Background: an optimization exercise with open tools, aiming at small area, a short achievable clock period and few clock cycles. Do not read the settings as production practice. The RTL was checked by simulation tests, not by an equivalence proof against the original design. Not every run is shown, and edits may drop behaviour that the tests do not exercise. Power figures rest on the tool's default switching activity, not on a simulated workload.

==> design/flow/design.v <==
module DecodeExecute(
    output [31:0] oldIR, oldA, oldB, oldPC,
    input [31:0] newIR, newA, newB, newPC,
    input clock, stall, reset);
    register_32 reg1(oldIR, newIR, clock, ~stall, reset);
    register_32 reg2(oldA, newA, clock, ~stall, reset);
    register_32 reg3(oldB, newB, clock, ~stall, reset);
    ProgramCounter programCounter(oldPC, newPC, clock, stall, reset);
endmodule
module FetchDecode(
    output [31:0] oldIR, oldPC,
    input [31:0] newIR, newPC,
    input clock, stall, reset);
    register_32 reg1(oldIR, newIR, clock, ~stall, reset);
    ProgramCounter programCounter(oldPC, newPC, clock, stall, reset);
endmodule
module MemoryWriteback(
    output [31:0] oldIR, oldO, oldD,
    output errorOut,
    input [31:0] newIR, newO, newD,
    input errorIn,
    input clock, stall, reset);
    register_32 regIR(oldIR, newIR, clock, ~stall, reset);
    register_32 regO(oldO, newO, clock, ~stall, reset);
    register_32 regD(oldD, newD, clock, ~stall, reset);
    dffe_ref regError(errorOut, errorIn, clock, ~stall, reset);
endmodule
module ProgramCounter(
    output [31:0] oldPC,
    input [31:0] newPC,
    input clock, stall, reset);
    register_32 reg1(oldPC, newPC, clock, ~stall, reset);
endmodule
module PCControl(
    output [31:0] nextPC,
    output branch,
    input [31:0] PCPlusOne, executePC, executeT, executeA, executeImmediate,
    input [4:0] executeOpcode,
    input neq, lt);
    wire [31:0] branchAddr, executePCPlusImmediate;
    wire adderOverflow;
    adder_32 adder(executePCPlusImmediate, adderOverflow, executePC, executeImmediate, 1'b0);
    assign nextPC = branch ? branchAddr : PCPlusOne;
    assign branchAddr = (executeOpcode == 5'b00001) || (executeOpcode == 5'b00011) || (executeOpcode == 5'b10110 && neq) ? executeT :
                        (executeOpcode == 5'b00010 && neq) || (executeOpcode == 5'b00110 && lt) ? executePCPlusImmediate :
                        (executeOpcode == 5'b00100) ? executeA :
                        32'd0;
    assign branch = (executeOpcode == 5'b00001) ||
                    (executeOpcode == 5'b00011) ||
                    (executeOpcode == 5'b00100) ||
                    (executeOpcode == 5'b10110 && neq) ||
                    (executeOpcode == 5'b00010 && neq) ||
                    (executeOpcode == 5'b00110 && lt);
endmodule
module ExecuteMemory(
    output [31:0] oldIR, oldO, oldB,
    output errorOut,
    input [31:0] newIR, newO, newB,
    input errorIn,
    input clock, stall, reset);
    register_32 regIR(oldIR, newIR, clock, ~stall, reset);
    register_32 regO(oldO, newO, clock, ~stall, reset);
    register_32 regB(oldB, newB, clock, ~stall, reset);
    dffe_ref regError(errorOut, errorIn, clock, ~stall, reset);
endmodule
module adder_32(
    output [31:0] sum,
    output overflow,
    input [31:0] A, B,
    input sub);
    wire [31:0] adderArgB, b_inverted;
    wire [3:0] carry;
    wire [3:0] PG, GG;
    wire [3:0] overflowBus;
    not_32 invertB(b_inverted, B);
    mux_2 add_sub_selector(adderArgB, sub, B, b_inverted);
    assign overflow = overflowBus[3];
    assign carry[0] = sub;
    adder_8 adder0(sum[7:0], PG[0], GG[0], overflowBus[0], A[7:0], adderArgB[7:0], carry[0]);
    adder_8 adder1(sum[15:8], PG[1], GG[1], overflowBus[1], A[15:8], adderArgB[15:8], carry[1]);
    adder_8 adder2(sum[23:16], PG[2], GG[2], overflowBus[2], A[23:16], adderArgB[23:16], carry[2]);
    adder_8 adder3(sum[31:24], PG[3], GG[3], overflowBus[3], A[31:24], adderArgB[31:24], carry[3]);
    cla_32 cla_32(carry, PG, GG);
endmodule
module adder_8(
    output [7:0] S,
    output PG, GG, overflow,
    input [7:0] a, b,
    input Cin);
    wire [7:0] carryWire;
    wire [7:0] P, G;
    xor carryOutXOR(overflow, carryWire[7], carryWire[6]);
    full_adder adder0(S[0], P[0], G[0], a[0], b[0], Cin);
    genvar i;
    for(i = 1; i < 8; i = i + 1) begin : adder_loop
        full_adder adder(S[i], P[i], G[i], a[i], b[i], carryWire[i - 1]);
    end
    cla_8 cla(PG, GG, carryWire, P, G, Cin);
endmodule
module alu(
    input [31:0] data_operandA, data_operandB,
    input [4:0] ctrl_ALUopcode, ctrl_shiftamt,
    output [31:0] data_result,
    output isNotEqual, isLessThan, overflow);
    wire [31:0] andWire, orWire, addWire, SLWire, SRWire, multWire, divWire;
    wire eq, multDone, divDone, startMult, startDiv;
    and_32 and_32(andWire, data_operandA, data_operandB);
    or_32 or_32(orWire, data_operandA, data_operandB);
    comparator_32 comparator_32(isLessThan, eq, data_operandA, data_operandB);
    not NEQNot(isNotEqual, eq);
    adder_32 adder_32(addWire, overflow, data_operandA, data_operandB, ctrl_ALUopcode[0]);
    shift_left SLL(SLWire, ctrl_shiftamt, data_operandA);
    shift_right SRA(SRWire, ctrl_shiftamt, data_operandA);
    alu_op alu_op(data_result, ctrl_ALUopcode[2:0], andWire, orWire, addWire, addWire, SLWire, SRWire);
endmodule
module alu_op(
    output [31:0] out,
    input [2:0] opcode,
    input [31:0] andData, orData, addData, subData, SLLData, SRAData);
    mux_8 mux(out, opcode, addData, subData, andData, orData, SLLData, SRAData, 32'b0, 32'b0);
endmodule
module and_32(
    output [31:0] result,
    input [31:0] a, b);
    genvar i;
    for(i = 0; i < 32; i = i + 1) begin : andGates
        and(result[i], a[i], b[i]);
    end
endmodule
module shift_left_1(
    output [31:0] out,
    input shift,
    input [31:0] in);
    wire [31:0] shifted;
    assign shifted[31:1] = in[30:0];
    assign shifted[0] = 1'b0;
    mux_2 mux(out, shift, in, shifted);
endmodule
module shift_left_16(
    output [31:0] out,
    input shift,
    input [31:0] in);
    wire [31:0] shifted;
    assign shifted[31:16] = in[15:0];
    assign shifted[15:0] = 1'b0;
    mux_2 mux(out, shift, in, shifted);
endmodule
module shift_left_2(
    output [31:0] out,
    input shift,
    input [31:0] in);
    wire [31:0] shifted;
    assign shifted[31:2] = in[29:0];
    assign shifted[1:0] = 1'b0;
    mux_2 mux(out, shift, in, shifted);
endmodule
module shift_left_4(
    output [31:0] out,
    input shift,
    input [31:0] in);
    wire [31:0] shifted;
    assign shifted[31:4] = in[27:0];
    assign shifted[3:0] = 1'b0;
    mux_2 mux(out, shift, in, shifted);
endmodule
module shift_left_8(
    output [31:0] out,
    input shift,
    input [31:0] in);
    wire [31:0] shifted;
    assign shifted[31:8] = in[23:0];
    assign shifted[7:0] = 1'b0;
    mux_2 mux(out, shift, in, shifted);
endmodule
module shift_right_1(
    output [31:0] out,
    input shift,
    input [31:0] in);
    wire [31:0] shifted;
    assign shifted[30:0] = in[31:1];
    assign shifted[31] = in[31];
    mux_2 mux(out, shift, in, shifted);
endmodule
module shift_right_16(
    output [31:0] out,
    input shift,
    input [31:0] in);
    wire [31:0] shifted;
    assign shifted[15:0] = in[31:16];
    genvar i;
    for(i = 16; i < 32; i = i + 1) begin
        assign shifted[i] = in[31];
    end
    mux_2 mux(out, shift, in, shifted);
endmodule
module shift_right_2(
    output [31:0] out,
    input shift,
    input [31:0] in);
    wire [31:0] shifted;
    assign shifted[29:0] = in[31:2];
    genvar i;
    for(i = 30; i < 32; i = i + 1) begin
        assign shifted[i] = in[31];
    end
    mux_2 mux(out, shift, in, shifted);
endmodule
module shift_right_4(
    output [31:0] out,
    input shift,
    input [31:0] in);
    wire [31:0] shifted;
    assign shifted[27:0] = in[31:4];
    genvar i;
    for(i = 28; i < 32; i = i + 1) begin
        assign shifted[i] = in[31];
    end
    mux_2 mux(out, shift, in, shifted);
endmodule
module shift_right_8(
    output [31:0] out,
    input shift,
    input [31:0] in);
    wire [31:0] shifted;
    assign shifted[23:0] = in[31:8];
    genvar i;
    for(i = 24; i < 32; i = i + 1) begin
        assign shifted[i] = in[31];
    end
    mux_2 mux(out, shift, in, shifted);
endmodule
module Bypass(
    output [1:0] ALU_A_bypass, ALU_B_bypass,
    output dmem_bypass,
    input [31:0] executeIR, memoryIR, writebackIR,
    input memoryException, writebackException);
    wire [4:0] executeRS1, executeRS2, memoryRD, writebackRD, memoryOpcode, writebackOpcode;
    wire [1:0] executeInsType;
    wire [31:0] executeT;
    wire memoryWrites, writebackWrites;
    DecodeControl executeSources(executeInsType, executeT, executeRS1, executeRS2, executeIR);
    assign memoryOpcode = memoryIR[31:27];
    assign writebackOpcode = writebackIR[31:27];
    assign memoryWrites = memoryException || memoryOpcode == 5'b00000 || memoryOpcode == 5'b00101 ||
                          memoryOpcode == 5'b01000 || memoryOpcode == 5'b00011 || memoryOpcode == 5'b10101;
    assign writebackWrites = writebackException || writebackOpcode == 5'b00000 || writebackOpcode == 5'b00101 ||
                             writebackOpcode == 5'b01000 || writebackOpcode == 5'b00011 || writebackOpcode == 5'b10101;
    assign memoryRD = memoryException ? 5'd30 : memoryOpcode == 5'b00011 ? 5'd31 : memoryOpcode == 5'b10101 ? 5'd30 : memoryIR[26:22];
    assign writebackRD = writebackException ? 5'd30 : writebackOpcode == 5'b00011 ? 5'd31 : writebackOpcode == 5'b10101 ? 5'd30 : writebackIR[26:22];
    assign ALU_A_bypass = (executeRS1 != 5'b0 && memoryWrites && executeRS1 == memoryRD) ? 2'b00 :
                          (executeRS1 != 5'b0 && writebackWrites && executeRS1 == writebackRD) ? 2'b01 : 2'b10;
    assign ALU_B_bypass = (executeRS2 != 5'b0 && memoryWrites && executeRS2 == memoryRD) ? 2'b00 :
                          (executeRS2 != 5'b0 && writebackWrites && executeRS2 == writebackRD) ? 2'b01 : 2'b10;
    assign dmem_bypass = memoryOpcode == 5'b00111 && memoryIR[26:22] != 5'b0 && writebackWrites && memoryIR[26:22] == writebackRD;
endmodule
module cla_32(
    output [3:0] carry,
    input [3:0] PG, GG);
    wire w1_0, w2_0, w2_1, w3_0, w3_1, w3_2, w4_0, w4_1, w4_2, w4_3;
    and andCarry1_0(w1_0, PG[0], carry[0]);
    or orCarry1_0(carry[1], GG[0], w1_0);
    and andCarry2_0(w2_0, PG[0], PG[1], carry[0]);
    and andCarry2_1(w2_1, GG[0], PG[1]);
    or orCarry2(carry[2], GG[1], w2_0, w2_1);
    and andCarry3_0(w3_0, PG[0], PG[1], PG[2], carry[0]);
    and andCarry3_1(w3_1, GG[0], PG[1], PG[2]);
    and andCarry3_2(w3_2, GG[1], PG[2]);
    or orCarry3(carry[3], GG[2], w3_0, w3_1, w3_2);
endmodule
module cla_8(
    output PG, GG,
    output [7:0] Cout,
    input [7:0] P, G,
    input Cin);
    wire w0_0, w1_0, w1_1, w2_0, w2_1, w2_2, w3_0, w3_1, w3_2, w3_3,
         w4_0, w4_1, w4_2, w4_3, w4_4, w5_0, w5_1, w5_2, w5_3, w5_4, w5_5,
         w6_0, w6_1, w6_2, w6_3, w6_4, w6_5, w6_6, w7_0, g0, g1, g2, g3,
         g4, g5, g6, wCout7;
    and andCOut0_0(w0_0, P[0], Cin);
    or orCOut0(Cout[0], G[0], w0_0);
    and andCOut1_0(w1_0, G[0], P[1]);
    and andCOut1_1(w1_1, P[0], P[1], Cin);
    or orCOut1(Cout[1], G[1], w1_0, w1_1);
    and andCOut2_0(w2_0, G[1], P[2]);
    and andCOut2_1(w2_1, G[0], P[1], P[2]);
    and andCOut2_2(w2_2, Cin, P[0], P[1], P[2]);
    or orCOut2(Cout[2], G[2], w2_0, w2_1, w2_2);
    and andCOut3_0(w3_0, G[2], P[3]);
    and andCOut3_1(w3_1, G[1], P[2], P[3]);
    and andCOut3_2(w3_2, G[0], P[1], P[2], P[3]);
    and andCOut3_3(w3_3, Cin, P[0], P[1], P[2], P[3]);
    or orCOut3(Cout[3], G[3], w3_0, w3_1, w3_2, w3_3);
    and andCOut4_0(w4_0, G[3], P[4]);
    and andCOut4_1(w4_1, G[2], P[3], P[4]);
    and andCOut4_2(w4_2, G[1], P[2], P[3], P[4]);
    and andCOut4_3(w4_3, G[0], P[1], P[2], P[3], P[4]);
    and andCOut4_4(w4_4, Cin, P[0], P[1], P[2], P[3], P[4]);
    or orCOut4(Cout[4], G[4], w4_0, w4_1, w4_2, w4_3, w4_4);
    and andCOut5_0(w5_0, G[4], P[5]);
    and andCOut5_1(w5_1, G[3], P[4], P[5]);
    and andCOut5_2(w5_2, G[2], P[3], P[4], P[5]);
    and andCOut5_3(w5_3, G[1], P[2], P[3], P[4], P[5]);
    and andCOut5_4(w5_4, G[0], P[1], P[2], P[3], P[4], P[5]);
    and andCOut5_5(w5_5, Cin, P[0], P[1], P[2], P[3], P[4], P[5]);
    or orCOut5(Cout[5], G[5], w5_0, w5_1, w5_2, w5_3, w5_4, w5_5);
    and andCOut6_0(w6_0, G[5], P[6]);
    and andCOut6_1(w6_1, G[4], P[5], P[6]);
    and andCOut6_2(w6_2, G[3], P[4], P[5], P[6]);
    and andCOut6_3(w6_3, G[2], P[3], P[4], P[5], P[6]);
    and andCOut6_4(w6_4, G[1], P[2], P[3], P[4], P[5], P[6]);
    and andCOut6_5(w6_5, G[0], P[1], P[2], P[3], P[4], P[5], P[6]);
    and andCOut6_6(w6_6, Cin, P[0], P[1], P[2], P[3], P[4], P[5], P[6]);
    or orCOut6(Cout[6], G[6], w6_0, w6_1, w6_2, w6_3, w6_4, w6_5, w6_6);
    and andCOut7_0(wCout7, Cin, PG);
    or orCOut7(Cout[7], GG, wCout7);
    and andPG(PG, P[7], P[6], P[5], P[4], P[3], P[2], P[1], P[0]);
    and andGG1(g6, G[6], P[7]);
    and andGG2(g5, G[5], P[6], P[7]);
    and andGG3(g4, G[4], P[5], P[6], P[7]);
    and andGG4(g3, G[3], P[4], P[5], P[6], P[7]);
    and andGG5(g2, G[2], P[3], P[4], P[5], P[6], P[7]);
    and andGG6(g1, G[1], P[2], P[3], P[4], P[5], P[6], P[7]);
    and andGG7(g0, G[0], P[1], P[2], P[3], P[4], P[5], P[6], P[7]);
    or combinedGG(GG, G[7], g0, g1, g2, g3, g4, g5, g6);
endmodule
module comparator_2(
    output LT, EQ,
    input LT_in, EQ_in,
    input [1:0] a, b);
    wire eq0, eq1, eq2, lt0, lt1, lt2, lt3, lt4;
    wire notA1Wire, notA0Wire, notB1Wire, notB0Wire;
    not notA1(notA1Wire, a[1]);
    not notA0(notA0Wire, a[0]);
    not notB1(notB1Wire, b[1]);
    not notB0(notB0Wire, b[0]);
    xnor xnor0(eq0, a[0], b[0]);
    xnor xnor1(eq1, a[1], b[1]);
    and EQAnd(EQ, eq0, eq1, EQ_in);
    and and0(lt0, notA1Wire, notA0Wire, notB1Wire, b[0]);
    and and1(lt1, notA1Wire, b[1]);
    and and2(lt2, a[1], notA0Wire, b[1], b[0]);
    or LTOr(lt3, lt0, lt1, lt2);
    and LTAnd(lt4, lt3, EQ_in);
    or LTOr2(LT, lt4, LT_in);
endmodule
module comparator_32(
    output LT, EQ,
    input [31:0] a, b);
    wire LT3, EQ3, LT2, EQ2, LT1, EQ1, LT_in, LT_chain_output, EQ_in, a32InverseWire, b32InverseWire, forceGTWire;
    not a32Inverse(a32InverseWire, a[31]);
    not b32Inverse(b32InverseWire, b[31]);
    and forceLT(LT_in, a[31], b32InverseWire);
    and forceGT(forceGTWire, b[31], a32InverseWire);
    assign EQ_in = 1;
    comparator_8 comp3(LT3, EQ3, LT_in, EQ_in, a[31:24], b[31:24]);
    comparator_8 comp2(LT2, EQ2, LT3, EQ3, a[23:16], b[23:16]);
    comparator_8 comp1(LT1, EQ1, LT2, EQ2, a[15:8], b[15:8]);
    comparator_8 comp0(LT_chain_output, EQ, LT1, EQ1, a[7:0], b[7:0]);
    mux_2_1 mux(LT, forceGTWire, LT_chain_output, 1'b0);
endmodule
module comparator_8(
    output LT, EQ,
    input LT_in, EQ_in,
    input [7:0] a, b);
    wire LT3, EQ3, LT2, EQ2, LT1, EQ1;
    comparator_2 comp3(LT3, EQ3, LT_in, EQ_in, a[7:6], b[7:6]);
    comparator_2 comp2(LT2, EQ2, LT3, EQ3, a[5:4], b[5:4]);
    comparator_2 comp1(LT1, EQ1, LT2, EQ2, a[3:2], b[3:2]);
    comparator_2 comp0(LT, EQ, LT1, EQ1, a[1:0], b[1:0]);
endmodule
module DecodeControl(
    output [1:0] insType,
    output [31:0] decodeT,
    output [4:0] ctrl_readRegA, ctrl_readRegB,
    input [31:0] ins);
    wire [4:0] rs1, rs2;
    TypeDetector typeDetector(insType, ins);
    assign decodeT[26:0] = insType == 2'b10 ? ins[26:0] : 27'b0;
    assign decodeT[31:27] = 5'b0;
    mux_4_5 select_rs1(rs1, insType, ins[21:17], ins[21:17], 5'b0, ins[26:22]);
    mux_4_5 select_rs2(rs2, insType, ins[16:12], ins[26:22], 5'b0, 5'b0);
    assign ctrl_readRegA = ins[31:27] == 5'b10101 ? 5'b0 : ins[31:27] == 5'b10110 ? 5'd30 : ins[31:27] == 5'b00110 || ins[31:27] == 5'b00010 ? rs2 : rs1;
    assign ctrl_readRegB = ins[31:27] == 5'b10110 ? 5'b0 : ins[31:27] == 5'b00110 || ins[31:27] == 5'b00010 ? rs1 : rs2;
endmodule
module decoder_32(
    output [31:0] out,
    input enable,
    input [4:0] select);
    assign out = enable << select;
endmodule
module dffe_ref(q, d, clk, en, clr);
   input d, clk, en, clr;
   wire clr;
   output q;
   reg q;
   always @(posedge clk or posedge clr) begin
       if (clr) begin
           q <= 1'b0;
       end else if (en) begin
           q <= d;
       end
   end
endmodule
module Exception(
    output [31:0] exceptionData,
    input [31:0] ins,
    input error);
    wire [4:0] op, aluOp;
    wire [1:0] insType;
    TypeDetector typeDetector(insType, ins);
    assign aluOp = ins[6:2];
    assign op = ins[31:27];
    assign exceptionData = error ? insType == 2'd0 && aluOp == 5'b00000 ? 32'd1 :
                                   insType == 2'd0 && aluOp == 5'b00001 ? 32'd3 :
                                   insType == 2'd0 && aluOp == 5'b00110 ? 32'd4 :
                                   insType == 2'd0 && aluOp == 5'b00111 ? 32'd5 :
                                   op == 5'b00101 ? 32'd2 :
                                   32'd0 : 32'd0;
endmodule
module ExecuteControl(
    output [1:0] insType,
    output [4:0] aluOpCode, shiftAmt,
    output aluBSelector0, aluBSelector1, startMult, startDiv,
    input [31:0] ins,
    input clock, multDivDone);
    TypeDetector typeDetector(insType, ins);
    assign aluOpCode = insType == 2'b00 ? ins[6:2] : 5'b0;
    assign aluBSelector0 = (insType == 2'b01) && (ins[31:27] != 5'b00010 && ins[31:27] != 5'b00110);
    assign aluBSelector1 = ins[31:27] == 5'b10101;
    assign shiftAmt = ins[11:7];
    assign startMult = insType == 2'b00 && aluOpCode == 5'b00110;
    assign startDiv = insType == 2'b00 && aluOpCode == 5'b00111;
endmodule
module SignExtender_16(
    output [31:0] out,
    input [16:0] in);
    assign out[31:17] = in[16] ? {15{1'b1}} : 15'b0;
    assign out[16:0] = in;
endmodule
module full_adder(
    output S, P, G,
    input A, B, Cin);
    wire w1, w2, w3;
    xor sumOut(S, A, B, Cin);
    and AND1(w1, A, B);
    and AND2(w2, A, Cin);
    and AND3(w3, B, Cin);
    and gen(G, A, B);
    or prop(P, A, B);
endmodule
module Interlock(
    output stall,
    input [31:0] decodeIR, executeIR);
    wire [4:0] decodeRS1, decodeRS2, executeRD, decodeOpcode, executeOpcode;
    wire [1:0] decodeInsType;
    wire [31:0] decodeT;
    DecodeControl decodeSources(decodeInsType, decodeT, decodeRS1, decodeRS2, decodeIR);
    assign executeRD = executeIR[26:22];
    assign decodeOpcode = decodeIR[31:27];
    assign executeOpcode = executeIR[31:27];
    assign stall = (executeOpcode == 5'b01000) && (executeRD != 5'b0) &&
                   ((decodeRS1 == executeRD) || ((decodeRS2 == executeRD) && decodeOpcode != 5'b00111));
endmodule
module MemoryControl(
    output [1:0] insType,
    output writeEnable,
    input [31:0] ins);
    wire [4:0] opcode;
    TypeDetector typeDetector(insType, ins);
    assign opcode = ins[31:27];
    assign writeEnable = opcode == 5'b00111;
endmodule
module MultDivStall(
    output stall,
    input [31:0] ins,
    input operationDone);
    wire [4:0] aluOpCode;
    wire [1:0] insType;
    TypeDetector insTypeDetector(insType, ins);
    assign aluOpCode = ins[6:2];
    assign stall = (insType == 2'b00) && (aluOpCode[4:1] == 4'b0011) && ~operationDone;
endmodule
module multdiv(
	data_operandA, data_operandB,
	ctrl_MULT, ctrl_DIV,
	clock, reset,
	data_result, data_exception, data_resultRDY);
    input [31:0] data_operandA, data_operandB;
    input ctrl_MULT, ctrl_DIV, clock, reset;
    output [31:0] data_result;
    output data_exception, data_resultRDY;
    reg busy, done, isDiv, negate;
    reg [5:0] count;
    reg [31:0] divisorReg;      
    reg [63:0] acc;             
    reg [31:0] resultReg;
    reg exceptionReg;
    wire [31:0] absA = data_operandA[31] ? (~data_operandA + 32'd1) : data_operandA;
    wire [31:0] absB = data_operandB[31] ? (~data_operandB + 32'd1) : data_operandB;
    wire [32:0] multSum = {1'b0, acc[63:32]} + (acc[0] ? {1'b0, divisorReg} : 33'd0);
    wire [63:0] divShift = {acc[62:0], 1'b0};
    wire [32:0] divDiff = {1'b0, divShift[63:32]} - {1'b0, divisorReg};
    wire [63:0] magProduct = acc;
    wire [63:0] signedProduct = negate ? (~magProduct + 64'd1) : magProduct;
    wire [31:0] quotient = negate ? (~acc[31:0] + 32'd1) : acc[31:0];
    wire multOverflow = (signedProduct[63:31] != {33{1'b0}}) && (signedProduct[63:31] != {33{1'b1}});
    always @(posedge clock or posedge reset) begin
        if (reset) begin
            busy <= 1'b0;
            done <= 1'b0;
            isDiv <= 1'b0;
            negate <= 1'b0;
            count <= 6'd0;
            divisorReg <= 32'd0;
            acc <= 64'd0;
            resultReg <= 32'd0;
            exceptionReg <= 1'b0;
        end else if (done) begin
            done <= 1'b0;
        end else if (busy) begin
            if (count == 6'd32) begin
                busy <= 1'b0;
                done <= 1'b1;
                if (isDiv) begin
                    resultReg <= (divisorReg == 32'd0) ? 32'd0 : quotient;
                    exceptionReg <= divisorReg == 32'd0;
                end else begin
                    resultReg <= signedProduct[31:0];
                    exceptionReg <= multOverflow;
                end
            end else begin
                count <= count + 6'd1;
                if (isDiv) begin
                    if (!divDiff[32])
                        acc <= {divDiff[31:0], divShift[31:1], 1'b1};
                    else
                        acc <= divShift;
                end else begin
                    acc <= {multSum, acc[31:1]};
                end
            end
        end else if (ctrl_MULT | ctrl_DIV) begin
            busy <= 1'b1;
            isDiv <= ctrl_DIV;
            negate <= data_operandA[31] ^ data_operandB[31];
            count <= 6'd0;
            divisorReg <= absB;
            acc <= {32'd0, absA};
        end
    end
    assign data_result = resultReg;
    assign data_exception = exceptionReg;
    assign data_resultRDY = done;
endmodule
module mux_2(out, select, in0, in1);
    output [31:0] out;
    input select;
    input [31:0] in0, in1;
    assign out = select ? in1 : in0;
endmodule
module mux_2_1(out, select, in0, in1);
    output out;
    input select;
    input in0, in1;
    assign out = select ? in1 : in0;
endmodule
module mux_2_5(out, select, in0, in1);
    output [4:0] out;
    input select;
    input [4:0] in0, in1;
    assign out = select ? in1 : in0;
endmodule
module mux_4(out, select, in0, in1, in2, in3);
    output [31:0] out;
    input [1:0] select;
    input [31:0] in0, in1, in2, in3;
    wire [31:0] w1, w2;
    mux_2 mux0_top(.out(w1), .select(select[0]), .in0(in0), .in1(in1));
    mux_2 mux0_bot(.out(w2), .select(select[0]), .in0(in2), .in1(in3));
    mux_2 mux1(.out(out), .select(select[1]), .in0(w1), .in1(w2));
endmodule
module mux_4_5(out, select, in0, in1, in2, in3);
    output [4:0] out;
    input [1:0] select;
    input [4:0] in0, in1, in2, in3;
    wire [4:0] w1, w2;
    mux_2_5 mux0_top(.out(w1), .select(select[0]), .in0(in0), .in1(in1));
    mux_2_5 mux0_bot(.out(w2), .select(select[0]), .in0(in2), .in1(in3));
    mux_2_5 mux1(.out(out), .select(select[1]), .in0(w1), .in1(w2));
endmodule
module mux_8(out, select, in0, in1, in2, in3, in4, in5, in6, in7);
    input [2:0] select;
    input [31:0] in0, in1, in2, in3, in4, in5, in6, in7;
    output [31:0] out;
    wire [31:0] w1, w2;
    mux_4 mux0_top(w1, select[1:0], in0, in1, in2, in3);
    mux_4 mux0_bottom(w2, select[1:0], in4, in5, in6, in7);
    mux_2 mux1(out, select[2], w1, w2);
endmodule
module not_32(
    output [31:0] result,
    input [31:0] in);
    genvar i;
    for(i = 0; i < 32; i = i + 1) begin : gen_loop
        not(result[i], in[i]);
    end
endmodule
module or_32(
    output [31:0] result,
    input [31:0] a, b);
    genvar i;
    for(i = 0; i < 32; i = i + 1) begin : gen_loop
        or(result[i], a[i], b[i]);
    end
endmodule
module processor(
    clock,                           
    reset,                           
    address_imem,                    
    q_imem,                          
    address_dmem,                    
    data,                            
    wren,                            
    q_dmem,                          
    ctrl_writeEnable,                
    ctrl_writeReg,                   
    ctrl_readRegA,                   
    ctrl_readRegB,                   
    data_writeReg,                   
    data_readRegA,                   
    data_readRegB                    
    );
	input clock, reset;
    output [31:0] address_imem;
	input [31:0] q_imem;
	output [31:0] address_dmem, data;
	output wren;
	input [31:0] q_dmem;
	output ctrl_writeEnable;
	output [4:0] ctrl_writeReg, ctrl_readRegA, ctrl_readRegB;
	output [31:0] data_writeReg;
	input [31:0] data_readRegA, data_readRegB;
    wire overflow1, multDivStall, stallPC, stallFD, stallDX, stallXM, stallMW;
    wire interlockStall;
    MultDivStall multDivStallModule(multDivStall, executeIR, multDivDone);
    assign stallPC = multDivStall || interlockStall;
    assign stallFD = multDivStall || interlockStall;
    assign stallDX = multDivStall;
    assign stallXM = multDivStall;
    assign stallMW = multDivStall;
    Interlock interlock(interlockStall, decodeIR, executeIR);
    wire [1:0] ALU_A_bypass, ALU_B_bypass;
    wire dmem_bypass;
    Bypass bypass(ALU_A_bypass, ALU_B_bypass, dmem_bypass, executeIR, memoryIR, writebackIR, memoryErrorOut, writebackErrorOut);
    wire [31:0] PC, nextPC, PCPlusOne;
    wire branch, PCOverflow;
    ProgramCounter programCounter(PC, nextPC, clock, stallPC, reset);
    PCControl programCountController(nextPC, branch, PCPlusOne, executePC, executeT, aluAInput, executeImmediate, executeOpcode, aluNEQ, aluLT);
    adder_32 PCAdder(PCPlusOne, PCOverflow, PC, 32'd1, 1'b0);
    assign address_imem = PC;
    wire [31:0] decodeIR, decodePC, decodeIRIn, decodeT;
    wire [1:0] decodeInsType;
    assign decodeIRIn = branch ? 32'b0 : q_imem;
    FetchDecode fetchDecodeLatch(decodeIR, decodePC, decodeIRIn, PCPlusOne, clock, stallFD, reset);
    DecodeControl decodeController(decodeInsType, decodeT, ctrl_readRegA, ctrl_readRegB, decodeIR);
    wire [31:0] executeIR, executeA, executeB, executePC, aluBInput, executeImmediate, aluOut, executeIRIn, executeT;
    wire [4:0] aluOpCode, shiftAmt, executeOpcode;
    wire [1:0] executeInsType;
    wire aluBSelector0, aluBSelector1, aluOverflow, aluNEQ, aluLT;
    assign executeT[26:0] = executeIR[26:0];
    assign executeT[31:27] = 5'b0;
    assign executeOpcode = executeIR[31:27];
    assign executeIRIn = interlockStall || branch ? 32'b0 : decodeIR;
    DecodeExecute decodeExecuteLatch(executeIR, executeA, executeB, executePC, executeIRIn, data_readRegA, data_readRegB, decodePC, clock, stallDX, reset);
    ExecuteControl executeController(executeInsType, aluOpCode, shiftAmt, aluBSelector0, aluBSelector1, startMult, startDiv, executeIR, clock, multDivDone);
    SignExtender_16 signExtenderExecuteImm(executeImmediate, executeIR[16:0]);
    wire [31:0] aluAInput, aluB;
    assign aluAInput = ALU_A_bypass[1] ? executeA : ALU_A_bypass[0] ? data_writeReg : memoryO;
    assign aluB = ALU_B_bypass[1] ? executeB : ALU_B_bypass[0] ? data_writeReg : memoryO;
    assign aluBInput = aluBSelector1 ? executeT : aluBSelector0 ? executeImmediate : aluB;
    alu mainALU(aluAInput, aluBInput, aluOpCode, shiftAmt, aluOut, aluNEQ, aluLT, aluOverflow);
    wire [31:0] memoryIn, multDivResult;
    wire startMult, startDiv, multDivError, multDivDone;
    multdiv mainMultDiv(aluAInput, aluB, startMult, startDiv, clock, reset, multDivResult, multDivError, multDivDone);
    wire [31:0] memoryIR, memoryO, memoryB;
    wire memoryErrorIn, memoryErrorOut;
    wire [1:0] memoryInsType;
    ExecuteMemory executeMemoryLatch(memoryIR, memoryO, memoryB, memoryErrorOut, executeIR, memoryIn, aluB, memoryErrorIn, clock, stallXM, reset);
    MemoryControl memoryController(memoryInsType, wren, memoryIR);
    assign address_dmem = memoryO;
    assign data = dmem_bypass ? data_writeReg : memoryB;
    assign memoryErrorIn = (multDivError && multDivDone) | (aluOverflow && executeIR != 32'd0 && ((executeInsType == 2'b00 && aluOpCode[4:1] == 4'b0000) || executeOpcode == 5'b00101));
    assign memoryIn = memoryErrorIn ? exceptionData : (executeInsType == 2'b00 && aluOpCode[4:1] == 4'b0011) ? multDivResult : executeOpcode == 5'b00011 ? executePC : aluOut;
    wire [31:0] exceptionData;
    Exception exceptionLogic(exceptionData, executeIR, memoryErrorIn);
    wire [31:0] writebackIR, writebackO, writebackD, writebackData;
    wire [4:0] rd, j1WriteReg;
    wire [1:0] writebackInsType;
    wire writebackDataSelector, writebackErrorOut;
    MemoryWriteback memoryWritebackLatch(writebackIR, writebackO, writebackD, writebackErrorOut, memoryIR, memoryO, q_dmem, memoryErrorOut, clock, stallMW, reset);
    WritebackControl writebackController(writebackInsType, writebackDataSelector, ctrl_writeEnable, writebackIR, 1'b0, 1'b0);
    assign j1WriteReg = writebackIR[31:27] == 5'b00011 ? 5'd31 : 5'd30;
    mux_4_5 select_rd(rd, writebackInsType, writebackIR[26:22], writebackIR[26:22], j1WriteReg, writebackIR[26:22]);
    assign data_writeReg = writebackDataSelector ? writebackD : writebackO;
    assign ctrl_writeReg = writebackErrorOut ? 5'd30 : rd;
endmodule
module regfile (
	clock,
	ctrl_writeEnable, ctrl_reset, ctrl_writeReg,
	ctrl_readRegA, ctrl_readRegB, data_writeReg,
	data_readRegA, data_readRegB);
	input clock, ctrl_writeEnable, ctrl_reset;
	input [4:0] ctrl_writeReg, ctrl_readRegA, ctrl_readRegB;
	input [31:0] data_writeReg;
	output [31:0] data_readRegA, data_readRegB;
    wire [31:0] regOut[31:0];
    wire [31:0] selectWriteRegDecoded;
    wire [31:0] storedA, storedB;
    decoder_32 selectWriteReg(selectWriteRegDecoded, ctrl_writeEnable, ctrl_writeReg);
    genvar i;
    for (i = 0; i < 32; i = i + 1) begin : registers
        if(i == 0) begin
            assign regOut[i] = 32'd0;
        end else begin
            register_32 reg32(regOut[i], data_writeReg, clock, selectWriteRegDecoded[i], ctrl_reset);
        end
    end
    assign storedA = regOut[ctrl_readRegA];
    assign storedB = regOut[ctrl_readRegB];
    assign data_readRegA = (ctrl_writeEnable && ctrl_writeReg != 5'd0 && ctrl_writeReg == ctrl_readRegA) ? data_writeReg : storedA;
    assign data_readRegB = (ctrl_writeEnable && ctrl_writeReg != 5'd0 && ctrl_writeReg == ctrl_readRegB) ? data_writeReg : storedB;
endmodule
    module register_32(
        output [31:0] out,
        input [31:0] data,
        input clock, enable, reset);
        dffe_ref dffe_reg[31:0] (out, data, clock, enable, reset);
    endmodule
module shift_left(
    output [31:0] out,
    input [4:0] shiftAmt,
    input [31:0] in);
    wire [31:0] shifted_16, shifted_8, shifted_4, shifted_2;
    shift_left_16 shift16(shifted_16, shiftAmt[4], in);
    shift_left_8 shift8(shifted_8, shiftAmt[3], shifted_16);
    shift_left_4 shift4(shifted_4, shiftAmt[2], shifted_8);
    shift_left_2 shift2(shifted_2, shiftAmt[1], shifted_4);
    shift_left_1 shift1(out, shiftAmt[0], shifted_2);
endmodule
module shift_right(
    output [31:0] out,
    input [4:0] shiftAmt,
    input [31:0] in);
    wire [31:0] shifted_16, shifted_8, shifted_4, shifted_2;
    shift_right_16 shift16(shifted_16, shiftAmt[4], in);
    shift_right_8 shift8(shifted_8, shiftAmt[3], shifted_16);
    shift_right_4 shift4(shifted_4, shiftAmt[2], shifted_8);
    shift_right_2 shift2(shifted_2, shiftAmt[1], shifted_4);
    shift_right_1 shift1(out, shiftAmt[0], shifted_2);
endmodule
module TypeDetector(
    output [1:0] insType,
    input [31:0] ins);
    wire [4:0] opcode;
    wire r_type, i_type, j1_type, j2_type;
    assign opcode = ins[31:27];
    assign insType = r_type ? 2'b00 : i_type ? 2'b01 : j1_type ? 2'b10 : j2_type ? 2'b11 : 2'b00;
    assign r_type = opcode == 5'b00000;
    assign i_type = opcode == 5'b00101 || opcode == 5'b00111 ||
                        opcode == 5'b01000 || opcode == 5'b00010 ||
                        opcode == 5'b00110 || opcode == 5'b10001;
    assign j1_type = opcode == 5'b00001 || opcode == 5'b00011 ||
                     opcode == 5'b10110 || opcode == 5'b10101;
    assign j2_type = opcode == 5'b00100;
endmodule
module WritebackControl(
    output [1:0] insType,
    output dataSelector, writeEnable,
    input [31:0] ins,
    input swStall, timeWriteEnable);
    wire [4:0] op;
    TypeDetector typeDetector(insType, ins);
    assign op = ins[31:27];
    assign dataSelector = op == 5'b01000;
    assign writeEnable = op == 5'b00000 || op == 5'b00101 ||
                         op == 5'b01000 || op == 5'b00011 ||
                         op == 5'b10101 || swStall || timeWriteEnable;
endmodule
module ece350_cpu(
    input         clock,
    input         reset,
    output [31:0] address_imem,
    input  [31:0] q_imem,
    output [31:0] address_dmem,
    output [31:0] data,
    output        wren,
    input  [31:0] q_dmem);
    wire rwe;
    wire [4:0] rd, rs1, rs2;
    wire [31:0] rData, regA, regB;
    processor CPU(.clock(clock), .reset(reset),
        .address_imem(address_imem), .q_imem(q_imem),
        .ctrl_writeEnable(rwe), .ctrl_writeReg(rd),
        .ctrl_readRegA(rs1), .ctrl_readRegB(rs2),
        .data_writeReg(rData), .data_readRegA(regA), .data_readRegB(regB),
        .wren(wren), .address_dmem(address_dmem),
        .data(data), .q_dmem(q_dmem));
    regfile RegisterFile(.clock(clock),
        .ctrl_writeEnable(rwe), .ctrl_reset(reset),
        .ctrl_writeReg(rd),
        .ctrl_readRegA(rs1), .ctrl_readRegB(rs2),
        .data_writeReg(rData), .data_readRegA(regA), .data_readRegB(regB));
endmodule
==> design/flow/run.sh <==
#!/bin/bash
# synth_recipe.tcl (not shown) runs the flow's synth.tcl, then flattens the netlist and writes it again
# the make line also repeats each setting of config.mk as NAME=value (left out here)
make -C /OpenROAD-flow-scripts/flow DESIGN_CONFIG=/design/flow/config.mk WORK_HOME=/design/flow/orfs CLKGATE_MAP_FILE= SYNTH_SCRIPT=/design/flow/synth_recipe.tcl finish
==> design/flow/config.mk <==
export PLATFORM = sky130hd
export DESIGN_NAME = ece350_cpu
export DESIGN_NICKNAME = ece350_cpu
export VERILOG_FILES = /design/flow/design.v
export SDC_FILE = /design/flow/constraint.sdc
export NUM_CORES = 4
export LEC_CHECK = 0
export CAP_MARGIN = 20
export CORE_MARGIN = 2
export CORE_UTILIZATION = 40
export SLEW_MARGIN = 20
==> design/flow/constraint.sdc <==
create_clock -name core_clock -period 11.0 [get_ports {clock}]
set_input_delay 2.2000 -clock core_clock [delete_from_list [all_inputs] [get_ports {clock}]]
set_output_delay 2.2000 -clock core_clock [all_outputs]
set_load 0.01 [all_outputs]
==> flow_summary.ini, run 1 <==
[synthesis]
syn_area_sq_um = 89400
synth_edf_count = 0
ys_async_sr_fraction_pct = 100
syn_avg_cell_area_sq_um = 8.75
synth-xor-area-share_pct = 2.92
ys_types = 121
yosysTopAreaCellShare_pct = 42.1
synth-main-ff-cell = dfrtp_1
ys_warn_count = 3
synth_compound_area_share_pct = 26.8
synth-seq-area-share_pct = 42.1
yosysTopAreaCell = dfrtp_1
synth-simple-area-share_pct = 15.2
synth_fa_ha_area_share_pct = 4.40

[worst_setup_path]
r2r_end = CPU.programCounter.reg1.dffe_reg[25].q
max_stage_delay_ps = 730
reg2reg_slack_ps = 660
path_depth = 30
start_kind = flop
cp.required_ps = 11810
worstSetupPathType = flop to flop
crit_start = CPU.decodeExecuteLatch.reg1.dffe_reg[29].q
crit_end = CPU.programCounter.reg1.dffe_reg[25].q

[floorplanning]
start_util_pct = 40.2
die_h_um = 477
rows = 173

[cts]
worstSkewPairLatency_ps = 880
cts_tree = yes
ctsHoldBuffers = 0
postCtsSetupRepairBufs = 0
cts_resized = 0
clock-sinks = 1505

[detailed_routing]
initialDrtViolationCount = 14500
drt-wirelength-per-cell_um = 37.4

[power_and_ir_drop]
irDropWorstVdd_mv = 0.199
p_per_area_nw_per_um2 = 387

[sta]
rsz0062_at_grt = no
max_slew_margin_pct = 15.3
fin_tns_setup_ps = 0
timing_hold_violations_final = 0
finalMaxSlewViolations = 0
tightest_slew_ps = 1260
clock_skew_ps = 101
setup_ws_ps = 664
max_freq_mhz = 96.7

[place]
placed_cell_area_sq_um = 94700
place.gp.congestion = 1.02
dp_slack_ps = 851
numPortBuffers = 162

[worst_hold_path]
whs_path_depth = 2

[grt]
grt-ovfl-total = 0

[cells_and_area]
multi_input_area_sq_um = 48000
area_growth_pct = 12.8
reg.largest.list = RegisterFile.registers.genblk1.reg32.dffe.q x992, CPU.mainMultDiv.acc x64

[run_status]
outcome = finished clean

[run]
maxCapViolations = 0
Testbench counts for the RTL of run 1, summed over its fixed seeds: cycles 121,605.
[run 1: synthesized netlist by cell type, types with 25 or more instances]
| cell type | count |
|---|---|
| nor2_1 | 582 |
| o22ai_1 | 37 |
| clkbuf_1 | 715 |
| a221oi_1 | 345 |
| o221ai_1 | 54 |
| xor2_1 | 97 |
| ha_1 | 300 |
| o21ai_0 | 1370 |
| xnor2_1 | 201 |
| mux2i_1 | 114 |
| a22o_1 | 365 |
| or3_1 | 35 |
| nand3_1 | 203 |
| o31ai_1 | 39 |
| a22oi_1 | 323 |
| nand4_1 | 141 |
| o21bai_1 | 26 |
| a211oi_1 | 41 |
| nand2b_1 | 27 |
| nor3_1 | 112 |
| nor4_1 | 73 |
| o21a_1 | 55 |
| nor2b_1 | 27 |
| buf_1 | 66 |
| and2_1 | 31 |
| mux2_2 | 93 |
| or4_1 | 32 |
| buf_4 | 78 |
| a222oi_1 | 91 |
| a31oi_1 | 99 |
| dfrtp_1 | 1505 |
| a21oi_1 | 378 |
| o211ai_1 | 50 |
| inv_1 | 274 |
| and3_1 | 32 |
| a21o_1 | 36 |
| buf_2 | 38 |
| nand2_1 | 1714 |
| or2_2 | 25 |
[run 1: metrics by stage]
stage | hold WS [ps] | instances
6_report | 473 | 13100
5_1_grt | 476 | 13100
4_1_cts | 474 | 13100
3_5_place_dp | 460 | 12800
3_3_place_gp | 453 | 12800
2_1_floorplan | 438 | 10200
[run 1: area by class of cell]
type | instances | share of cell area [%]
diodes | 15 | 0.0372
clock buffers | 256 | 5.04
clock inverters | 61 | 0.929
inverters | 285 | 1.06
multi-input cells | 7508 | 47.6
flip-flops and latches | 1505 | 37.4
well taps | 2975 | 3.69
repair buffers | 506 | 4.31
[run 1: worst register-to-register path, delay by kind of cell, from the launching register on]
family          cells  cell delay [ps]
simple gates       15             4590
flops               1              670
buf+inv             1              690
compound gates     13             4000
fa+ha+maj           1              350
[run 1: power breakdown]
part	switching (mW)	internal, mW	total, mW
Sequential	2.45	7.52	9.97
Clock	2.65	3.56	6.21
Combinational	16.1	6.71	22.8
Total	21.2	17.8	39.0
[run 1: routing by layer]
layer,global-route usage (%),share of wire [%]
met1,53.8,38
met2,59.0,40
met3,13.4,12
met4,29.6,8.9
met5,0.336,0.066
Run 1, congestion heat map:
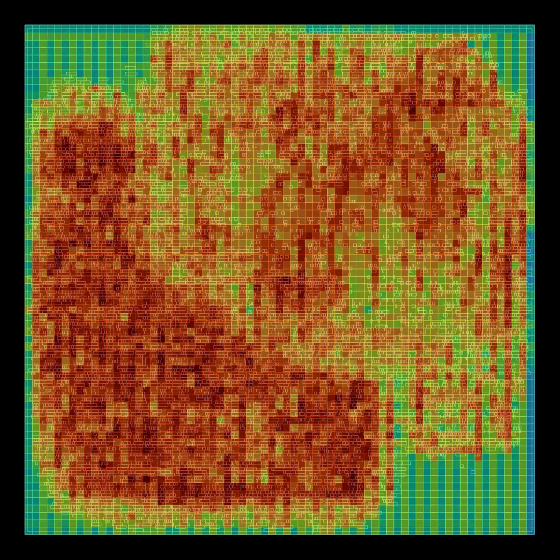
met3 usage: 13.4%
Final Util: 45.4%
gr busiest metal: met2

Run 1, cell classes on the final placement:
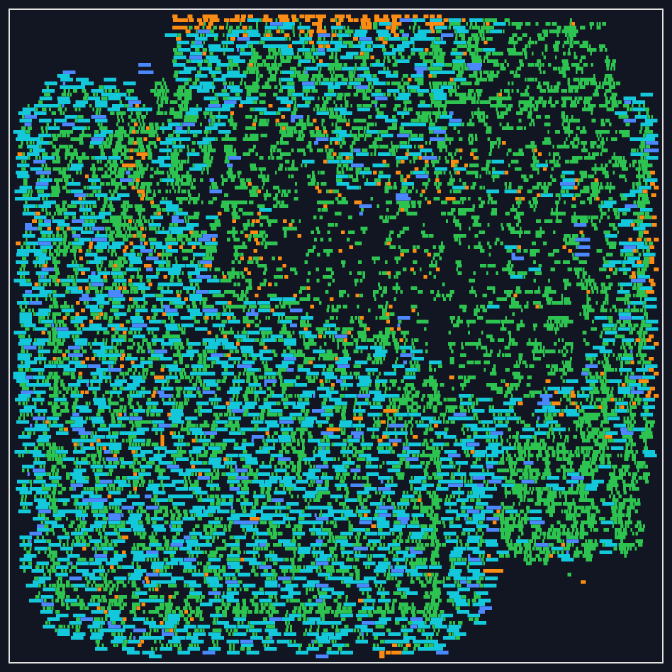
combinational and other logic -> green  # cells 7793
other buffers and delay cells -> orange  # cells 506
clock drivers and dummy loads -> blue  # cells 317
flops -> cyan  # cells 1505

Run 1, metal layers overlaid:
Scale bar: 100 um.
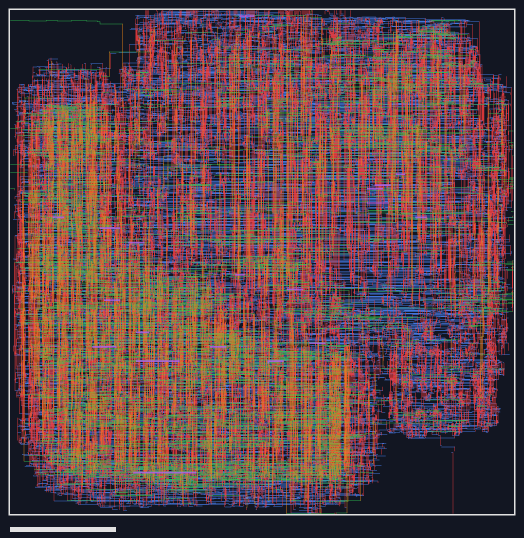
metal 2 -> red  # wire length 199 mm
metal 4 -> orange  # wire length 43.5 mm
metal 3 -> green  # wire length 60.0 mm
metal 5 -> purple  # wire length 325 um
metal 1 -> blue  # wire length 188 mm

Run 1, routed metal per tile:
24 x 24 tiles, from white (low) to dark blue (high), scaled to the fullest tile. Values are wire area over tile area, all layers added.
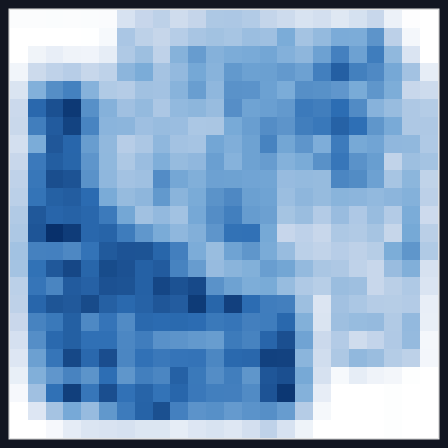

==> run 2: a larger rewrite; changed files in full <==
==> design/flow/design.v <==
module ece350_cpu(
    input         clock,
    input         reset,
    output [31:0] address_imem,
    input  [31:0] q_imem,
    output [31:0] address_dmem,
    output [31:0] data,
    output        wren,
    input  [31:0] q_dmem);
    reg  [31:0] pc;
    reg         xAdd, xSub, xAnd, xOr, xSll, xSra, xMul, xDiv;
    reg         xLw, xSw, xBne, xBlt, xBex, xPassB, xOvfEn, xAddi, xPred, xWen;
    reg  [4:0]  xRd, xSh;
    reg  [31:0] xA, xB, xC;
    reg  [32*32-1:0] rf;      
    reg  [31:1] valid;
    wire [31:0] bOp   = xSub ? ~xB : xB;
    wire [31:0] sum   = xA + bOp + {31'd0, xSub};
    wire        ovf   = xOvfEn & (xA[31] == bOp[31]) & (sum[31] != xA[31]);
    wire [31:0] shl   = xA << xSh;
    wire [63:0] shr64 = {{32{xA[31]}}, xA} >> xSh;
    wire [31:0] shr   = shr64[31:0];
    wire [31:0] alu   = xAnd ? (xA & xB) :
                        xOr  ? (xA | xB) :
                        xSll ? shl :
                        xSra ? shr : sum;
    wire        neq   = xA != xB;
    wire        lt    = (xB[31] != xA[31]) ? xB[31] : (xB[30:0] < xA[30:0]);    
    wire        taken = (xBne & neq) | (xBlt & lt) | (xBex & (xB != 32'd0));
    wire        mispred = (xBne | xBlt | xBex) & (taken ^ xPred);
    wire        mdRun;             
    wire        mdDone;            
    wire [31:0] mdRes;
    wire        mdExc;
    muldiv MD(.clock(clock), .reset(reset), .mul(xMul), .div(xDiv),
        .a(xA), .b(xB), .run(mdRun), .done(mdDone), .result(mdRes), .exc(mdExc));
    wire        stall = mdRun;
    wire        exc   = ovf | mdExc;
    wire [31:0] excCode = xMul ? 32'd4 : xDiv ? 32'd5 : xAddi ? 32'd2 : xSub ? 32'd3 : 32'd1;
    wire [31:0] res   = exc ? excCode :
                        xLw ? q_dmem :
                        xPassB ? xB :
                        (xMul | xDiv) ? mdRes : alu;
    wire        wen   = ~stall & (exc | xWen);
    wire [4:0]  waddr = exc ? 5'd30 : xRd;
    assign address_dmem = sum;
    assign data = xC;
    assign wren = xSw;
    genvar i;
    generate
        for (i = 1; i < 32; i = i + 1) begin : regs
            always @(posedge clock)
                if (wen && waddr == i)
                    rf[32*i +: 32] <= res;
        end
    endgenerate
    always @(posedge clock or posedge reset)
        if (reset)
            valid <= 31'd0;
        else if (wen && waddr != 5'd0)
            valid[waddr] <= 1'b1;
    wire [31:0] ins = q_imem;
    wire [4:0]  op  = ins[31:27];
    wire isR    = op == 5'b00000;
    wire isJ    = op == 5'b00001;
    wire isBne  = op == 5'b00010;
    wire isJal  = op == 5'b00011;
    wire isJr   = op == 5'b00100;
    wire isAddi = op == 5'b00101;
    wire isBlt  = op == 5'b00110;
    wire isSw   = op == 5'b00111;
    wire isLw   = op == 5'b01000;
    wire isSetx = op == 5'b10101;
    wire isBex  = op == 5'b10110;
    wire [4:0] aluop = ins[6:2];
    wire [31:0] imm = {{15{ins[16]}}, ins[16:0]};
    wire [31:0] T   = {5'd0, ins[26:0]};
    wire [4:0] aP = ins[21:17];
    wire [4:0] aQ = isR ? ins[16:12] : isBex ? 5'd30 : ins[26:22];
    reg  [31:0] rfP, rfQ;
    integer k;
    always @(*) begin
        rfP = 32'd0;
        rfQ = 32'd0;
        for (k = 1; k < 32; k = k + 1) begin
            rfP = rfP | ({32{valid[k] && aP == k}} & rf[32*k +: 32]);
            rfQ = rfQ | ({32{valid[k] && aQ == k}} & rf[32*k +: 32]);
        end
    end
    wire byP = exc ? (aP == 5'd30) : (xWen && aP == xRd);
    wire byQ = exc ? (aQ == 5'd30) : (xWen && aQ == xRd);
    wire [31:0] valP = byP ? res : rfP;
    wire [31:0] valQ = byQ ? res : rfQ;
    wire [31:0] pcp1 = pc + 32'd1;
    wire [31:0] tgt  = pcp1 + imm;
    wire        cond = isBne | isBlt;
    wire        pred = (cond & ins[16]) | isBex;
    wire [31:0] altPC = (cond & ~ins[16]) ? tgt : pcp1;
    wire [31:0] nextPC = mispred ? xC :
                         (isJ | isJal | isBex) ? T :
                         isJr ? valQ :
                         (cond & ins[16]) ? tgt : pcp1;
    wire useImm = isAddi | isLw | isSw;
    wire [31:0] bIn = useImm ? imm : isJal ? pcp1 : isSetx ? T : valQ;
    wire [31:0] cIn = isSw ? valQ : altPC;
    wire [4:0] rdIn = isJal ? 5'd31 : isSetx ? 5'd30 : ins[26:22];
    wire wenIn = (isR | isAddi | isLw | isJal | isSetx) && rdIn != 5'd0;
    always @(posedge clock or posedge reset) begin
        if (reset)
            pc <= 32'd0;
        else if (!stall)
            pc <= nextPC;
    end
    always @(posedge clock or posedge reset) begin
        if (reset) begin
            {xAdd, xSub, xAnd, xOr, xSll, xSra, xMul, xDiv} <= 8'd0;
            {xLw, xSw, xBne, xBlt, xBex, xPassB, xOvfEn, xAddi, xPred, xWen} <= 10'd0;
        end else if (!stall) begin
            if (mispred) begin
                {xAdd, xSub, xAnd, xOr, xSll, xSra, xMul, xDiv} <= 8'd0;
                {xLw, xSw, xBne, xBlt, xBex, xPassB, xOvfEn, xAddi, xPred, xWen} <= 10'd0;
            end else begin
                xAdd   <= (isR & aluop == 5'd0) | useImm;
                xSub   <= isR & aluop == 5'd1;
                xAnd   <= isR & aluop == 5'd2;
                xOr    <= isR & aluop == 5'd3;
                xSll   <= isR & aluop == 5'd4;
                xSra   <= isR & aluop == 5'd5;
                xMul   <= isR & aluop == 5'd6;
                xDiv   <= isR & aluop == 5'd7;
                xLw    <= isLw;
                xSw    <= isSw;
                xBne   <= isBne;
                xBlt   <= isBlt;
                xBex   <= isBex;
                xPassB <= isJal | isSetx;
                xOvfEn <= (isR & (aluop == 5'd0 | aluop == 5'd1)) | isAddi;
                xAddi  <= isAddi;
                xPred  <= pred;
                xWen   <= wenIn;
            end
        end
    end
    always @(posedge clock)
        if (!stall)
            xRd <= rdIn;
    always @(posedge clock) begin
        xSh <= ins[11:7];
        xA  <= valP;
        xB  <= bIn;
        xC  <= cIn;
    end
    assign address_imem = pc;
endmodule
module muldiv(
    input         clock, reset,
    input         mul, div,
    input  [31:0] a, b,
    output        run, done,
    output [31:0] result,
    output        exc);
    localparam IDLE = 3'd0, SETUP = 3'd1, MUL = 3'd2, DIVA = 3'd3, DIVB = 3'd4, DONE = 3'd5;
    reg  [2:0]  state;
    reg  [31:0] R, Q;
    reg  [32:0] D;
    reg         neg, isDiv, big, dbig;
    reg  [5:0]  cnt;
    wire [31:0] absA = a[31] ? -a : a;
    wire [31:0] absB = b[31] ? -b : b;
    wire        aZero = a == 32'd0;
    wire        bZero = b == 32'd0;
    wire        start = (mul | div) & (state == IDLE);
    wire        trivial = aZero | bZero;
    wire [31:0] tr, td;
    assign tr[31] = R[31];
    assign td[31] = D[31];
    genvar t;
    generate
        for (t = 0; t < 31; t = t + 1) begin : therm
            assign tr[t] = tr[t+1] | R[t];
            assign td[t] = td[t+1] | D[t];
        end
    endgenerate
    wire        rLtD = |(td & ~tr);    
    wire [30:0] ovfPair;
    generate
        for (t = 1; t < 32; t = t + 1) begin : pairs
            assign ovfPair[t-1] = tr[t] & td[32-t];
        end
    endgenerate
    wire        setupDone = (state == SETUP) & (|ovfPair);
    wire [32:0] dOp = (state == DIVB) ? {1'b0, D[32:1]} : D;
    wire        sub = (state != MUL);
    wire [33:0] addRes = {2'b0, R} + {1'b0, sub ? ~dOp : dOp} + {33'd0, sub};
    wire        geq = sub & addRes[33];    
    wire [31:0] v    = isDiv ? Q : R;
    wire [31:0] vNeg = neg ? -v : v;
    wire        mulOvf = big | (R[31] & ~(neg & R[30:0] == 31'd0));
    wire        divZero = (state == DIVA) & (cnt == 6'd0) & ~geq;
    assign done   = (start & trivial) | setupDone | divZero | (state == DONE);
    assign run    = (mul | div) & ~done;
    assign result = (state == DONE) ? vNeg : 32'd0;
    assign exc    = (state == DONE) ? (~isDiv & mulOvf) :
                    (state == SETUP) ? setupDone :
                    (start & div & bZero);
    always @(posedge clock or posedge reset) begin
        if (reset)
            state <= IDLE;
        else case (state)
            IDLE:  if (start & ~trivial) state <= div ? DIVA : SETUP;
            SETUP: state <= setupDone ? IDLE : MUL;
            MUL:   if (Q[31:1] == 31'd0) state <= DONE;
            DIVA:  if (divZero) state <= IDLE;
                   else if (~geq) state <= DIVB;
            DIVB:  if (cnt == 6'd1) state <= DONE;
            default: state <= IDLE;
        endcase
    end
    always @(posedge clock) begin
        case (state)
            IDLE: begin
                neg   <= a[31] ^ b[31];
                isDiv <= div;
                big   <= 1'b0;
                dbig  <= 1'b0;
                cnt   <= 6'd0;
                R     <= absA;
                D     <= {1'b0, absB};
                Q     <= 32'd0;
            end
            SETUP: begin
                R <= 32'd0;
                Q <= rLtD ? R : D[31:0];
                D <= {1'b0, rLtD ? D[31:0] : R};
            end
            MUL: begin
                if (Q[0]) begin
                    R   <= addRes[31:0];
                    big <= big | addRes[32] | dbig | D[32];
                end
                D    <= {D[31:0], 1'b0};
                dbig <= dbig | D[32];
                Q    <= {1'b0, Q[31:1]};
            end
            DIVA: begin
                if (geq) begin
                    D   <= {D[31:0], 1'b0};
                    cnt <= cnt + 6'd1;
                end
            end
            DIVB: begin
                D   <= dOp;
                cnt <= cnt - 6'd1;
                if (geq) begin
                    R <= addRes[31:0];
                    Q <= {Q[30:0], 1'b1};
                end else
                    Q <= {Q[30:0], 1'b0};
            end
            default: ;
        endcase
    end
endmodule
==> design/flow/config.mk <==
export PLATFORM = sky130hd
export DESIGN_NAME = ece350_cpu
export DESIGN_NICKNAME = ece350_cpu
export VERILOG_FILES = /design/flow/design.v
export SDC_FILE = /design/flow/constraint.sdc
export NUM_CORES = 4
export LEC_CHECK = 0
export CAP_MARGIN = 20
export CORE_MARGIN = 2
export CORE_UTILIZATION = 35
export SETUP_SLACK_MARGIN = 5
export SLEW_MARGIN = 20
Run 2, routed metal per tile:
23 x 23 tiles, from white (low) to dark blue (high), scaled to the fullest tile. Values are wire area over tile area, all layers added.
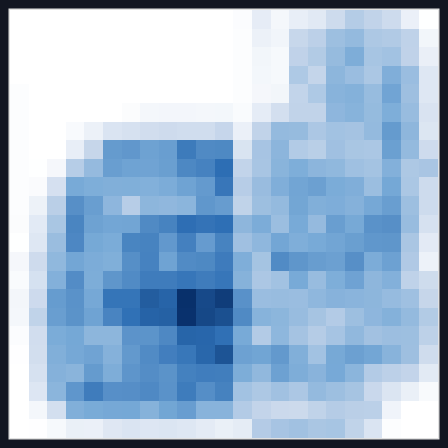
mean over tiles = 0.37
emptiest ninth of the die = upper left
nearly empty tiles = 18%
DR WL/cell: 43.1 um
via count: 71800
final WL: 425 mm
All-Layer GR Usage: 38.2%

Run 2, where the registers sit:
Scale bar: 100 um. Other sequential cells in the stronger gray, the rest of the logic in the fainter gray.
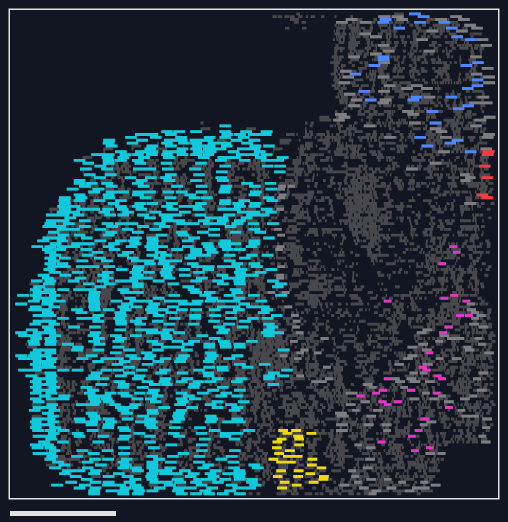
rf -> cyan  # placed flops 992
MD.D -> blue  # placed flops 33, where upper right
xB -> magenta  # placed flops 32, where lower right
valid -> yellow  # placed flops 31, where bottom center
MD.cnt -> red  # placed flops 6
not colored = 194
Register Area: 37300 sq um
Seq area share: 42.2%

==> run 2 against run 1 <==
Critical endpoint is now address_dmem[30]; via count decreased by 20%; final cell count decreased by 25%; area after synthesis decreased by 18%; global-route usage decreased by 3.6 points; cell area decreased by 12%; count of clock-buffer cells in the layout decreased by 82; core utilization decreased by 3.1 points; sequential share of layout area increased by 4.8 points; synthesized cell count decreased by 34%; largest cell class is now sequential cells; largest power group unchanged; still clean on timing, DRC and antenna; fmax increased by 61%.
==> flow_summary.ini, run 2 <==
[synthesis]
synth_edf_count = 1104
synth_most_common_cell = edfxtp_1
ys_warn_count = 2
synth-seq-area-share_pct = 50.8
synth.top_cells.by_count = edfxtp_1 (1104), nand2_1 (449), nor2_1 (423), clkbuf_1 (415), a22oi_1 (342)
synth-main-ff-cell = edfxtp_1
yosysTopAreaCellShare_pct = 45.2
synth_fa_ha_area_share_pct = 3.59

[run]
maxCapViolations = 0

[cts]
worstSkewPairLatency_ps = 890
postCtsSetupRepairBufs = 147
cts_tree = yes

[worst_setup_path]
reg2reg_slack_ps = 4900
worstSetupPathType = flop to output port
cp.required_ps = 8800

[power_and_ir_drop]
switching_power_mw = 7.93
comb_power_share_pct = 39.0
p_seq_share_pct = 35.1
irDropWorstVdd_mv = 0.192

[sta]
max_freq_mhz = 156
max_slew_margin_pct = 12.2
rsz0062_at_grt = yes

[place]
numPortBuffers = 162
place.gp.congestion = 1.04

[floorplanning]
die_h_um = 462

[run_status]
outcome = finished clean

[cells_and_area]
area_growth_pct = 20.4
Testbench counts for the RTL of run 2, summed over its fixed seeds: cycles 58,683.
Run 2, metal layers overlaid:
Scale bar: 100 um.
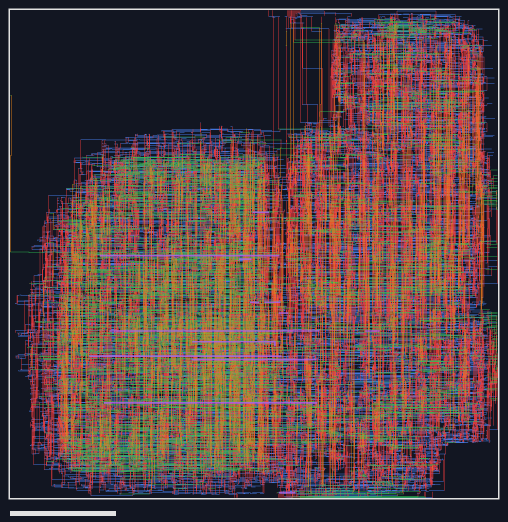
metal 1 -> blue  # wire length 147 mm
metal 4 -> orange  # wire length 38.8 mm
metal 2 -> red  # wire length 172 mm
metal 5 -> purple  # wire length 1020 um
metal 3 -> green  # wire length 65.5 mm

-- run 2: cell types whose count changed after synthesis, sizes merged, moves of 72 or more --
cell    delta
dfrtp   -1422
nand2   -1266
edfxtp  +1104
o21ai   -1096
clkbuf   -303
nor2     -160
a22o     -117
inv      -111
dfxtp    +101
ha        -94
mux2      -77
a221oi    -72
-- run 2: worst max-delay path, stage by stage, from the launching register on --
cell	delay [ps]
dfrtp_2	490
buf_12	170
buf_16	160
buf_4	150
xor2_2	270
ha_2	390
nand3_1	100
nand2_1	60
a41o_1	250
and4_1	230
a211o_4	390
a21boi_4	220
xnor2_4	290
buf_6	190
-- run 2: cells by family after synthesis --
| group | after synthesis |
|---|---|
| buffers and inverters | 728 |
| and+or+nand+nor | 1690 |
| DFF | 1288 |
| AOI/OAI and AO/OA | 2274 |
| xor gates and xnor gates | 280 |
| muxes | 225 |
| adders and majority gates | 209 |
-- run 2: path summary, 6_finish.rpt --
path                               endpoint  cells past startpoint
min reg2reg                        valid[6]                      1
min                                valid[6]                      1
max in group asynchronous       MD.state[2]                      3
max                        address_dmem[30]                     13
min in group asynchronous         valid[10]                      2
max reg2reg                        valid[1]                     31
-- run 2: per-stage QoR --
stage / instance area (sq um) / hold WS, ps / setup WS [ps]
finish: 88400 / 491 / 4590
global route: 88300 / 517 / 4600
CTS: 87200 / 493 / 4600
detailed placement: 79100 / 472 / 2740
global placement: 78900 / 469 / 2790
floorplan: 73600 / 434 / 4870
-- run 2: final cells by class --
class | count | area, sq um
Antenna cell | 19 | 47.5
Sequential cell | 1288 | 37300
Tap cell | 2805 | 3510
Fill cell | 19600 | 121000
Clock buffer | 174 | 3850
Multi-Input combinational cell | 4684 | 35900
Clock inverter | 84 | 1050
Timing Repair Buffer | 631 | 6090
Inverter | 175 | 672
-- run 2: power groups by stage --
stage | sequential [mW] | clock, mW | combinational, mW
final | 6.88 | 5.09 | 7.64
after global routing | 6.89 | 5.26 | 7.91
after CTS | 6.83 | 5.07 | 7.24
after detailed placement | 6.92 | 0 | 6.82
after global placement | 6.91 | 0 | 6.82
after floorplan | 6.64 | 0 | 3.94
-- run 2: metal layers --
layer	part of all wire (%)	up-vias	track usage, %
li1	-	27300	-
met1	35	35300	46.2
met2	41	7336	54.5
met3	15	1927	15.9
met4	9.1	26	26.8
met5	0.24	-	3.10
Run 2, congestion heat map:
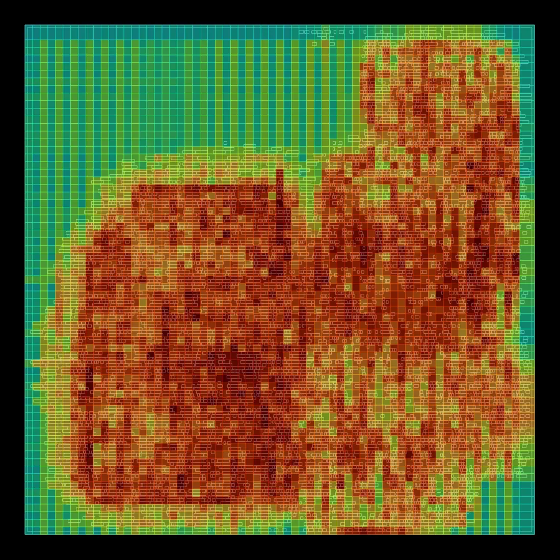

==> run 2 -> run 3 <==
--- a/design/flow/design.v
+++ b/design/flow/design.v
@@ -45,3 +45,3 @@
     wire [4:0]  waddr = exc ? 5'd30 : xRd;
-    assign address_dmem = sum;
+    assign address_dmem = xA + xB;
     assign data = xC;
@@ -63,13 +63,14 @@
     wire [4:0]  op  = ins[31:27];
-    wire isR    = op == 5'b00000;
-    wire isJ    = op == 5'b00001;
-    wire isBne  = op == 5'b00010;
-    wire isJal  = op == 5'b00011;
-    wire isJr   = op == 5'b00100;
-    wire isAddi = op == 5'b00101;
-    wire isBlt  = op == 5'b00110;
-    wire isSw   = op == 5'b00111;
-    wire isLw   = op == 5'b01000;
-    wire isSetx = op == 5'b10101;
-    wire isBex  = op == 5'b10110;
+    wire lowOp  = ~op[4] & ~op[3];
+    wire isR    = lowOp & op[2:0] == 3'b000;
+    wire isJ    = op[2:0] == 3'b001;
+    wire isBne  = op[2:0] == 3'b010;
+    wire isJal  = op[2:0] == 3'b011;
+    wire isJr   = op[2:0] == 3'b100;
+    wire isAddi = lowOp & op[2:0] == 3'b101;
+    wire isBlt  = lowOp & op[2:0] == 3'b110;
+    wire isSw   = op[2:0] == 3'b111;
+    wire isLw   = op[3];
+    wire isSetx = op[4] & op[0];
+    wire isBex  = op[4] & ~op[0];
     wire [4:0] aluop = ins[6:2];
@@ -78,3 +79,3 @@
     wire [4:0] aP = ins[21:17];
-    wire [4:0] aQ = isR ? ins[16:12] : isBex ? 5'd30 : ins[26:22];
+    wire [4:0] aQ = op[4] ? 5'd30 : (op[2:0] == 3'b000) ? ins[16:12] : ins[26:22];
     reg  [31:0] rfP, rfQ;
@@ -191,2 +192,9 @@
     wire        setupDone = (state == SETUP) & (|ovfPair);
+    wire [26:0] far;
+    generate
+        for (t = 0; t < 27; t = t + 1) begin : farBits
+            assign far[t] = td[t] & ~td[t+1] & tr[t+5];
+        end
+    endgenerate
+    wire        step4 = |far;
     wire [32:0] dOp = (state == DIVB) ? {1'b0, D[32:1]} : D;
@@ -245,3 +253,6 @@
             DIVA: begin
-                if (geq) begin
+                if (step4) begin
+                    D   <= {D[28:0], 4'd0};
+                    cnt <= cnt + 6'd4;
+                end else if (geq) begin
                     D   <= {D[31:0], 1'b0};
--- a/design/flow/config.mk
+++ b/design/flow/config.mk
@@ -9,3 +9,3 @@
 export CORE_MARGIN = 2
-export CORE_UTILIZATION = 35
+export CORE_UTILIZATION = 30
 export SETUP_SLACK_MARGIN = 5
Run 3, congestion heat map:
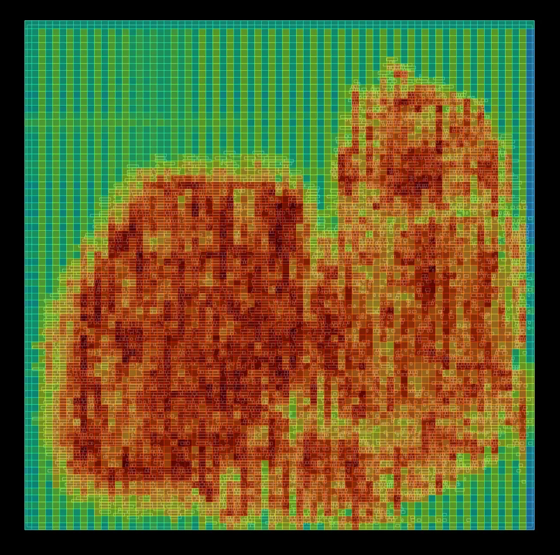
GR Layer Usage met1: 41.2%
All-Layer GR Usage: 33.3%

Run 3, routed metal per tile:
25 x 25 tiles, from white (low) to dark blue (high), scaled to the fullest tile. Values are wire area over tile area, all layers added.
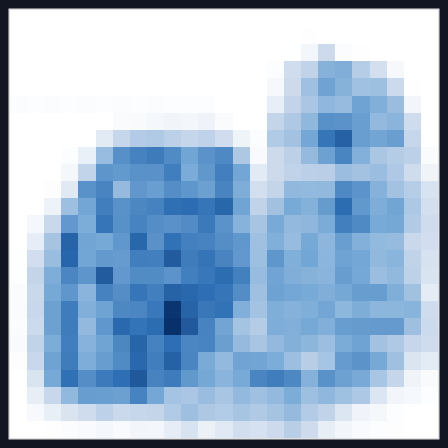
mean over tiles = 0.33
nearly empty tiles = 28%
tiles over half the peak = 31%
DR WL/cell: 41.4 um
via count: 75100

==> run 3 against run 2 <==
The layout now fails its checks (capacitance limit, slew limit); hold slack improved by 6.1 ps; setup slack got worse by 150 ps; clock power decreased by 2%; area after synthesis increased by 2.5%; core utilization decreased by 6.2 points; flip-flop and latch count unchanged; fmax decreased by 2.3%; total power increased by 12%.
==> flow_summary.ini, run 3 <==
[sta]
rsz0062_at_grt = yes
max_slew_margin_pct = -2.09
worst_hold_slack_ps = 498
fin_tns_setup_ps = 0
period_share_pct = 59.7
setup_ws_ps = 4430
timing_hold_violations_final = 0
finalMaxSlewViolations = 2
tightest_slew_ps = 1510

[detailed_routing]
initialDrtViolationCount = 16600

[worst_setup_path]
r2r_cells = 18
start_kind = flop
cp.required_ps = 8800
worstSetupPathType = flop to output port
reg2reg_slack_ps = 5070
crit_start = xA[4]
r2r_end = rf[603]
crit_end = address_dmem[30]

[cells_and_area]
multi_input_area_sq_um = 36700
area_growth_pct = 19.6
largest_register_ffs = 992
reg.largest.list = rf x992, MD.D x33
nFillCells = 24600

[synthesis]
synth-seq-area-share_pct = 49.5
synth_most_common_cell = edfxtp_1
ys_warn_count = 2
ys_async_sr_fraction_pct = 6.44
ys_ff_latch = 1288
ys_types = 116
yosysTopAreaCellShare_pct = 44.1
syn_area_sq_um = 75200
synth_edf_count = 1104
synth.top_cells.by_count = edfxtp_1 (1104), nand2_1 (504), nor2_1 (488), clkbuf_1 (455), a21oi_1 (446)
synth-main-ff-cell = edfxtp_1

[run_status]
outcome = failed layout checks
violations = capacitance limit, slew limit

[floorplanning]
die_h_um = 505
start_util_pct = 30.2
rows = 183

[power_and_ir_drop]
switching_share_pct = 43.3
comb_power_share_pct = 43.9
p_seq_share_pct = 33.3
power-top-group = combinational logic
switching_power_mw = 9.49
p_per_area_nw_per_um2 = 244
p_int_mw = 12.4
p_clk_mw = 4.99
pwr-share-clk_pct = 22.8
p_comb_mw = 9.64

[place]
dp_slack_ps = 2480
place.gp.congestion = 1.04
numPortBuffers = 162

[cts]
cts_tree = yes
ctsHoldBuffers = 0
worstSkewPairLatency_ps = 860
clock-sinks = 1288

[grt]
grt-ovfl-total = 0

[run]
maxCapViolations = 1
Testbench counts for the RTL of run 3, summed over its fixed seeds: cycles 57,663.
Run 3, where the registers sit:
Scale bar: 200 um. Other sequential cells in the stronger gray, the rest of the logic in the fainter gray.
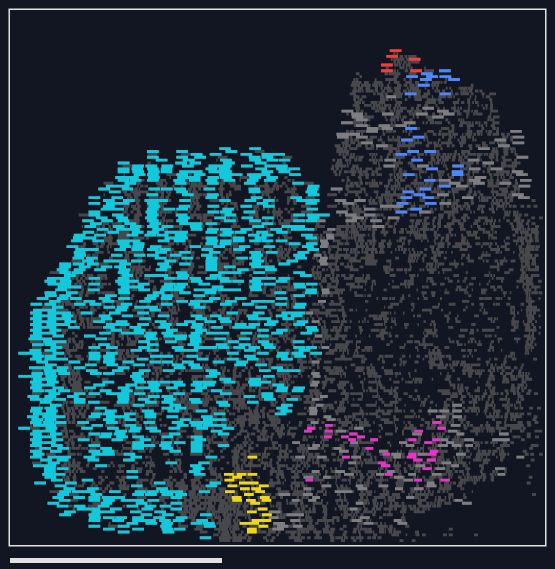
valid -> yellow  # placed flops 31, where bottom center
xB -> magenta  # placed flops 32
rf -> cyan  # placed flops 992
MD.D -> blue  # placed flops 33, where upper right
MD.cnt -> red  # placed flops 6, where upper right
Seq area share: 41.5%
Final Util: 36.1%
Register Area: 37300 sq um
Seq group: 7.30 mW

## run 3: cell count changes after synthesis, sizes merged, moves of 31 or more
cell,delta
nor2,+66
clkbuf,+41
nand2,+56
o22ai,-31
a21oi,+128
nand4,-36
a22oi,+58
a22o,-66
o21ai,+88
a221oi,-33
nand3,+72
## run 3: logic make-up after synthesis
kind of cell / after synthesis / synth area share [%]
compound gates: 2466 / 23.4
fa+ha+maj: 214 / 3.60
xor+xnor: 286 / 3.33
flops: 1288 / 49.5
simple gates: 1884 / 12.3
buf+inv: 765 / 3.97
mux: 203 / 3.90
## run 3: layout make-up
class,instances,share of cell area (%)
clock buffers,183,4.39
well taps,3330,4.63
flip-flops and latches,1288,41.5
clock inverters,79,1.02
multi-input cells,5059,40.8
repair buffers,670,6.79
diodes,22,0.0612
inverters,193,0.880
## run 3: critical path, stage by stage (launching register included)
cell,delay (ps)
dfxtp_1,310
buf_4,300
inv_1,210
ha_1,570
o21ai_2,130
a211oi_2,280
o31a_1,230
a31oi_1,120
nor3_2,280
a21oi_2,120
a2111oi_2,300
o21a_1,190
o21ai_2,60
o311ai_1,240
buf_2,180
## run 3: timing repair
action	in CTS	in global routing
setup buffers	121	65
cloned	4	3
setup endpoints to repair	1305	1187
pin swaps	52	63
resized for setup	292	133
## run 3: metrics by stage
stage          cells  total power, mW  util [%]  cell area, sq um
2_1_floorplan   7106             12.0         -             75300
3_3_place_gp   10300             15.9      32.8             81800
3_5_place_dp   10300             16.0      32.9             81900
4_1_cts        10700             21.2      35.6             88800
5_1_grt        10800             22.4      36.1             89900
6_report       10800             21.9      36.1             90000
## run 3: worst min-delay path by stage
| stage | end | slack, ps | startpoint | cells past startpoint |
|---|---|---|---|---|
| after floorplan | valid[14] | 430 | valid[14] | 1 |
| after global placement | xOvfEn | 480 | xOvfEn | 1 |
| after detailed placement | xOvfEn | 490 | xOvfEn | 1 |
| after CTS | xOvfEn | 500 | xOvfEn | 1 |
| after global routing | xSw | 520 | xSw | 2 |
| final | pc[11] | 500 | xC[11] | 2 |
## run 3: routing by layer
layer | track usage (%) | wire length, um | vias up
met2 | 47.6 | 181000 | 7691
met3 | 13.3 | 69700 | 2064
met5 | 0 | 236 | -
li1 | - | - | 28700
met1 | 41.2 | 158000 | 36700
met4 | 22.4 | 39200 | 26
Run 3, metal layers overlaid:
Scale bar: 200 um.
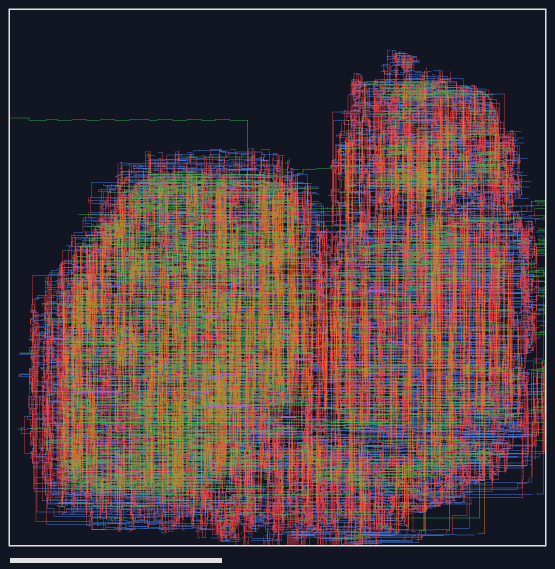

==> run 3 -> run 4 <==
--- a/design/flow/design.v
+++ b/design/flow/design.v
@@ -19,11 +19,19 @@
     wire        ovf   = xOvfEn & (xA[31] == bOp[31]) & (sum[31] != xA[31]);
-    wire [31:0] shl   = xA << xSh;
-    wire [63:0] shr64 = {{32{xA[31]}}, xA} >> xSh;
-    wire [31:0] shr   = shr64[31:0];
+    function [31:0] rev;
+        input [31:0] x;
+        integer j;
+        begin
+            for (j = 0; j < 32; j = j + 1)
+                rev[j] = x[31 - j];
+        end
+    endfunction
+    wire [31:0] shIn  = xSll ? rev(xA) : xA;
+    wire [63:0] shr64 = {{32{xSra & xA[31]}}, shIn} >> xSh;
+    wire [31:0] shOut = xSll ? rev(shr64[31:0]) : shr64[31:0];
     wire [31:0] alu   = xAnd ? (xA & xB) :
                         xOr  ? (xA | xB) :
-                        xSll ? shl :
-                        xSra ? shr : sum;
+                        (xSll | xSra) ? shOut : sum;
     wire        neq   = xA != xB;
-    wire        lt    = (xB[31] != xA[31]) ? xB[31] : (xB[30:0] < xA[30:0]);    
+    wire        subNeg = sum[31] ^ ((xA[31] != xB[31]) & (sum[31] != xA[31]));
+    wire        lt    = ~subNeg & neq;
     wire        taken = (xBne & neq) | (xBlt & lt) | (xBex & (xB != 32'd0));
@@ -124,3 +132,3 @@
                 xAdd   <= (isR & aluop == 5'd0) | useImm;
-                xSub   <= isR & aluop == 5'd1;
+                xSub   <= (isR & aluop == 5'd1) | isBlt;
                 xAnd   <= isR & aluop == 5'd2;
--- a/design/flow/config.mk
+++ b/design/flow/config.mk
@@ -8,4 +8,7 @@
 export CAP_MARGIN = 20
+export CELL_PAD_IN_SITES_DETAIL_PLACEMENT = 1
+export CELL_PAD_IN_SITES_GLOBAL_PLACEMENT = 1
 export CORE_MARGIN = 2
 export CORE_UTILIZATION = 30
+export PLACE_DENSITY = 0.45
 export SETUP_SLACK_MARGIN = 5
Run 4, metal layers overlaid:
Scale bar: 200 um.
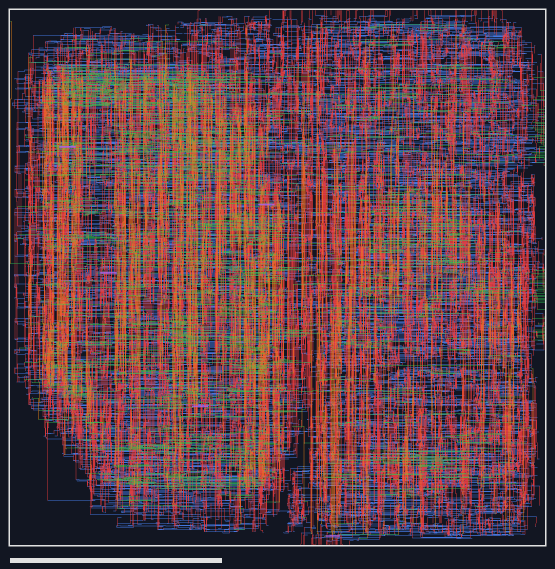
metal 3 -> green  # wire length 46.3 mm
metal 1 -> blue  # wire length 191 mm
metal 4 -> orange  # wire length 40.4 mm
metal 5 -> purple  # wire length 67.2 um
metal 2 -> red  # wire length 221 mm

Run 4, routed metal per tile:
25 x 25 tiles, from white (low) to dark blue (high), scaled to the fullest tile. Values are wire area over tile area, all layers added.
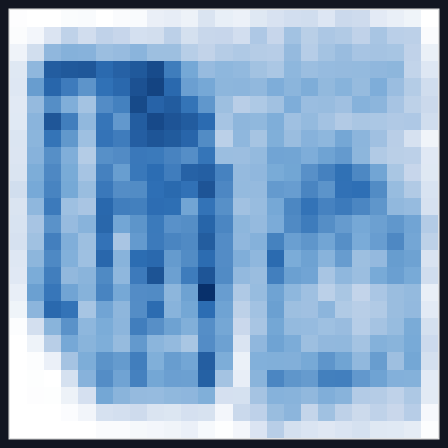
tiles over half the peak = 36%
mean over tiles = 0.34
nearly empty tiles = 4.3%
densest ninth of the die = center
fullest tile = 0.79
All-Layer GR Usage: 37.5%
via count: 73900
final WL: 498 mm
DR WL/cell: 45.8 um

Run 4, where the registers sit:
Scale bar: 200 um. Other sequential cells in the stronger gray, the rest of the logic in the fainter gray.
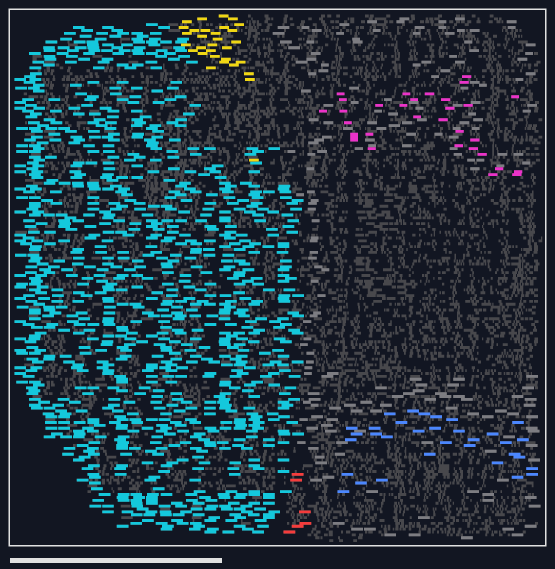
xB -> magenta  # placed flops 32, where upper right
valid -> yellow  # placed flops 31, where top center
MD.cnt -> red  # placed flops 6, where bottom center
rf -> cyan  # placed flops 992
MD.D -> blue  # placed flops 33, where lower right
not colored = 194

==> run 4 against run 3 <==
Now clean on timing, DRC and antenna; sequential power hardly changed; sequential share of layout area is 0.86 points lower; global-route usage is 4.2 points higher; clock power is 9.8% higher; cell area is 2.1% higher; via count is 1.7% lower; setup slack worse by 53 ps; total power is 4.0% higher; count of clock-buffer cells in the layout is 6 higher; core utilization is 0.77 points higher; first-iteration DRC count is 34% lower; register-to-register slack worse by 80 ps; critical endpoint is now address_dmem[29]; highest routed layer unchanged.
==> flow_summary.ini, run 4 <==
[worst_setup_path]
reg2reg_slack_ps = 4990
r2r_cells = 18
crit_slowest_cell = or4_4
r2r_end = xB[24]
cp.required_ps = 8800
path_cells = buf_12 -> clkinvlp_4 -> ha_4 -> a21o_1 -> a2111oi_4 -> nor2b_2 -> a31oi_4 -> nand4_1 -> o211ai_1 -> o21ai_2 -> or4_4 -> a311o_1 -> a21oi_2 -> xnor2_2 -> buf_2
critPathBufInv = 3

[cts]
cts_tree = yes

[synthesis]
yosysTopAreaCell = edfxtp_1
synth-xor-area-share_pct = 3.03
ys_async_sr_fraction_pct = 6.44
synth_top_family_by_area = compound AO/OA/AOI/OAI gates
syn_area_sq_um = 75200
synth-main-ff-cell = edfxtp_1
synth-seq-area-share_pct = 49.5
ys_ff_latch = 1288
yosysTopAreaCellShare_pct = 44.1

[power_and_ir_drop]
pwr-share-clk_pct = 24.0
switching_share_pct = 43.5
p_per_area_nw_per_um2 = 248
p_int_mw = 12.9
comb_power_share_pct = 43.9

[sta]
fin_tns_setup_ps = 0
worst_hold_slack_ps = 457
finalMaxSlewViolations = 0
clock_skew_ps = 81.1
max_freq_mhz = 151
tightest_slew_ps = 1330
rsz0062_at_grt = yes
max_slew_margin_pct = 10.4
timing_hold_violations_final = 0

[run_status]
outcome = finished clean

[place]
placed_cell_area_sq_um = 82300

[cells_and_area]
nFillCells = 27200
finalInstanceArea_sq_um = 91900
multi_input_area_sq_um = 37300

[run]
maxCapViolations = 0

[floorplanning]
start_util_pct = 30.2

[worst_hold_path]
min_from = valid[30]
Testbench counts for the RTL of run 4, summed over its fixed seeds: cycles 57,663.
-- run 4: cell types whose count changed in the layout (fill, tap and decap cells not counted), sizes merged, moves of 53 or more --
cell,before,now
a22oi,400,339
a22o,182,248
nor2,492,412
nand3,207,154
o21ai,377,316
buf,515,604
a21oi,451,353
-- run 4: power by group through the flow --
| stage | combinational [mW] | sequential, mW | clock (mW) |
|---|---|---|---|
| 2_1_floorplan | 5.00 | 6.94 | 0 |
| 3_3_place_gp | 8.86 | 7.51 | 0 |
| 3_5_place_dp | 8.91 | 7.50 | 0 |
| 4_1_cts | 9.55 | 7.33 | 5.53 |
| 5_1_grt | 10.5 | 7.34 | 5.70 |
| 6_report | 10.0 | 7.32 | 5.48 |
-- run 4: cell families (layout without fill, tap and decap cells) --
logic type	count (synthesis)	count (layout)
AOI/OAI and AO/OA	2450	2450
xor gates and xnor gates	260	260
adders and majority gates	181	181
buffers and inverters	732	1234
DFF	1288	1288
muxes	232	232
other	0	23
and+or+nand+nor	1877	1878
-- run 4: cell type report --
cell class	count	share of cell area, %
inverters	187	0.834
repair buffers	756	7.58
diodes	23	0.0626
clock inverters	102	1.33
clock buffers	189	4.52
well taps	3330	4.53
flip-flops and latches	1288	40.6
multi-input cells	5001	40.5
-- run 4: what timing repair did --
action,in CTS,in global routing
endpoints found under the setup margin,1356,791
gates resized for setup,474,107
pin swaps,73,50
cloned,2,5
buffers inserted,157,78
hold buffers,0,0
hold endpoints to repair,0,0
-- run 4: metrics by stage --
stage	instances	setup WS (ps)
finish	10900	4380
global route	10900	4240
CTS	10800	4360
detailed placement	10300	2440
global placement	10300	2680
floorplan	7020	4760
-- run 4: routing by layer --
layer | track usage, % | vias up | share of wire, %
met5 | 0 | - | 0.013
met4 | 25.0 | 10 | 8.1
met3 | 8.34 | 1577 | 9.3
met2 | 58.3 | 5249 | 44
met1 | 46.6 | 38100 | 38
li1 | - | 29000 | -
-- run 4: worst max path at each step --
| stage | endpoint | slack (ps) | depth (start not counted) |
|---|---|---|---|
| 5_1_grt | address_dmem[29] | 4240 | 15 |
| 3_3_place_gp | pc[21] | 2680 | 14 |
| 6_report | address_dmem[29] | 4380 | 15 |
| 4_1_cts | address_dmem[29] | 4360 | 15 |
| 3_5_place_dp | xB[21] | 2440 | 14 |
| 2_1_floorplan | rf[640] | 4760 | 22 |
Run 4, cell classes on the final placement:
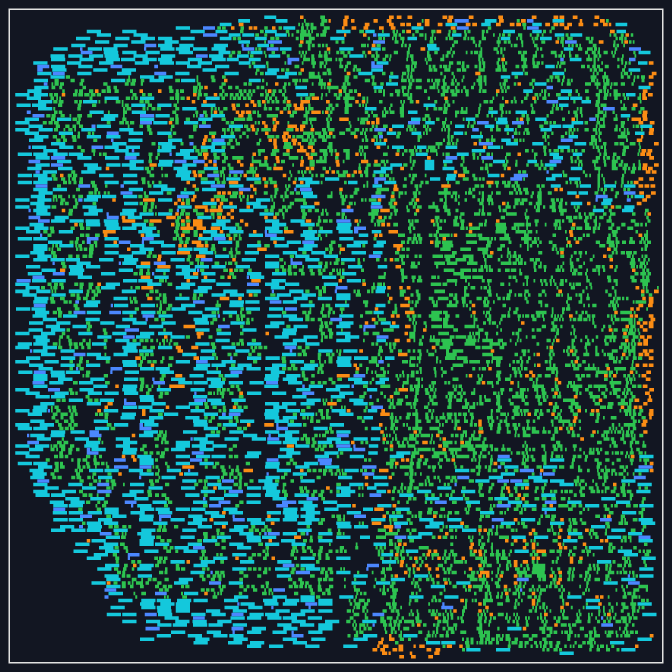

==> run 4 -> run 5 <==
==> design/flow/flow/run.sh (new file) <==
#!/bin/bash
set -euo pipefail
bash standard.sh SETUP_SLACK_MARGIN=6 finish > standard_flow.log 2>&1
==> design/flow/standard.sh (new file) <==
#!/bin/bash
# synth_recipe.tcl (not shown) runs the flow's synth.tcl, then flattens the netlist and writes it again
# the make line also repeats each setting of config.mk as NAME=value (left out here)
make -C /OpenROAD-flow-scripts/flow DESIGN_CONFIG=/design/flow/config.mk WORK_HOME=/design/flow/orfs CLKGATE_MAP_FILE= SYNTH_SCRIPT=/design/flow/synth_recipe.tcl "${@:-finish}"
--- a/design/flow/config.mk
+++ b/design/flow/config.mk
@@ -13,3 +13,2 @@
 export PLACE_DENSITY = 0.45
-export SETUP_SLACK_MARGIN = 5
 export SLEW_MARGIN = 20
removed: design/flow/run.sh
Run 5, cell classes on the final placement:
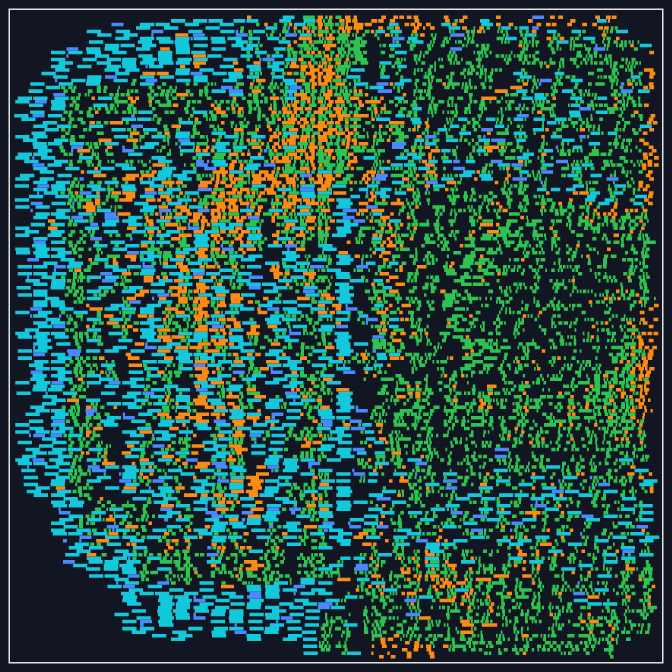
other buffers and delay cells -> orange  # cells 1384
flops -> cyan  # cells 1288
combinational and other logic -> green  # cells 5205
clock drivers and dummy loads -> blue  # cells 292
Core Rows: 183
design area: 106000 sq um
Seq area share: 35.3%
area of the core: 249000 sq um
Final Util: 42.5%

Run 5, metal layers overlaid:
Scale bar: 200 um.
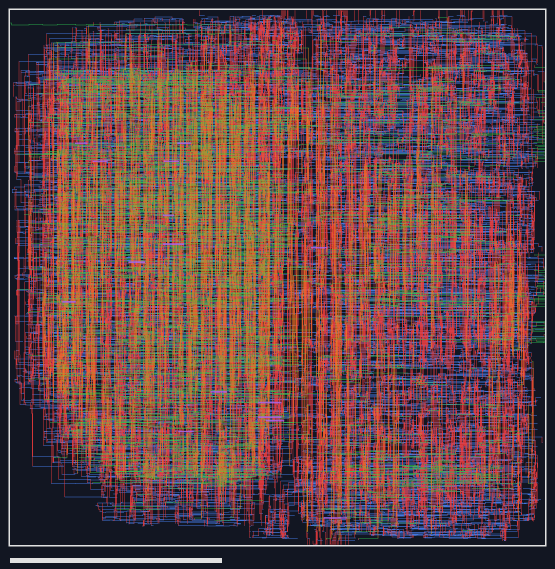
metal 3 -> green  # wire length 65.2 mm
metal 4 -> orange  # wire length 52.9 mm
metal 5 -> purple  # wire length 216 um
metal 1 -> blue  # wire length 202 mm
metal 2 -> red  # wire length 234 mm
All-Layer GR Usage: 41.3%
DR WL/cell: 48.2 um

Run 5, cell placement:
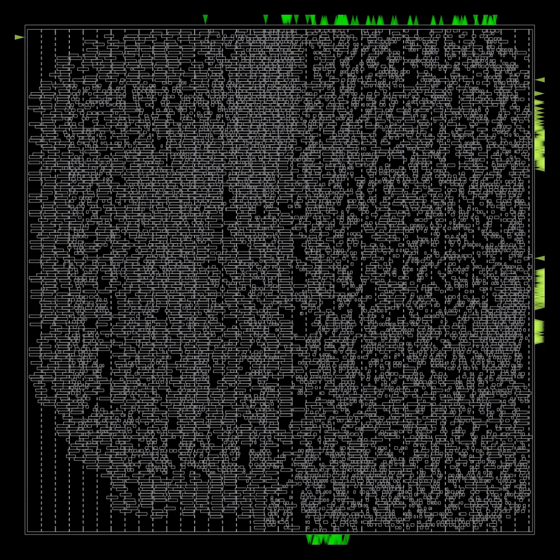
seq_cells: 1288
Fillers: 26300
Layout Cells excl Fill: 11500
n_taps: 3330

==> run 5 against run 4 <==
Cell area increased by 15%; setup slack improved by 17 ps; via count increased by 7.2%; die area unchanged; critical path depth decreased by 1; wire length increased by 11%; final cell count increased by 5.8%; global-route usage increased by 3.8 points; count of clock-buffer cells in the layout decreased by 4; largest cell class is now multi-input gates.
==> flow_summary.ini, run 5 <==
[sta]
tightest_slew_ps = 1160
worst_hold_slack_ps = 471
finalMaxSlewViolations = 0
clock_skew_ps = 96.2
max_slew_margin_pct = 22.6
setup_ws_ps = 4400
period_share_pct = 60.0
fin_tns_setup_ps = 0
rsz0062_at_grt = yes
max_freq_mhz = 151

[cts]
cts_resized = 1302
cts_tree = yes
ctsHoldBuffers = 0
clock-sinks = 1288
worstSkewPairLatency_ps = 870

[synthesis]
ys_async_sr_fraction_pct = 6.44
syn_avg_cell_area_sq_um = 10.7
yosysTopAreaCellShare_pct = 44.1
ys_warn_count = 2
yosysTopAreaCell = edfxtp_1
synth-main-ff-cell = edfxtp_1
syn_area_sq_um = 75200
synth_most_common_cell = edfxtp_1
ys_types = 107
synth.top_cells.by_count = edfxtp_1 (1104), nand2_1 (511), clkbuf_1 (448), nor2_1 (411), a21oi_1 (351)

[detailed_routing]
vias = 79200
initialDrtViolationCount = 13100
drt-total-wl_mm = 555
vias_per_cell = 6.88

[power_and_ir_drop]
power.total_mw = 24.4
p_int_mw = 13.7
switching_power_mw = 10.7
irDropWorstVdd_mv = 0.177
switching_share_pct = 43.9
pwr-share-clk_pct = 22.5
p_seq_share_pct = 30.1
comb_power_share_pct = 47.4

[grt]
grt_max_degree = 59
grt-ovfl-total = 0

[cells_and_area]
reg.largest.list = rf x992, MD.D x33
largest_register_ffs = 992
area_growth_pct = 40.7

[floorplanning]
die_w_um = 505
die_h_um = 505
start_util_pct = 30.2

[worst_setup_path]
start_kind = flop
cp.required_ps = 8800

[place]
dp_slack_ps = 2500
place.gp.congestion = 0.973
dp_cells = 10300
numPortBuffers = 162
placed_cell_area_sq_um = 82800

[run_status]
outcome = finished clean
[run 5: cell count changes in the layout (fill, tap and decap cells not counted), sizes merged, moves of 7 or more]
cell / change
bufbuf: +13
diode: -10
clkdlybuf4s15: +7
buf: +616
clkinv: +13
clkdlybuf4s50: -22
and2: +11
clkbuf: +10
[run 5: layer usage]
metal	vias up	wire [um]	global-route usage, %	part of all wire (%)
met5	-	216	0	0.039
met4	30	52900	31.4	9.5
met3	2042	65200	12.1	12
met2	6392	234000	61.2	42
met1	40400	202000	50.4	36
li1	30400	-	-	-
[run 5: cells by family after synthesis]
family                   Yosys count  share of synthesized area, %
AO/OA/AOI/OAI                   2450                          24.0
AND/OR/NAND/NOR                 1877                          12.5
XOR/XNOR                         260                          3.03
flip-flops                      1288                          49.5
adder cells (fa/ha/maj)          181                          3.05
buffers and inverters            732                          3.76
multiplexers                     232                          4.20
[run 5: power groups by stage]
stage / combinational (mW) / sequential, mW / clock (mW)
global route: 12.0 / 7.35 / 5.69
CTS: 10.6 / 7.30 / 5.52
floorplan: 5.13 / 6.94 / 0
global placement: 8.93 / 7.53 / 0
finish: 11.6 / 7.35 / 5.50
detailed placement: 9.01 / 7.52 / 0
[run 5: area by class of cell]
| class | instances | area [sq um] | share of cell area [%] |
|---|---|---|---|
| diodes | 13 | 32.5 | 0.0307 |
| repair inverters | 1 | 7.51 | 0.00709 |
| multi-input cells | 5017 | 40700 | 38.4 |
| well taps | 3330 | 4170 | 3.93 |
| clock inverters | 107 | 1250 | 1.18 |
| clock buffers | 185 | 4090 | 3.86 |
| inverters | 187 | 779 | 0.736 |
| repair buffers | 1384 | 17600 | 16.6 |
| flip-flops and latches | 1288 | 37300 | 35.3 |
[run 5: worst paths after layout]
kind,startpoint,end,slack (ps),cells after the start
worst max-delay path,xA[8],address_dmem[29],4400,14
worst min-delay path,valid[30],valid[30],470,1
worst max register to register,MD.state[1],rf[1015],5290,30
worst min register to register,valid[30],valid[30],470,1
max in group asynchronous,reset,xSll,7830,3
min in group asynchronous,reset,pc[15],1860,2
[run 5: worst max-delay path, cell delays in order, from the launching register on]
cell and delay [ps]:
dfxtp_4 490, inv_4 60, ha_4 250, a21o_1 230
a2111oi_4 400, nor2b_4 90, a31oi_4 200, nand4_1 140
o211ai_1 180, o21ai_2 140, or4_4 460, a311o_1 340
a21oi_2 250, xnor2_4 200, buf_6 150
Run 5, where the registers sit:
Scale bar: 200 um. Other sequential cells in the stronger gray, the rest of the logic in the fainter gray.
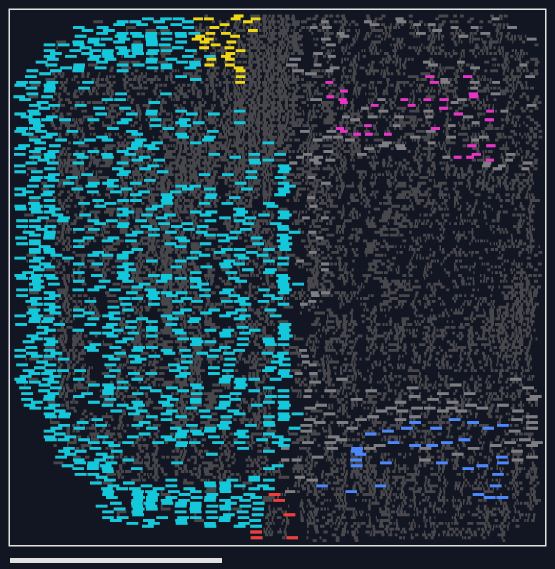

==> run 5 -> run 6 <==
--- a/design/flow/design.v
+++ b/design/flow/design.v
@@ -87,3 +87,6 @@
     wire [4:0] aP = ins[21:17];
-    wire [4:0] aQ = op[4] ? 5'd30 : (op[2:0] == 3'b000) ? ins[16:12] : ins[26:22];
+    wire qRt  = ~op[4] & (op[2:0] == 3'b000);
+    wire qRd  = ~op[4] & (op[2:0] != 3'b000);
+    wire qR30 = op[4];
+    wire [4:0] aQ = qR30 ? 5'd30 : qRt ? ins[16:12] : ins[26:22];
     reg  [31:0] rfP, rfQ;
@@ -95,3 +98,3 @@
             rfP = rfP | ({32{valid[k] && aP == k}} & rf[32*k +: 32]);
-            rfQ = rfQ | ({32{valid[k] && aQ == k}} & rf[32*k +: 32]);
+            rfQ = rfQ | ({32{valid[k] && ((qRt && ins[16:12] == k) || (qRd && ins[26:22] == k) || (qR30 && k == 30))}} & rf[32*k +: 32]);
         end
==> design/flow/run.sh (new file) <==
#!/bin/bash
# synth_recipe.tcl (not shown) runs the flow's synth.tcl, then flattens the netlist and writes it again
# the make line also repeats each setting of config.mk as NAME=value (left out here)
make -C /OpenROAD-flow-scripts/flow DESIGN_CONFIG=/design/flow/config.mk WORK_HOME=/design/flow/orfs CLKGATE_MAP_FILE= SYNTH_SCRIPT=/design/flow/synth_recipe.tcl finish
==> design/flow/config.mk (replaced) <==
export PLATFORM = sky130hd
export DESIGN_NAME = ece350_cpu
export DESIGN_NICKNAME = ece350_cpu
export VERILOG_FILES = /design/flow/design.v
export SDC_FILE = /design/flow/constraint.sdc
export NUM_CORES = 4
export LEC_CHECK = 0
export CAP_MARGIN = 20
export CORE_MARGIN = 2
export CORE_UTILIZATION = 35
export SETUP_SLACK_MARGIN = 5
export SLEW_MARGIN = 20
removed: design/flow/flow/run.sh
removed: design/flow/standard.sh
Run 6, where the registers sit:
Scale bar: 100 um. Other sequential cells in the stronger gray, the rest of the logic in the fainter gray.
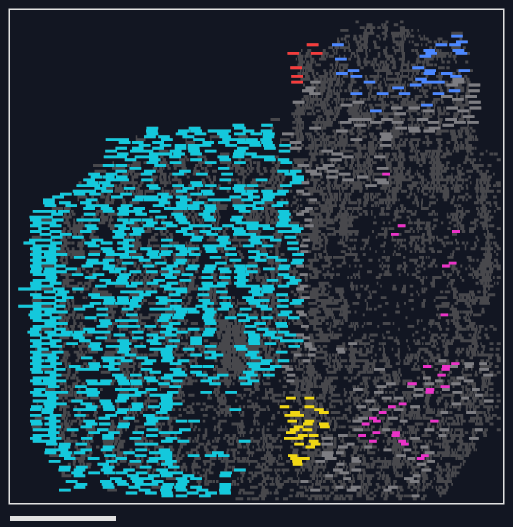
xB -> magenta  # placed flops 32
valid -> yellow  # placed flops 31, where bottom center
rf -> cyan  # placed flops 992
MD.D -> blue  # placed flops 33, where upper right
MD.cnt -> red  # placed flops 6, where top center
Final Util: 42.2%
Register Area: 37300 sq um
Seq group: 7.99 mW

Run 6, metal layers overlaid:
Scale bar: 100 um.
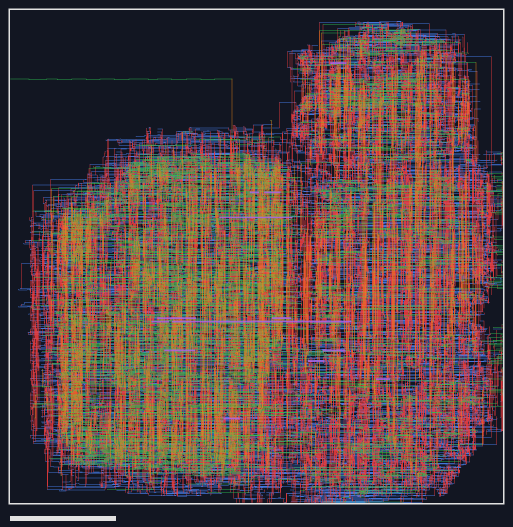
metal 5 -> purple  # wire length 424 um
metal 1 -> blue  # wire length 153 mm
metal 2 -> red  # wire length 176 mm
metal 4 -> orange  # wire length 38.4 mm
metal 3 -> green  # wire length 69.4 mm
DR WL/cell: 42.7 um
All-Layer GR Usage: 38.5%
via count: 76200
final WL: 438 mm

Run 6, cell classes on the final placement:
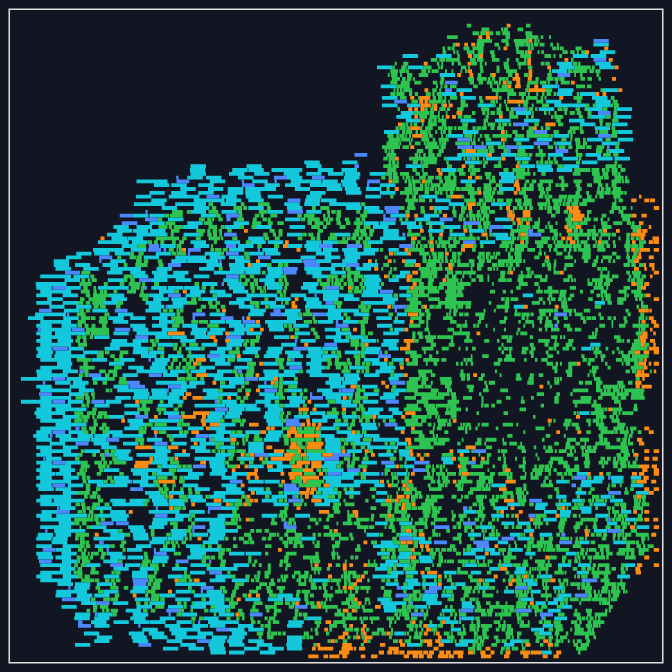
flops -> cyan  # cells 1288
other buffers and delay cells -> orange  # cells 674
combinational and other logic -> green  # cells 5181
clock drivers and dummy loads -> blue  # cells 258

==> run 6 against run 5 <==
Sequential share of layout area rose by 6.4 points; critical path depth is 4 higher; area after synthesis down 0.38%; non-clock buffer count down 710; flip-flop and latch count did not move; die area down 14%; via count down 3.8%; wire length is 21% lower; count of clock-buffer cells in the layout decreased by 14; largest cell class is now sequential cells; highest routed layer unchanged.
==> flow_summary.ini, run 6 <==
[synthesis]
ys_types = 97
ys_ff_latch = 1288
synth_edf_count = 1104
synth_most_common_cell = edfxtp_1
yosysTopAreaCell = edfxtp_1

[floorplanning]
start_util_pct = 35.3
die_w_um = 467

[run_status]
outcome = finished clean

[cts]
ctsHoldBuffers = 0
worstSkewPairLatency_ps = 850

[sta]
max_slew_margin_pct = 11.9
fin_tns_setup_ps = 0
clock_skew_ps = 80.1
finalMaxSlewViolations = 0

[grt]
grt-ovfl-total = 0

[detailed_routing]
vias_per_cell = 7.43
initialDrtViolationCount = 17400

[cells_and_area]
nFillCells = 19900
multi_input_area_sq_um = 36700
reg.largest.list = rf x992, MD.D x33
largest_register_ffs = 992
area_growth_pct = 19.6

[worst_setup_path]
regToRegStartpoint = MD.R[30]
start_kind = flop
max_stage_delay_ps = 360

[run]
maxCapViolations = 0

[power_and_ir_drop]
irDropWorstVdd_mv = 0.172
p_per_area_nw_per_um2 = 277
Testbench counts for the RTL of run 6, summed over its fixed seeds: cycles 57,663.
run 6: final cells by class:
cell class                      instances  share of cell area (%)
Clock buffer                          171                    4.17
Multi-Input combinational cell       4979                    41.0
Antenna cell                           27                  0.0754
Tap cell                             2821                    3.94
Clock inverter                         87                    1.26
Sequential cell                      1288                    41.6
Timing Repair Buffer                  674                    7.09
Inverter                              202                   0.891
run 6: cells by family (layout without fill, tap and decap cells):
logic type / count (synthesis) / after routing / share of synthesized area, %
muxes: 209 / 209 / 3.92
and+or+nand+nor: 1884 / 1887 / 12.5
adders and majority gates: 181 / 181 / 3.06
AOI/OAI and AO/OA: 2420 / 2420 / 23.5
buffers and inverters: 777 / 1134 / 3.94
DFF: 1288 / 1288 / 49.7
other: 0 / 27 / 0
xor gates and xnor gates: 282 / 282 / 3.29
run 6: power by group:
group | switching, mW | internal [mW] | leakage, nW
Clock | 2.21 | 2.86 | 2.33
Combinational | 7.85 | 3.87 | 16.9
Sequential | 1.04 | 6.95 | 12.1
run 6: path summary, 6_finish.rpt:
kind,end,slack (ps),cells after the start
min in group asynchronous,pc[29],1780,2
max reg2reg,valid[10],4680,22
min reg2reg,xSw,510,2
max,address_dmem[31],4510,18
max in group asynchronous,MD.state[1],7790,3
min,xSw,510,2
run 6: metal layers:
layer	global-route usage, %	routed length (um)	vias up
li1	-	-	28800
met1	47.8	153000	37100
met2	54.3	176000	8111
met3	15.9	69400	2198
met4	25.6	38400	26
met5	0.527	424	-
run 6: timing repair:
action	4_1_cts	5_1_grt
hold endpoints to repair	0	0
gates cloned	12	1
pin swaps	109	75
setup buffers	160	39
setup endpoints to repair	1746	647
resized for setup	318	129
run 6: metrics by stage:
step	instance area, sq um	setup slack (ps)	utilization, %	cells	total power, mW
6_report	89600	4510	42.2	10200	24.8
5_1_grt	89600	4440	42.1	10200	25.3
4_1_cts	88700	4460	41.8	10200	23.9
3_5_place_dp	81200	3060	38.2	9751	18.4
3_3_place_gp	81100	3020	38.2	9749	18.3
2_1_floorplan	75300	4930	-	7041	13.7
run 6: critical path, delay by kind of cell (launching register included):
family | cells | cell delay (ps)
simple gates | 3 | 310
compound gates | 8 | 1520
fa+ha+maj | 1 | 350
flops | 1 | 360
xor+xnor | 1 | 140
buf+inv | 5 | 750
Run 6, congestion heat map:
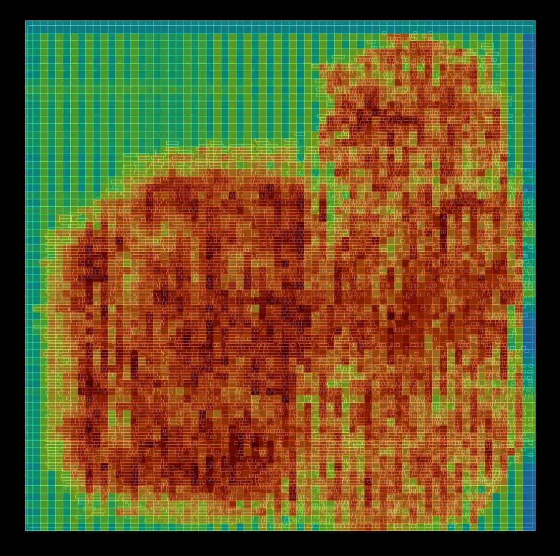

==> run 6 -> run 7 <==
--- a/design/flow/design.v
+++ b/design/flow/design.v
@@ -53,5 +53,18 @@
     wire [4:0]  waddr = exc ? 5'd30 : xRd;
-    assign address_dmem = xA + xB;
+    wire [11:0] dAddr = xA[11:0] + xB[11:0];
+    assign address_dmem = {20'd0, dAddr};
     assign data = xC;
     assign wren = xSw;
+    reg         wWen;
+    reg  [4:0]  wAddr;
+    reg  [31:0] wRes;
+    always @(posedge clock or posedge reset)
+        if (reset)
+            wWen <= 1'b0;
+        else
+            wWen <= wen;
+    always @(posedge clock) begin
+        wAddr <= waddr;
+        wRes  <= res;
+    end
     genvar i;
@@ -60,4 +73,4 @@
             always @(posedge clock)
-                if (wen && waddr == i)
-                    rf[32*i +: 32] <= res;
+                if (wWen && wAddr == i)
+                    rf[32*i +: 32] <= wRes;
         end
@@ -67,4 +80,10 @@
             valid <= 31'd0;
-        else if (wen && waddr != 5'd0)
-            valid[waddr] <= 1'b1;
+        else if (wWen && wAddr != 5'd0)
+            valid[wAddr] <= 1'b1;
+    wire [31:1] readable;
+    generate
+        for (i = 1; i < 32; i = i + 1) begin : rdbl
+            assign readable[i] = valid[i] & ~(wWen && wAddr == i);
+        end
+    endgenerate
     wire [31:0] ins = q_imem;
@@ -97,5 +116,7 @@
         for (k = 1; k < 32; k = k + 1) begin
-            rfP = rfP | ({32{valid[k] && aP == k}} & rf[32*k +: 32]);
-            rfQ = rfQ | ({32{valid[k] && ((qRt && ins[16:12] == k) || (qRd && ins[26:22] == k) || (qR30 && k == 30))}} & rf[32*k +: 32]);
-        end
+            rfP = rfP | ({32{readable[k] && aP == k}} & rf[32*k +: 32]);
+            rfQ = rfQ | ({32{readable[k] && ((qRt && ins[16:12] == k) || (qRd && ins[26:22] == k) || (qR30 && k == 30))}} & rf[32*k +: 32]);
+        end
+        rfP = rfP | ({32{wWen && aP == wAddr}} & wRes);
+        rfQ = rfQ | ({32{wWen && ((qRt && ins[16:12] == wAddr) || (qRd && ins[26:22] == wAddr) || (qR30 && wAddr == 5'd30))}} & wRes);
     end
@@ -108,4 +129,4 @@
     wire        cond = isBne | isBlt;
-    wire        pred = (cond & ins[16]) | isBex;
-    wire [31:0] altPC = (cond & ~ins[16]) ? tgt : pcp1;
+    wire        pred = cond | isBex;
+    wire [31:0] altPC = pcp1;
     wire [31:0] nextPC = mispred ? xC :
@@ -113,3 +134,3 @@
                          isJr ? valQ :
-                         (cond & ins[16]) ? tgt : pcp1;
+                         cond ? tgt : pcp1;
     wire useImm = isAddi | isLw | isSw;
==> design/flow/flow/run.sh (new file) <==
#!/bin/bash
set -euo pipefail
bash standard.sh MATCH_CELL_FOOTPRINT=0 SETUP_SLACK_MARGIN=5.5 finish > standard_flow.log 2>&1
==> design/flow/standard.sh (new file) <==
#!/bin/bash
# synth_recipe.tcl (not shown) runs the flow's synth.tcl, then flattens the netlist and writes it again
# the make line also repeats each setting of config.mk as NAME=value (left out here)
make -C /OpenROAD-flow-scripts/flow DESIGN_CONFIG=/design/flow/config.mk WORK_HOME=/design/flow/orfs CLKGATE_MAP_FILE= SYNTH_SCRIPT=/design/flow/synth_recipe.tcl "${@:-finish}"
--- a/design/flow/config.mk
+++ b/design/flow/config.mk
@@ -10,3 +10,2 @@
 export CORE_UTILIZATION = 35
-export SETUP_SLACK_MARGIN = 5
 export SLEW_MARGIN = 20
removed: design/flow/run.sh
Run 7, congestion heat map:
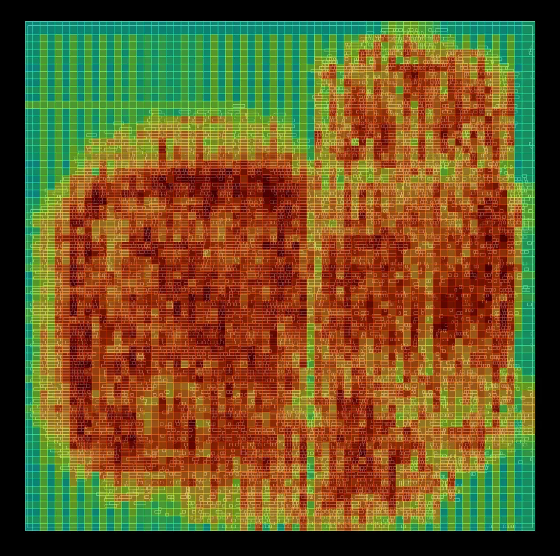
Final Util: 41.5%
routing usage on met2: 55.8%
GR Layer Usage met1: 48.6%

Run 7, where the registers sit:
Scale bar: 100 um. Other sequential cells in the stronger gray, the rest of the logic in the fainter gray.
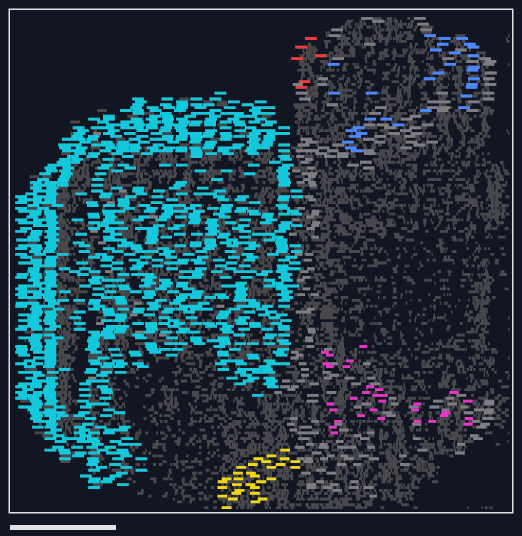
rf -> cyan  # placed flops 992
MD.cnt -> red  # placed flops 6, where top center
valid -> yellow  # placed flops 31, where bottom center
xB -> magenta  # placed flops 32, where lower right
MD.D -> blue  # placed flops 33, where upper right
not colored = 232
Seq group: 8.01 mW
Register Area: 38100 sq um
Seq area share: 41.8%

==> run 7 against run 6 <==
Fmax increased by 15%; still clean on timing, DRC and antenna; hold slack got worse by 39 ps; die area increased by 3.3%; combinational power decreased by about 20%; count of clock-buffer cells in the layout increased by 11; setup slack improved by 840 ps; flip-flop and latch count increased by 38; cell area increased by 1.7%; first-iteration DRC count increased by 2.9%; non-clock buffer count decreased by 75; critical path type is now primary input to flop; total power decreased by 8.1%.
==> flow_summary.ini, run 7 <==
[run_status]
outcome = finished clean

[power_and_ir_drop]
irDropWorstVdd_mv = 0.187
comb_power_share_pct = 41.2
p_seq_share_pct = 35.2
switching_share_pct = 43.3
p_int_mw = 12.9
switching_power_mw = 9.86
pwr-share-clk_pct = 23.6

[synthesis]
yosysTopAreaCell = edfxtp_1
ys_warn_count = 2
ys_async_sr_fraction_pct = 6.33
syn_avg_cell_area_sq_um = 10.7
synth-main-ff-cell = edfxtp_1
yosysTopAreaCellShare_pct = 42.8
synth-simple-area-share_pct = 11.7
synth.top_cells.by_count = edfxtp_1 (1104), a22oi_1 (481), clkbuf_1 (454), nand2_1 (428), nor2_1 (392)
synth_compound_area_share_pct = 24.9
syn_area_sq_um = 77400
ys_types = 103

[cells_and_area]
area_growth_pct = 17.7
nFillCells = 20800
largest_register_ffs = 992

[sta]
timing_hold_violations_final = 0
rsz0062_at_grt = yes

[detailed_routing]
drt-total-wl_mm = 461
dr_wl_met2_mm = 186
dr_wl_met3_mm = 70.6
highest_layer = met5
vias_per_cell = 7.36
vias = 77100

[floorplanning]
die_w_um = 474
start_util_pct = 35.2
rows = 172

[worst_setup_path]
cp.required_ps = 11770
worstSetupPathType = primary input to flop
start_kind = primary input

[cts]
clock-sinks = 1326
worstSkewPairLatency_ps = 850

[grt]
grt_max_degree = 79

[place]
place.gp.congestion = 1.05
numPortBuffers = 142
Testbench counts for the RTL of run 7, summed over its fixed seeds: cycles 57,574.
Run 7, cell classes on the final placement:
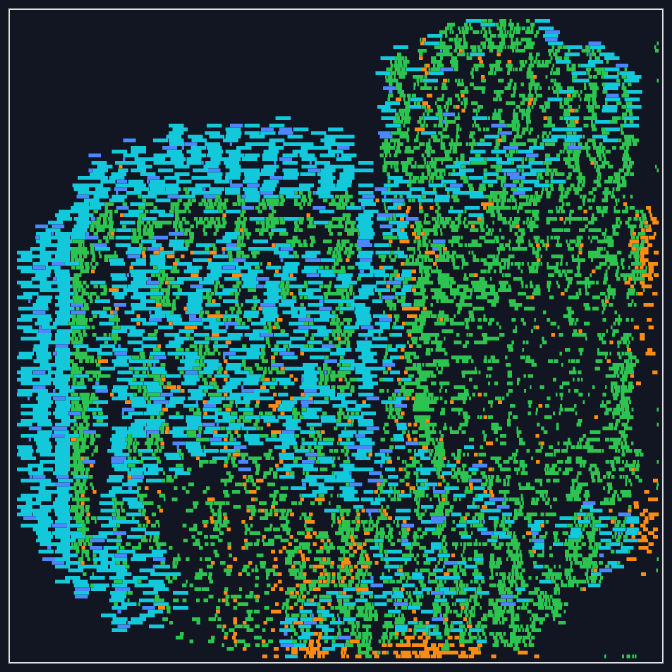
flops -> cyan  # cells 1326
clock drivers and dummy loads -> blue  # cells 272
other buffers and delay cells -> orange  # cells 599
combinational and other logic -> green  # cells 5315

-- run 7: cell families (layout without fill, tap and decap cells) --
logic type | after synthesis | count (layout)
AO/OA/AOI/OAI | 2617 | 2617
multiplexers | 243 | 243
AND/OR/NAND/NOR | 1781 | 1784
XOR/XNOR | 256 | 256
buffers and inverters | 799 | 1084
adder cells (fa/ha/maj) | 182 | 182
other | 1 | 27
flip-flops | 1326 | 1326
-- run 7: critical path, cell delays in order --
cell	delay [ps]
clkdlybuf4s50_1	860
or3b_2	760
nor4b_4	580
buf_4	360
buf_6	480
a22o_1	200
a221oi_1	60
nand4_1	180
a2111oi_1	90
a21oi_2	470
a21o_1	130
-- run 7: power groups by stage --
stage	Combinational [mW]	Clock (mW)	Sequential [mW]
after floorplan	4.85	0	7.47
after global placement	8.51	0	8.02
after detailed placement	8.55	0	8.01
after CTS	8.80	5.37	7.93
after global routing	9.63	5.57	8.03
final	9.39	5.37	8.01
-- run 7: stage by stage --
step	cells	worst slack [ps]	total power, mW	utilization [%]	instance area, sq um
after floorplan	7224	5420	12.3	-	77600
after global placement	10100	2750	16.5	37.9	83200
after detailed placement	10100	2690	16.6	37.9	83300
after CTS	10400	5420	22.1	41.0	90100
after global routing	10500	5310	23.2	41.5	91100
final	10500	5350	22.8	41.5	91100
-- run 7: repair_timing --
| item | in CTS | in global routing |
|---|---|---|
| pin swaps | 40 | 31 |
| buffers inserted | 80 | 51 |
| gates resized for setup | 255 | 127 |
| setup endpoints to repair | 257 | 184 |
| hold buffers | 0 | 0 |
| cloned | 3 | 3 |
-- run 7: final timing paths --
path                            start        end  slack, ps  cells past startpoint
min in group asynchronous       reset  valid[31]       1830                      2
hold / removal              valid[25]  valid[25]        470                      1
setup / recovery           q_imem[19]     xA[28]       5350                     11
hold reg to reg             valid[25]  valid[25]        470                      1
max in group asynchronous       reset       xSub       7900                      3
setup reg to reg             wAddr[0]      xA[7]       5460                     12
-- run 7: final cells by class --
class                   count  area [sq um]  area share (%)
repair buffers            599          5310            5.83
clock inverters            90          1260            1.39
multi-input cells        5102         38000            41.7
well taps                2958          3700            4.06
inverters                 213           817           0.897
diodes                      7          17.5          0.0192
clock buffers             182          3950            4.33
flip-flops and latches   1326         38100            41.8

[separate check: timing with driven ports]
The results above use ideal ports. As a check the final layouts listed here were re-extracted and re-timed, cells and wires unchanged. Step 1 (the two cells are an assumption about what drives the block):
set clk [get_ports {clock}]
set_driving_cell -lib_cell sky130_fd_sc_hd__clkbuf_16 $clk
set_driving_cell -lib_cell sky130_fd_sc_hd__buf_2 [delete_from_list [all_inputs] $clk]
Step 2 times the ports against the registers' clock, not the clock port: input delays grow and output delays shrink by t, the midpoint of the rising clock arrivals with the driver on. Three values: ideal ports, drivers, drivers and shift; two values: the first two.
run | t (ns) | slack for setup (ns) | worst setup path after step 2 | clock arrival spread, ns | pins driven straight from the clock port
run 1 | 0.929 | 0.664 / 0.664 / 0.664 | register to register | 0.104 / 0.105 | 1
run 2 | 0.912 | 4.586 / 4.503 / 3.984 | input to register | 0.122 / 0.123 | 1
run 3 | 0.904 | 4.433 / 4.349 / 4.076 | input to register | 0.083 / 0.083 | 1
run 4 | 0.917 | 4.380 / 4.287 / 3.987 | input to register | 0.081 / 0.081 | 1
run 5 | 0.933 | 4.397 / 4.290 / 4.336 | input to register | 0.097 / 0.097 | 1
run 6 | 0.892 | 4.507 / 4.425 / 3.938 | input to register | 0.080 / 0.080 | 1
run 7 | 0.905 | 5.347 / 5.370 / 4.492 | input to register | 0.062 / 0.063 | 1
For run 7, which loses most, drivers alone change the setup slack by +0.023 ns; drivers and shift together by -0.855 ns.
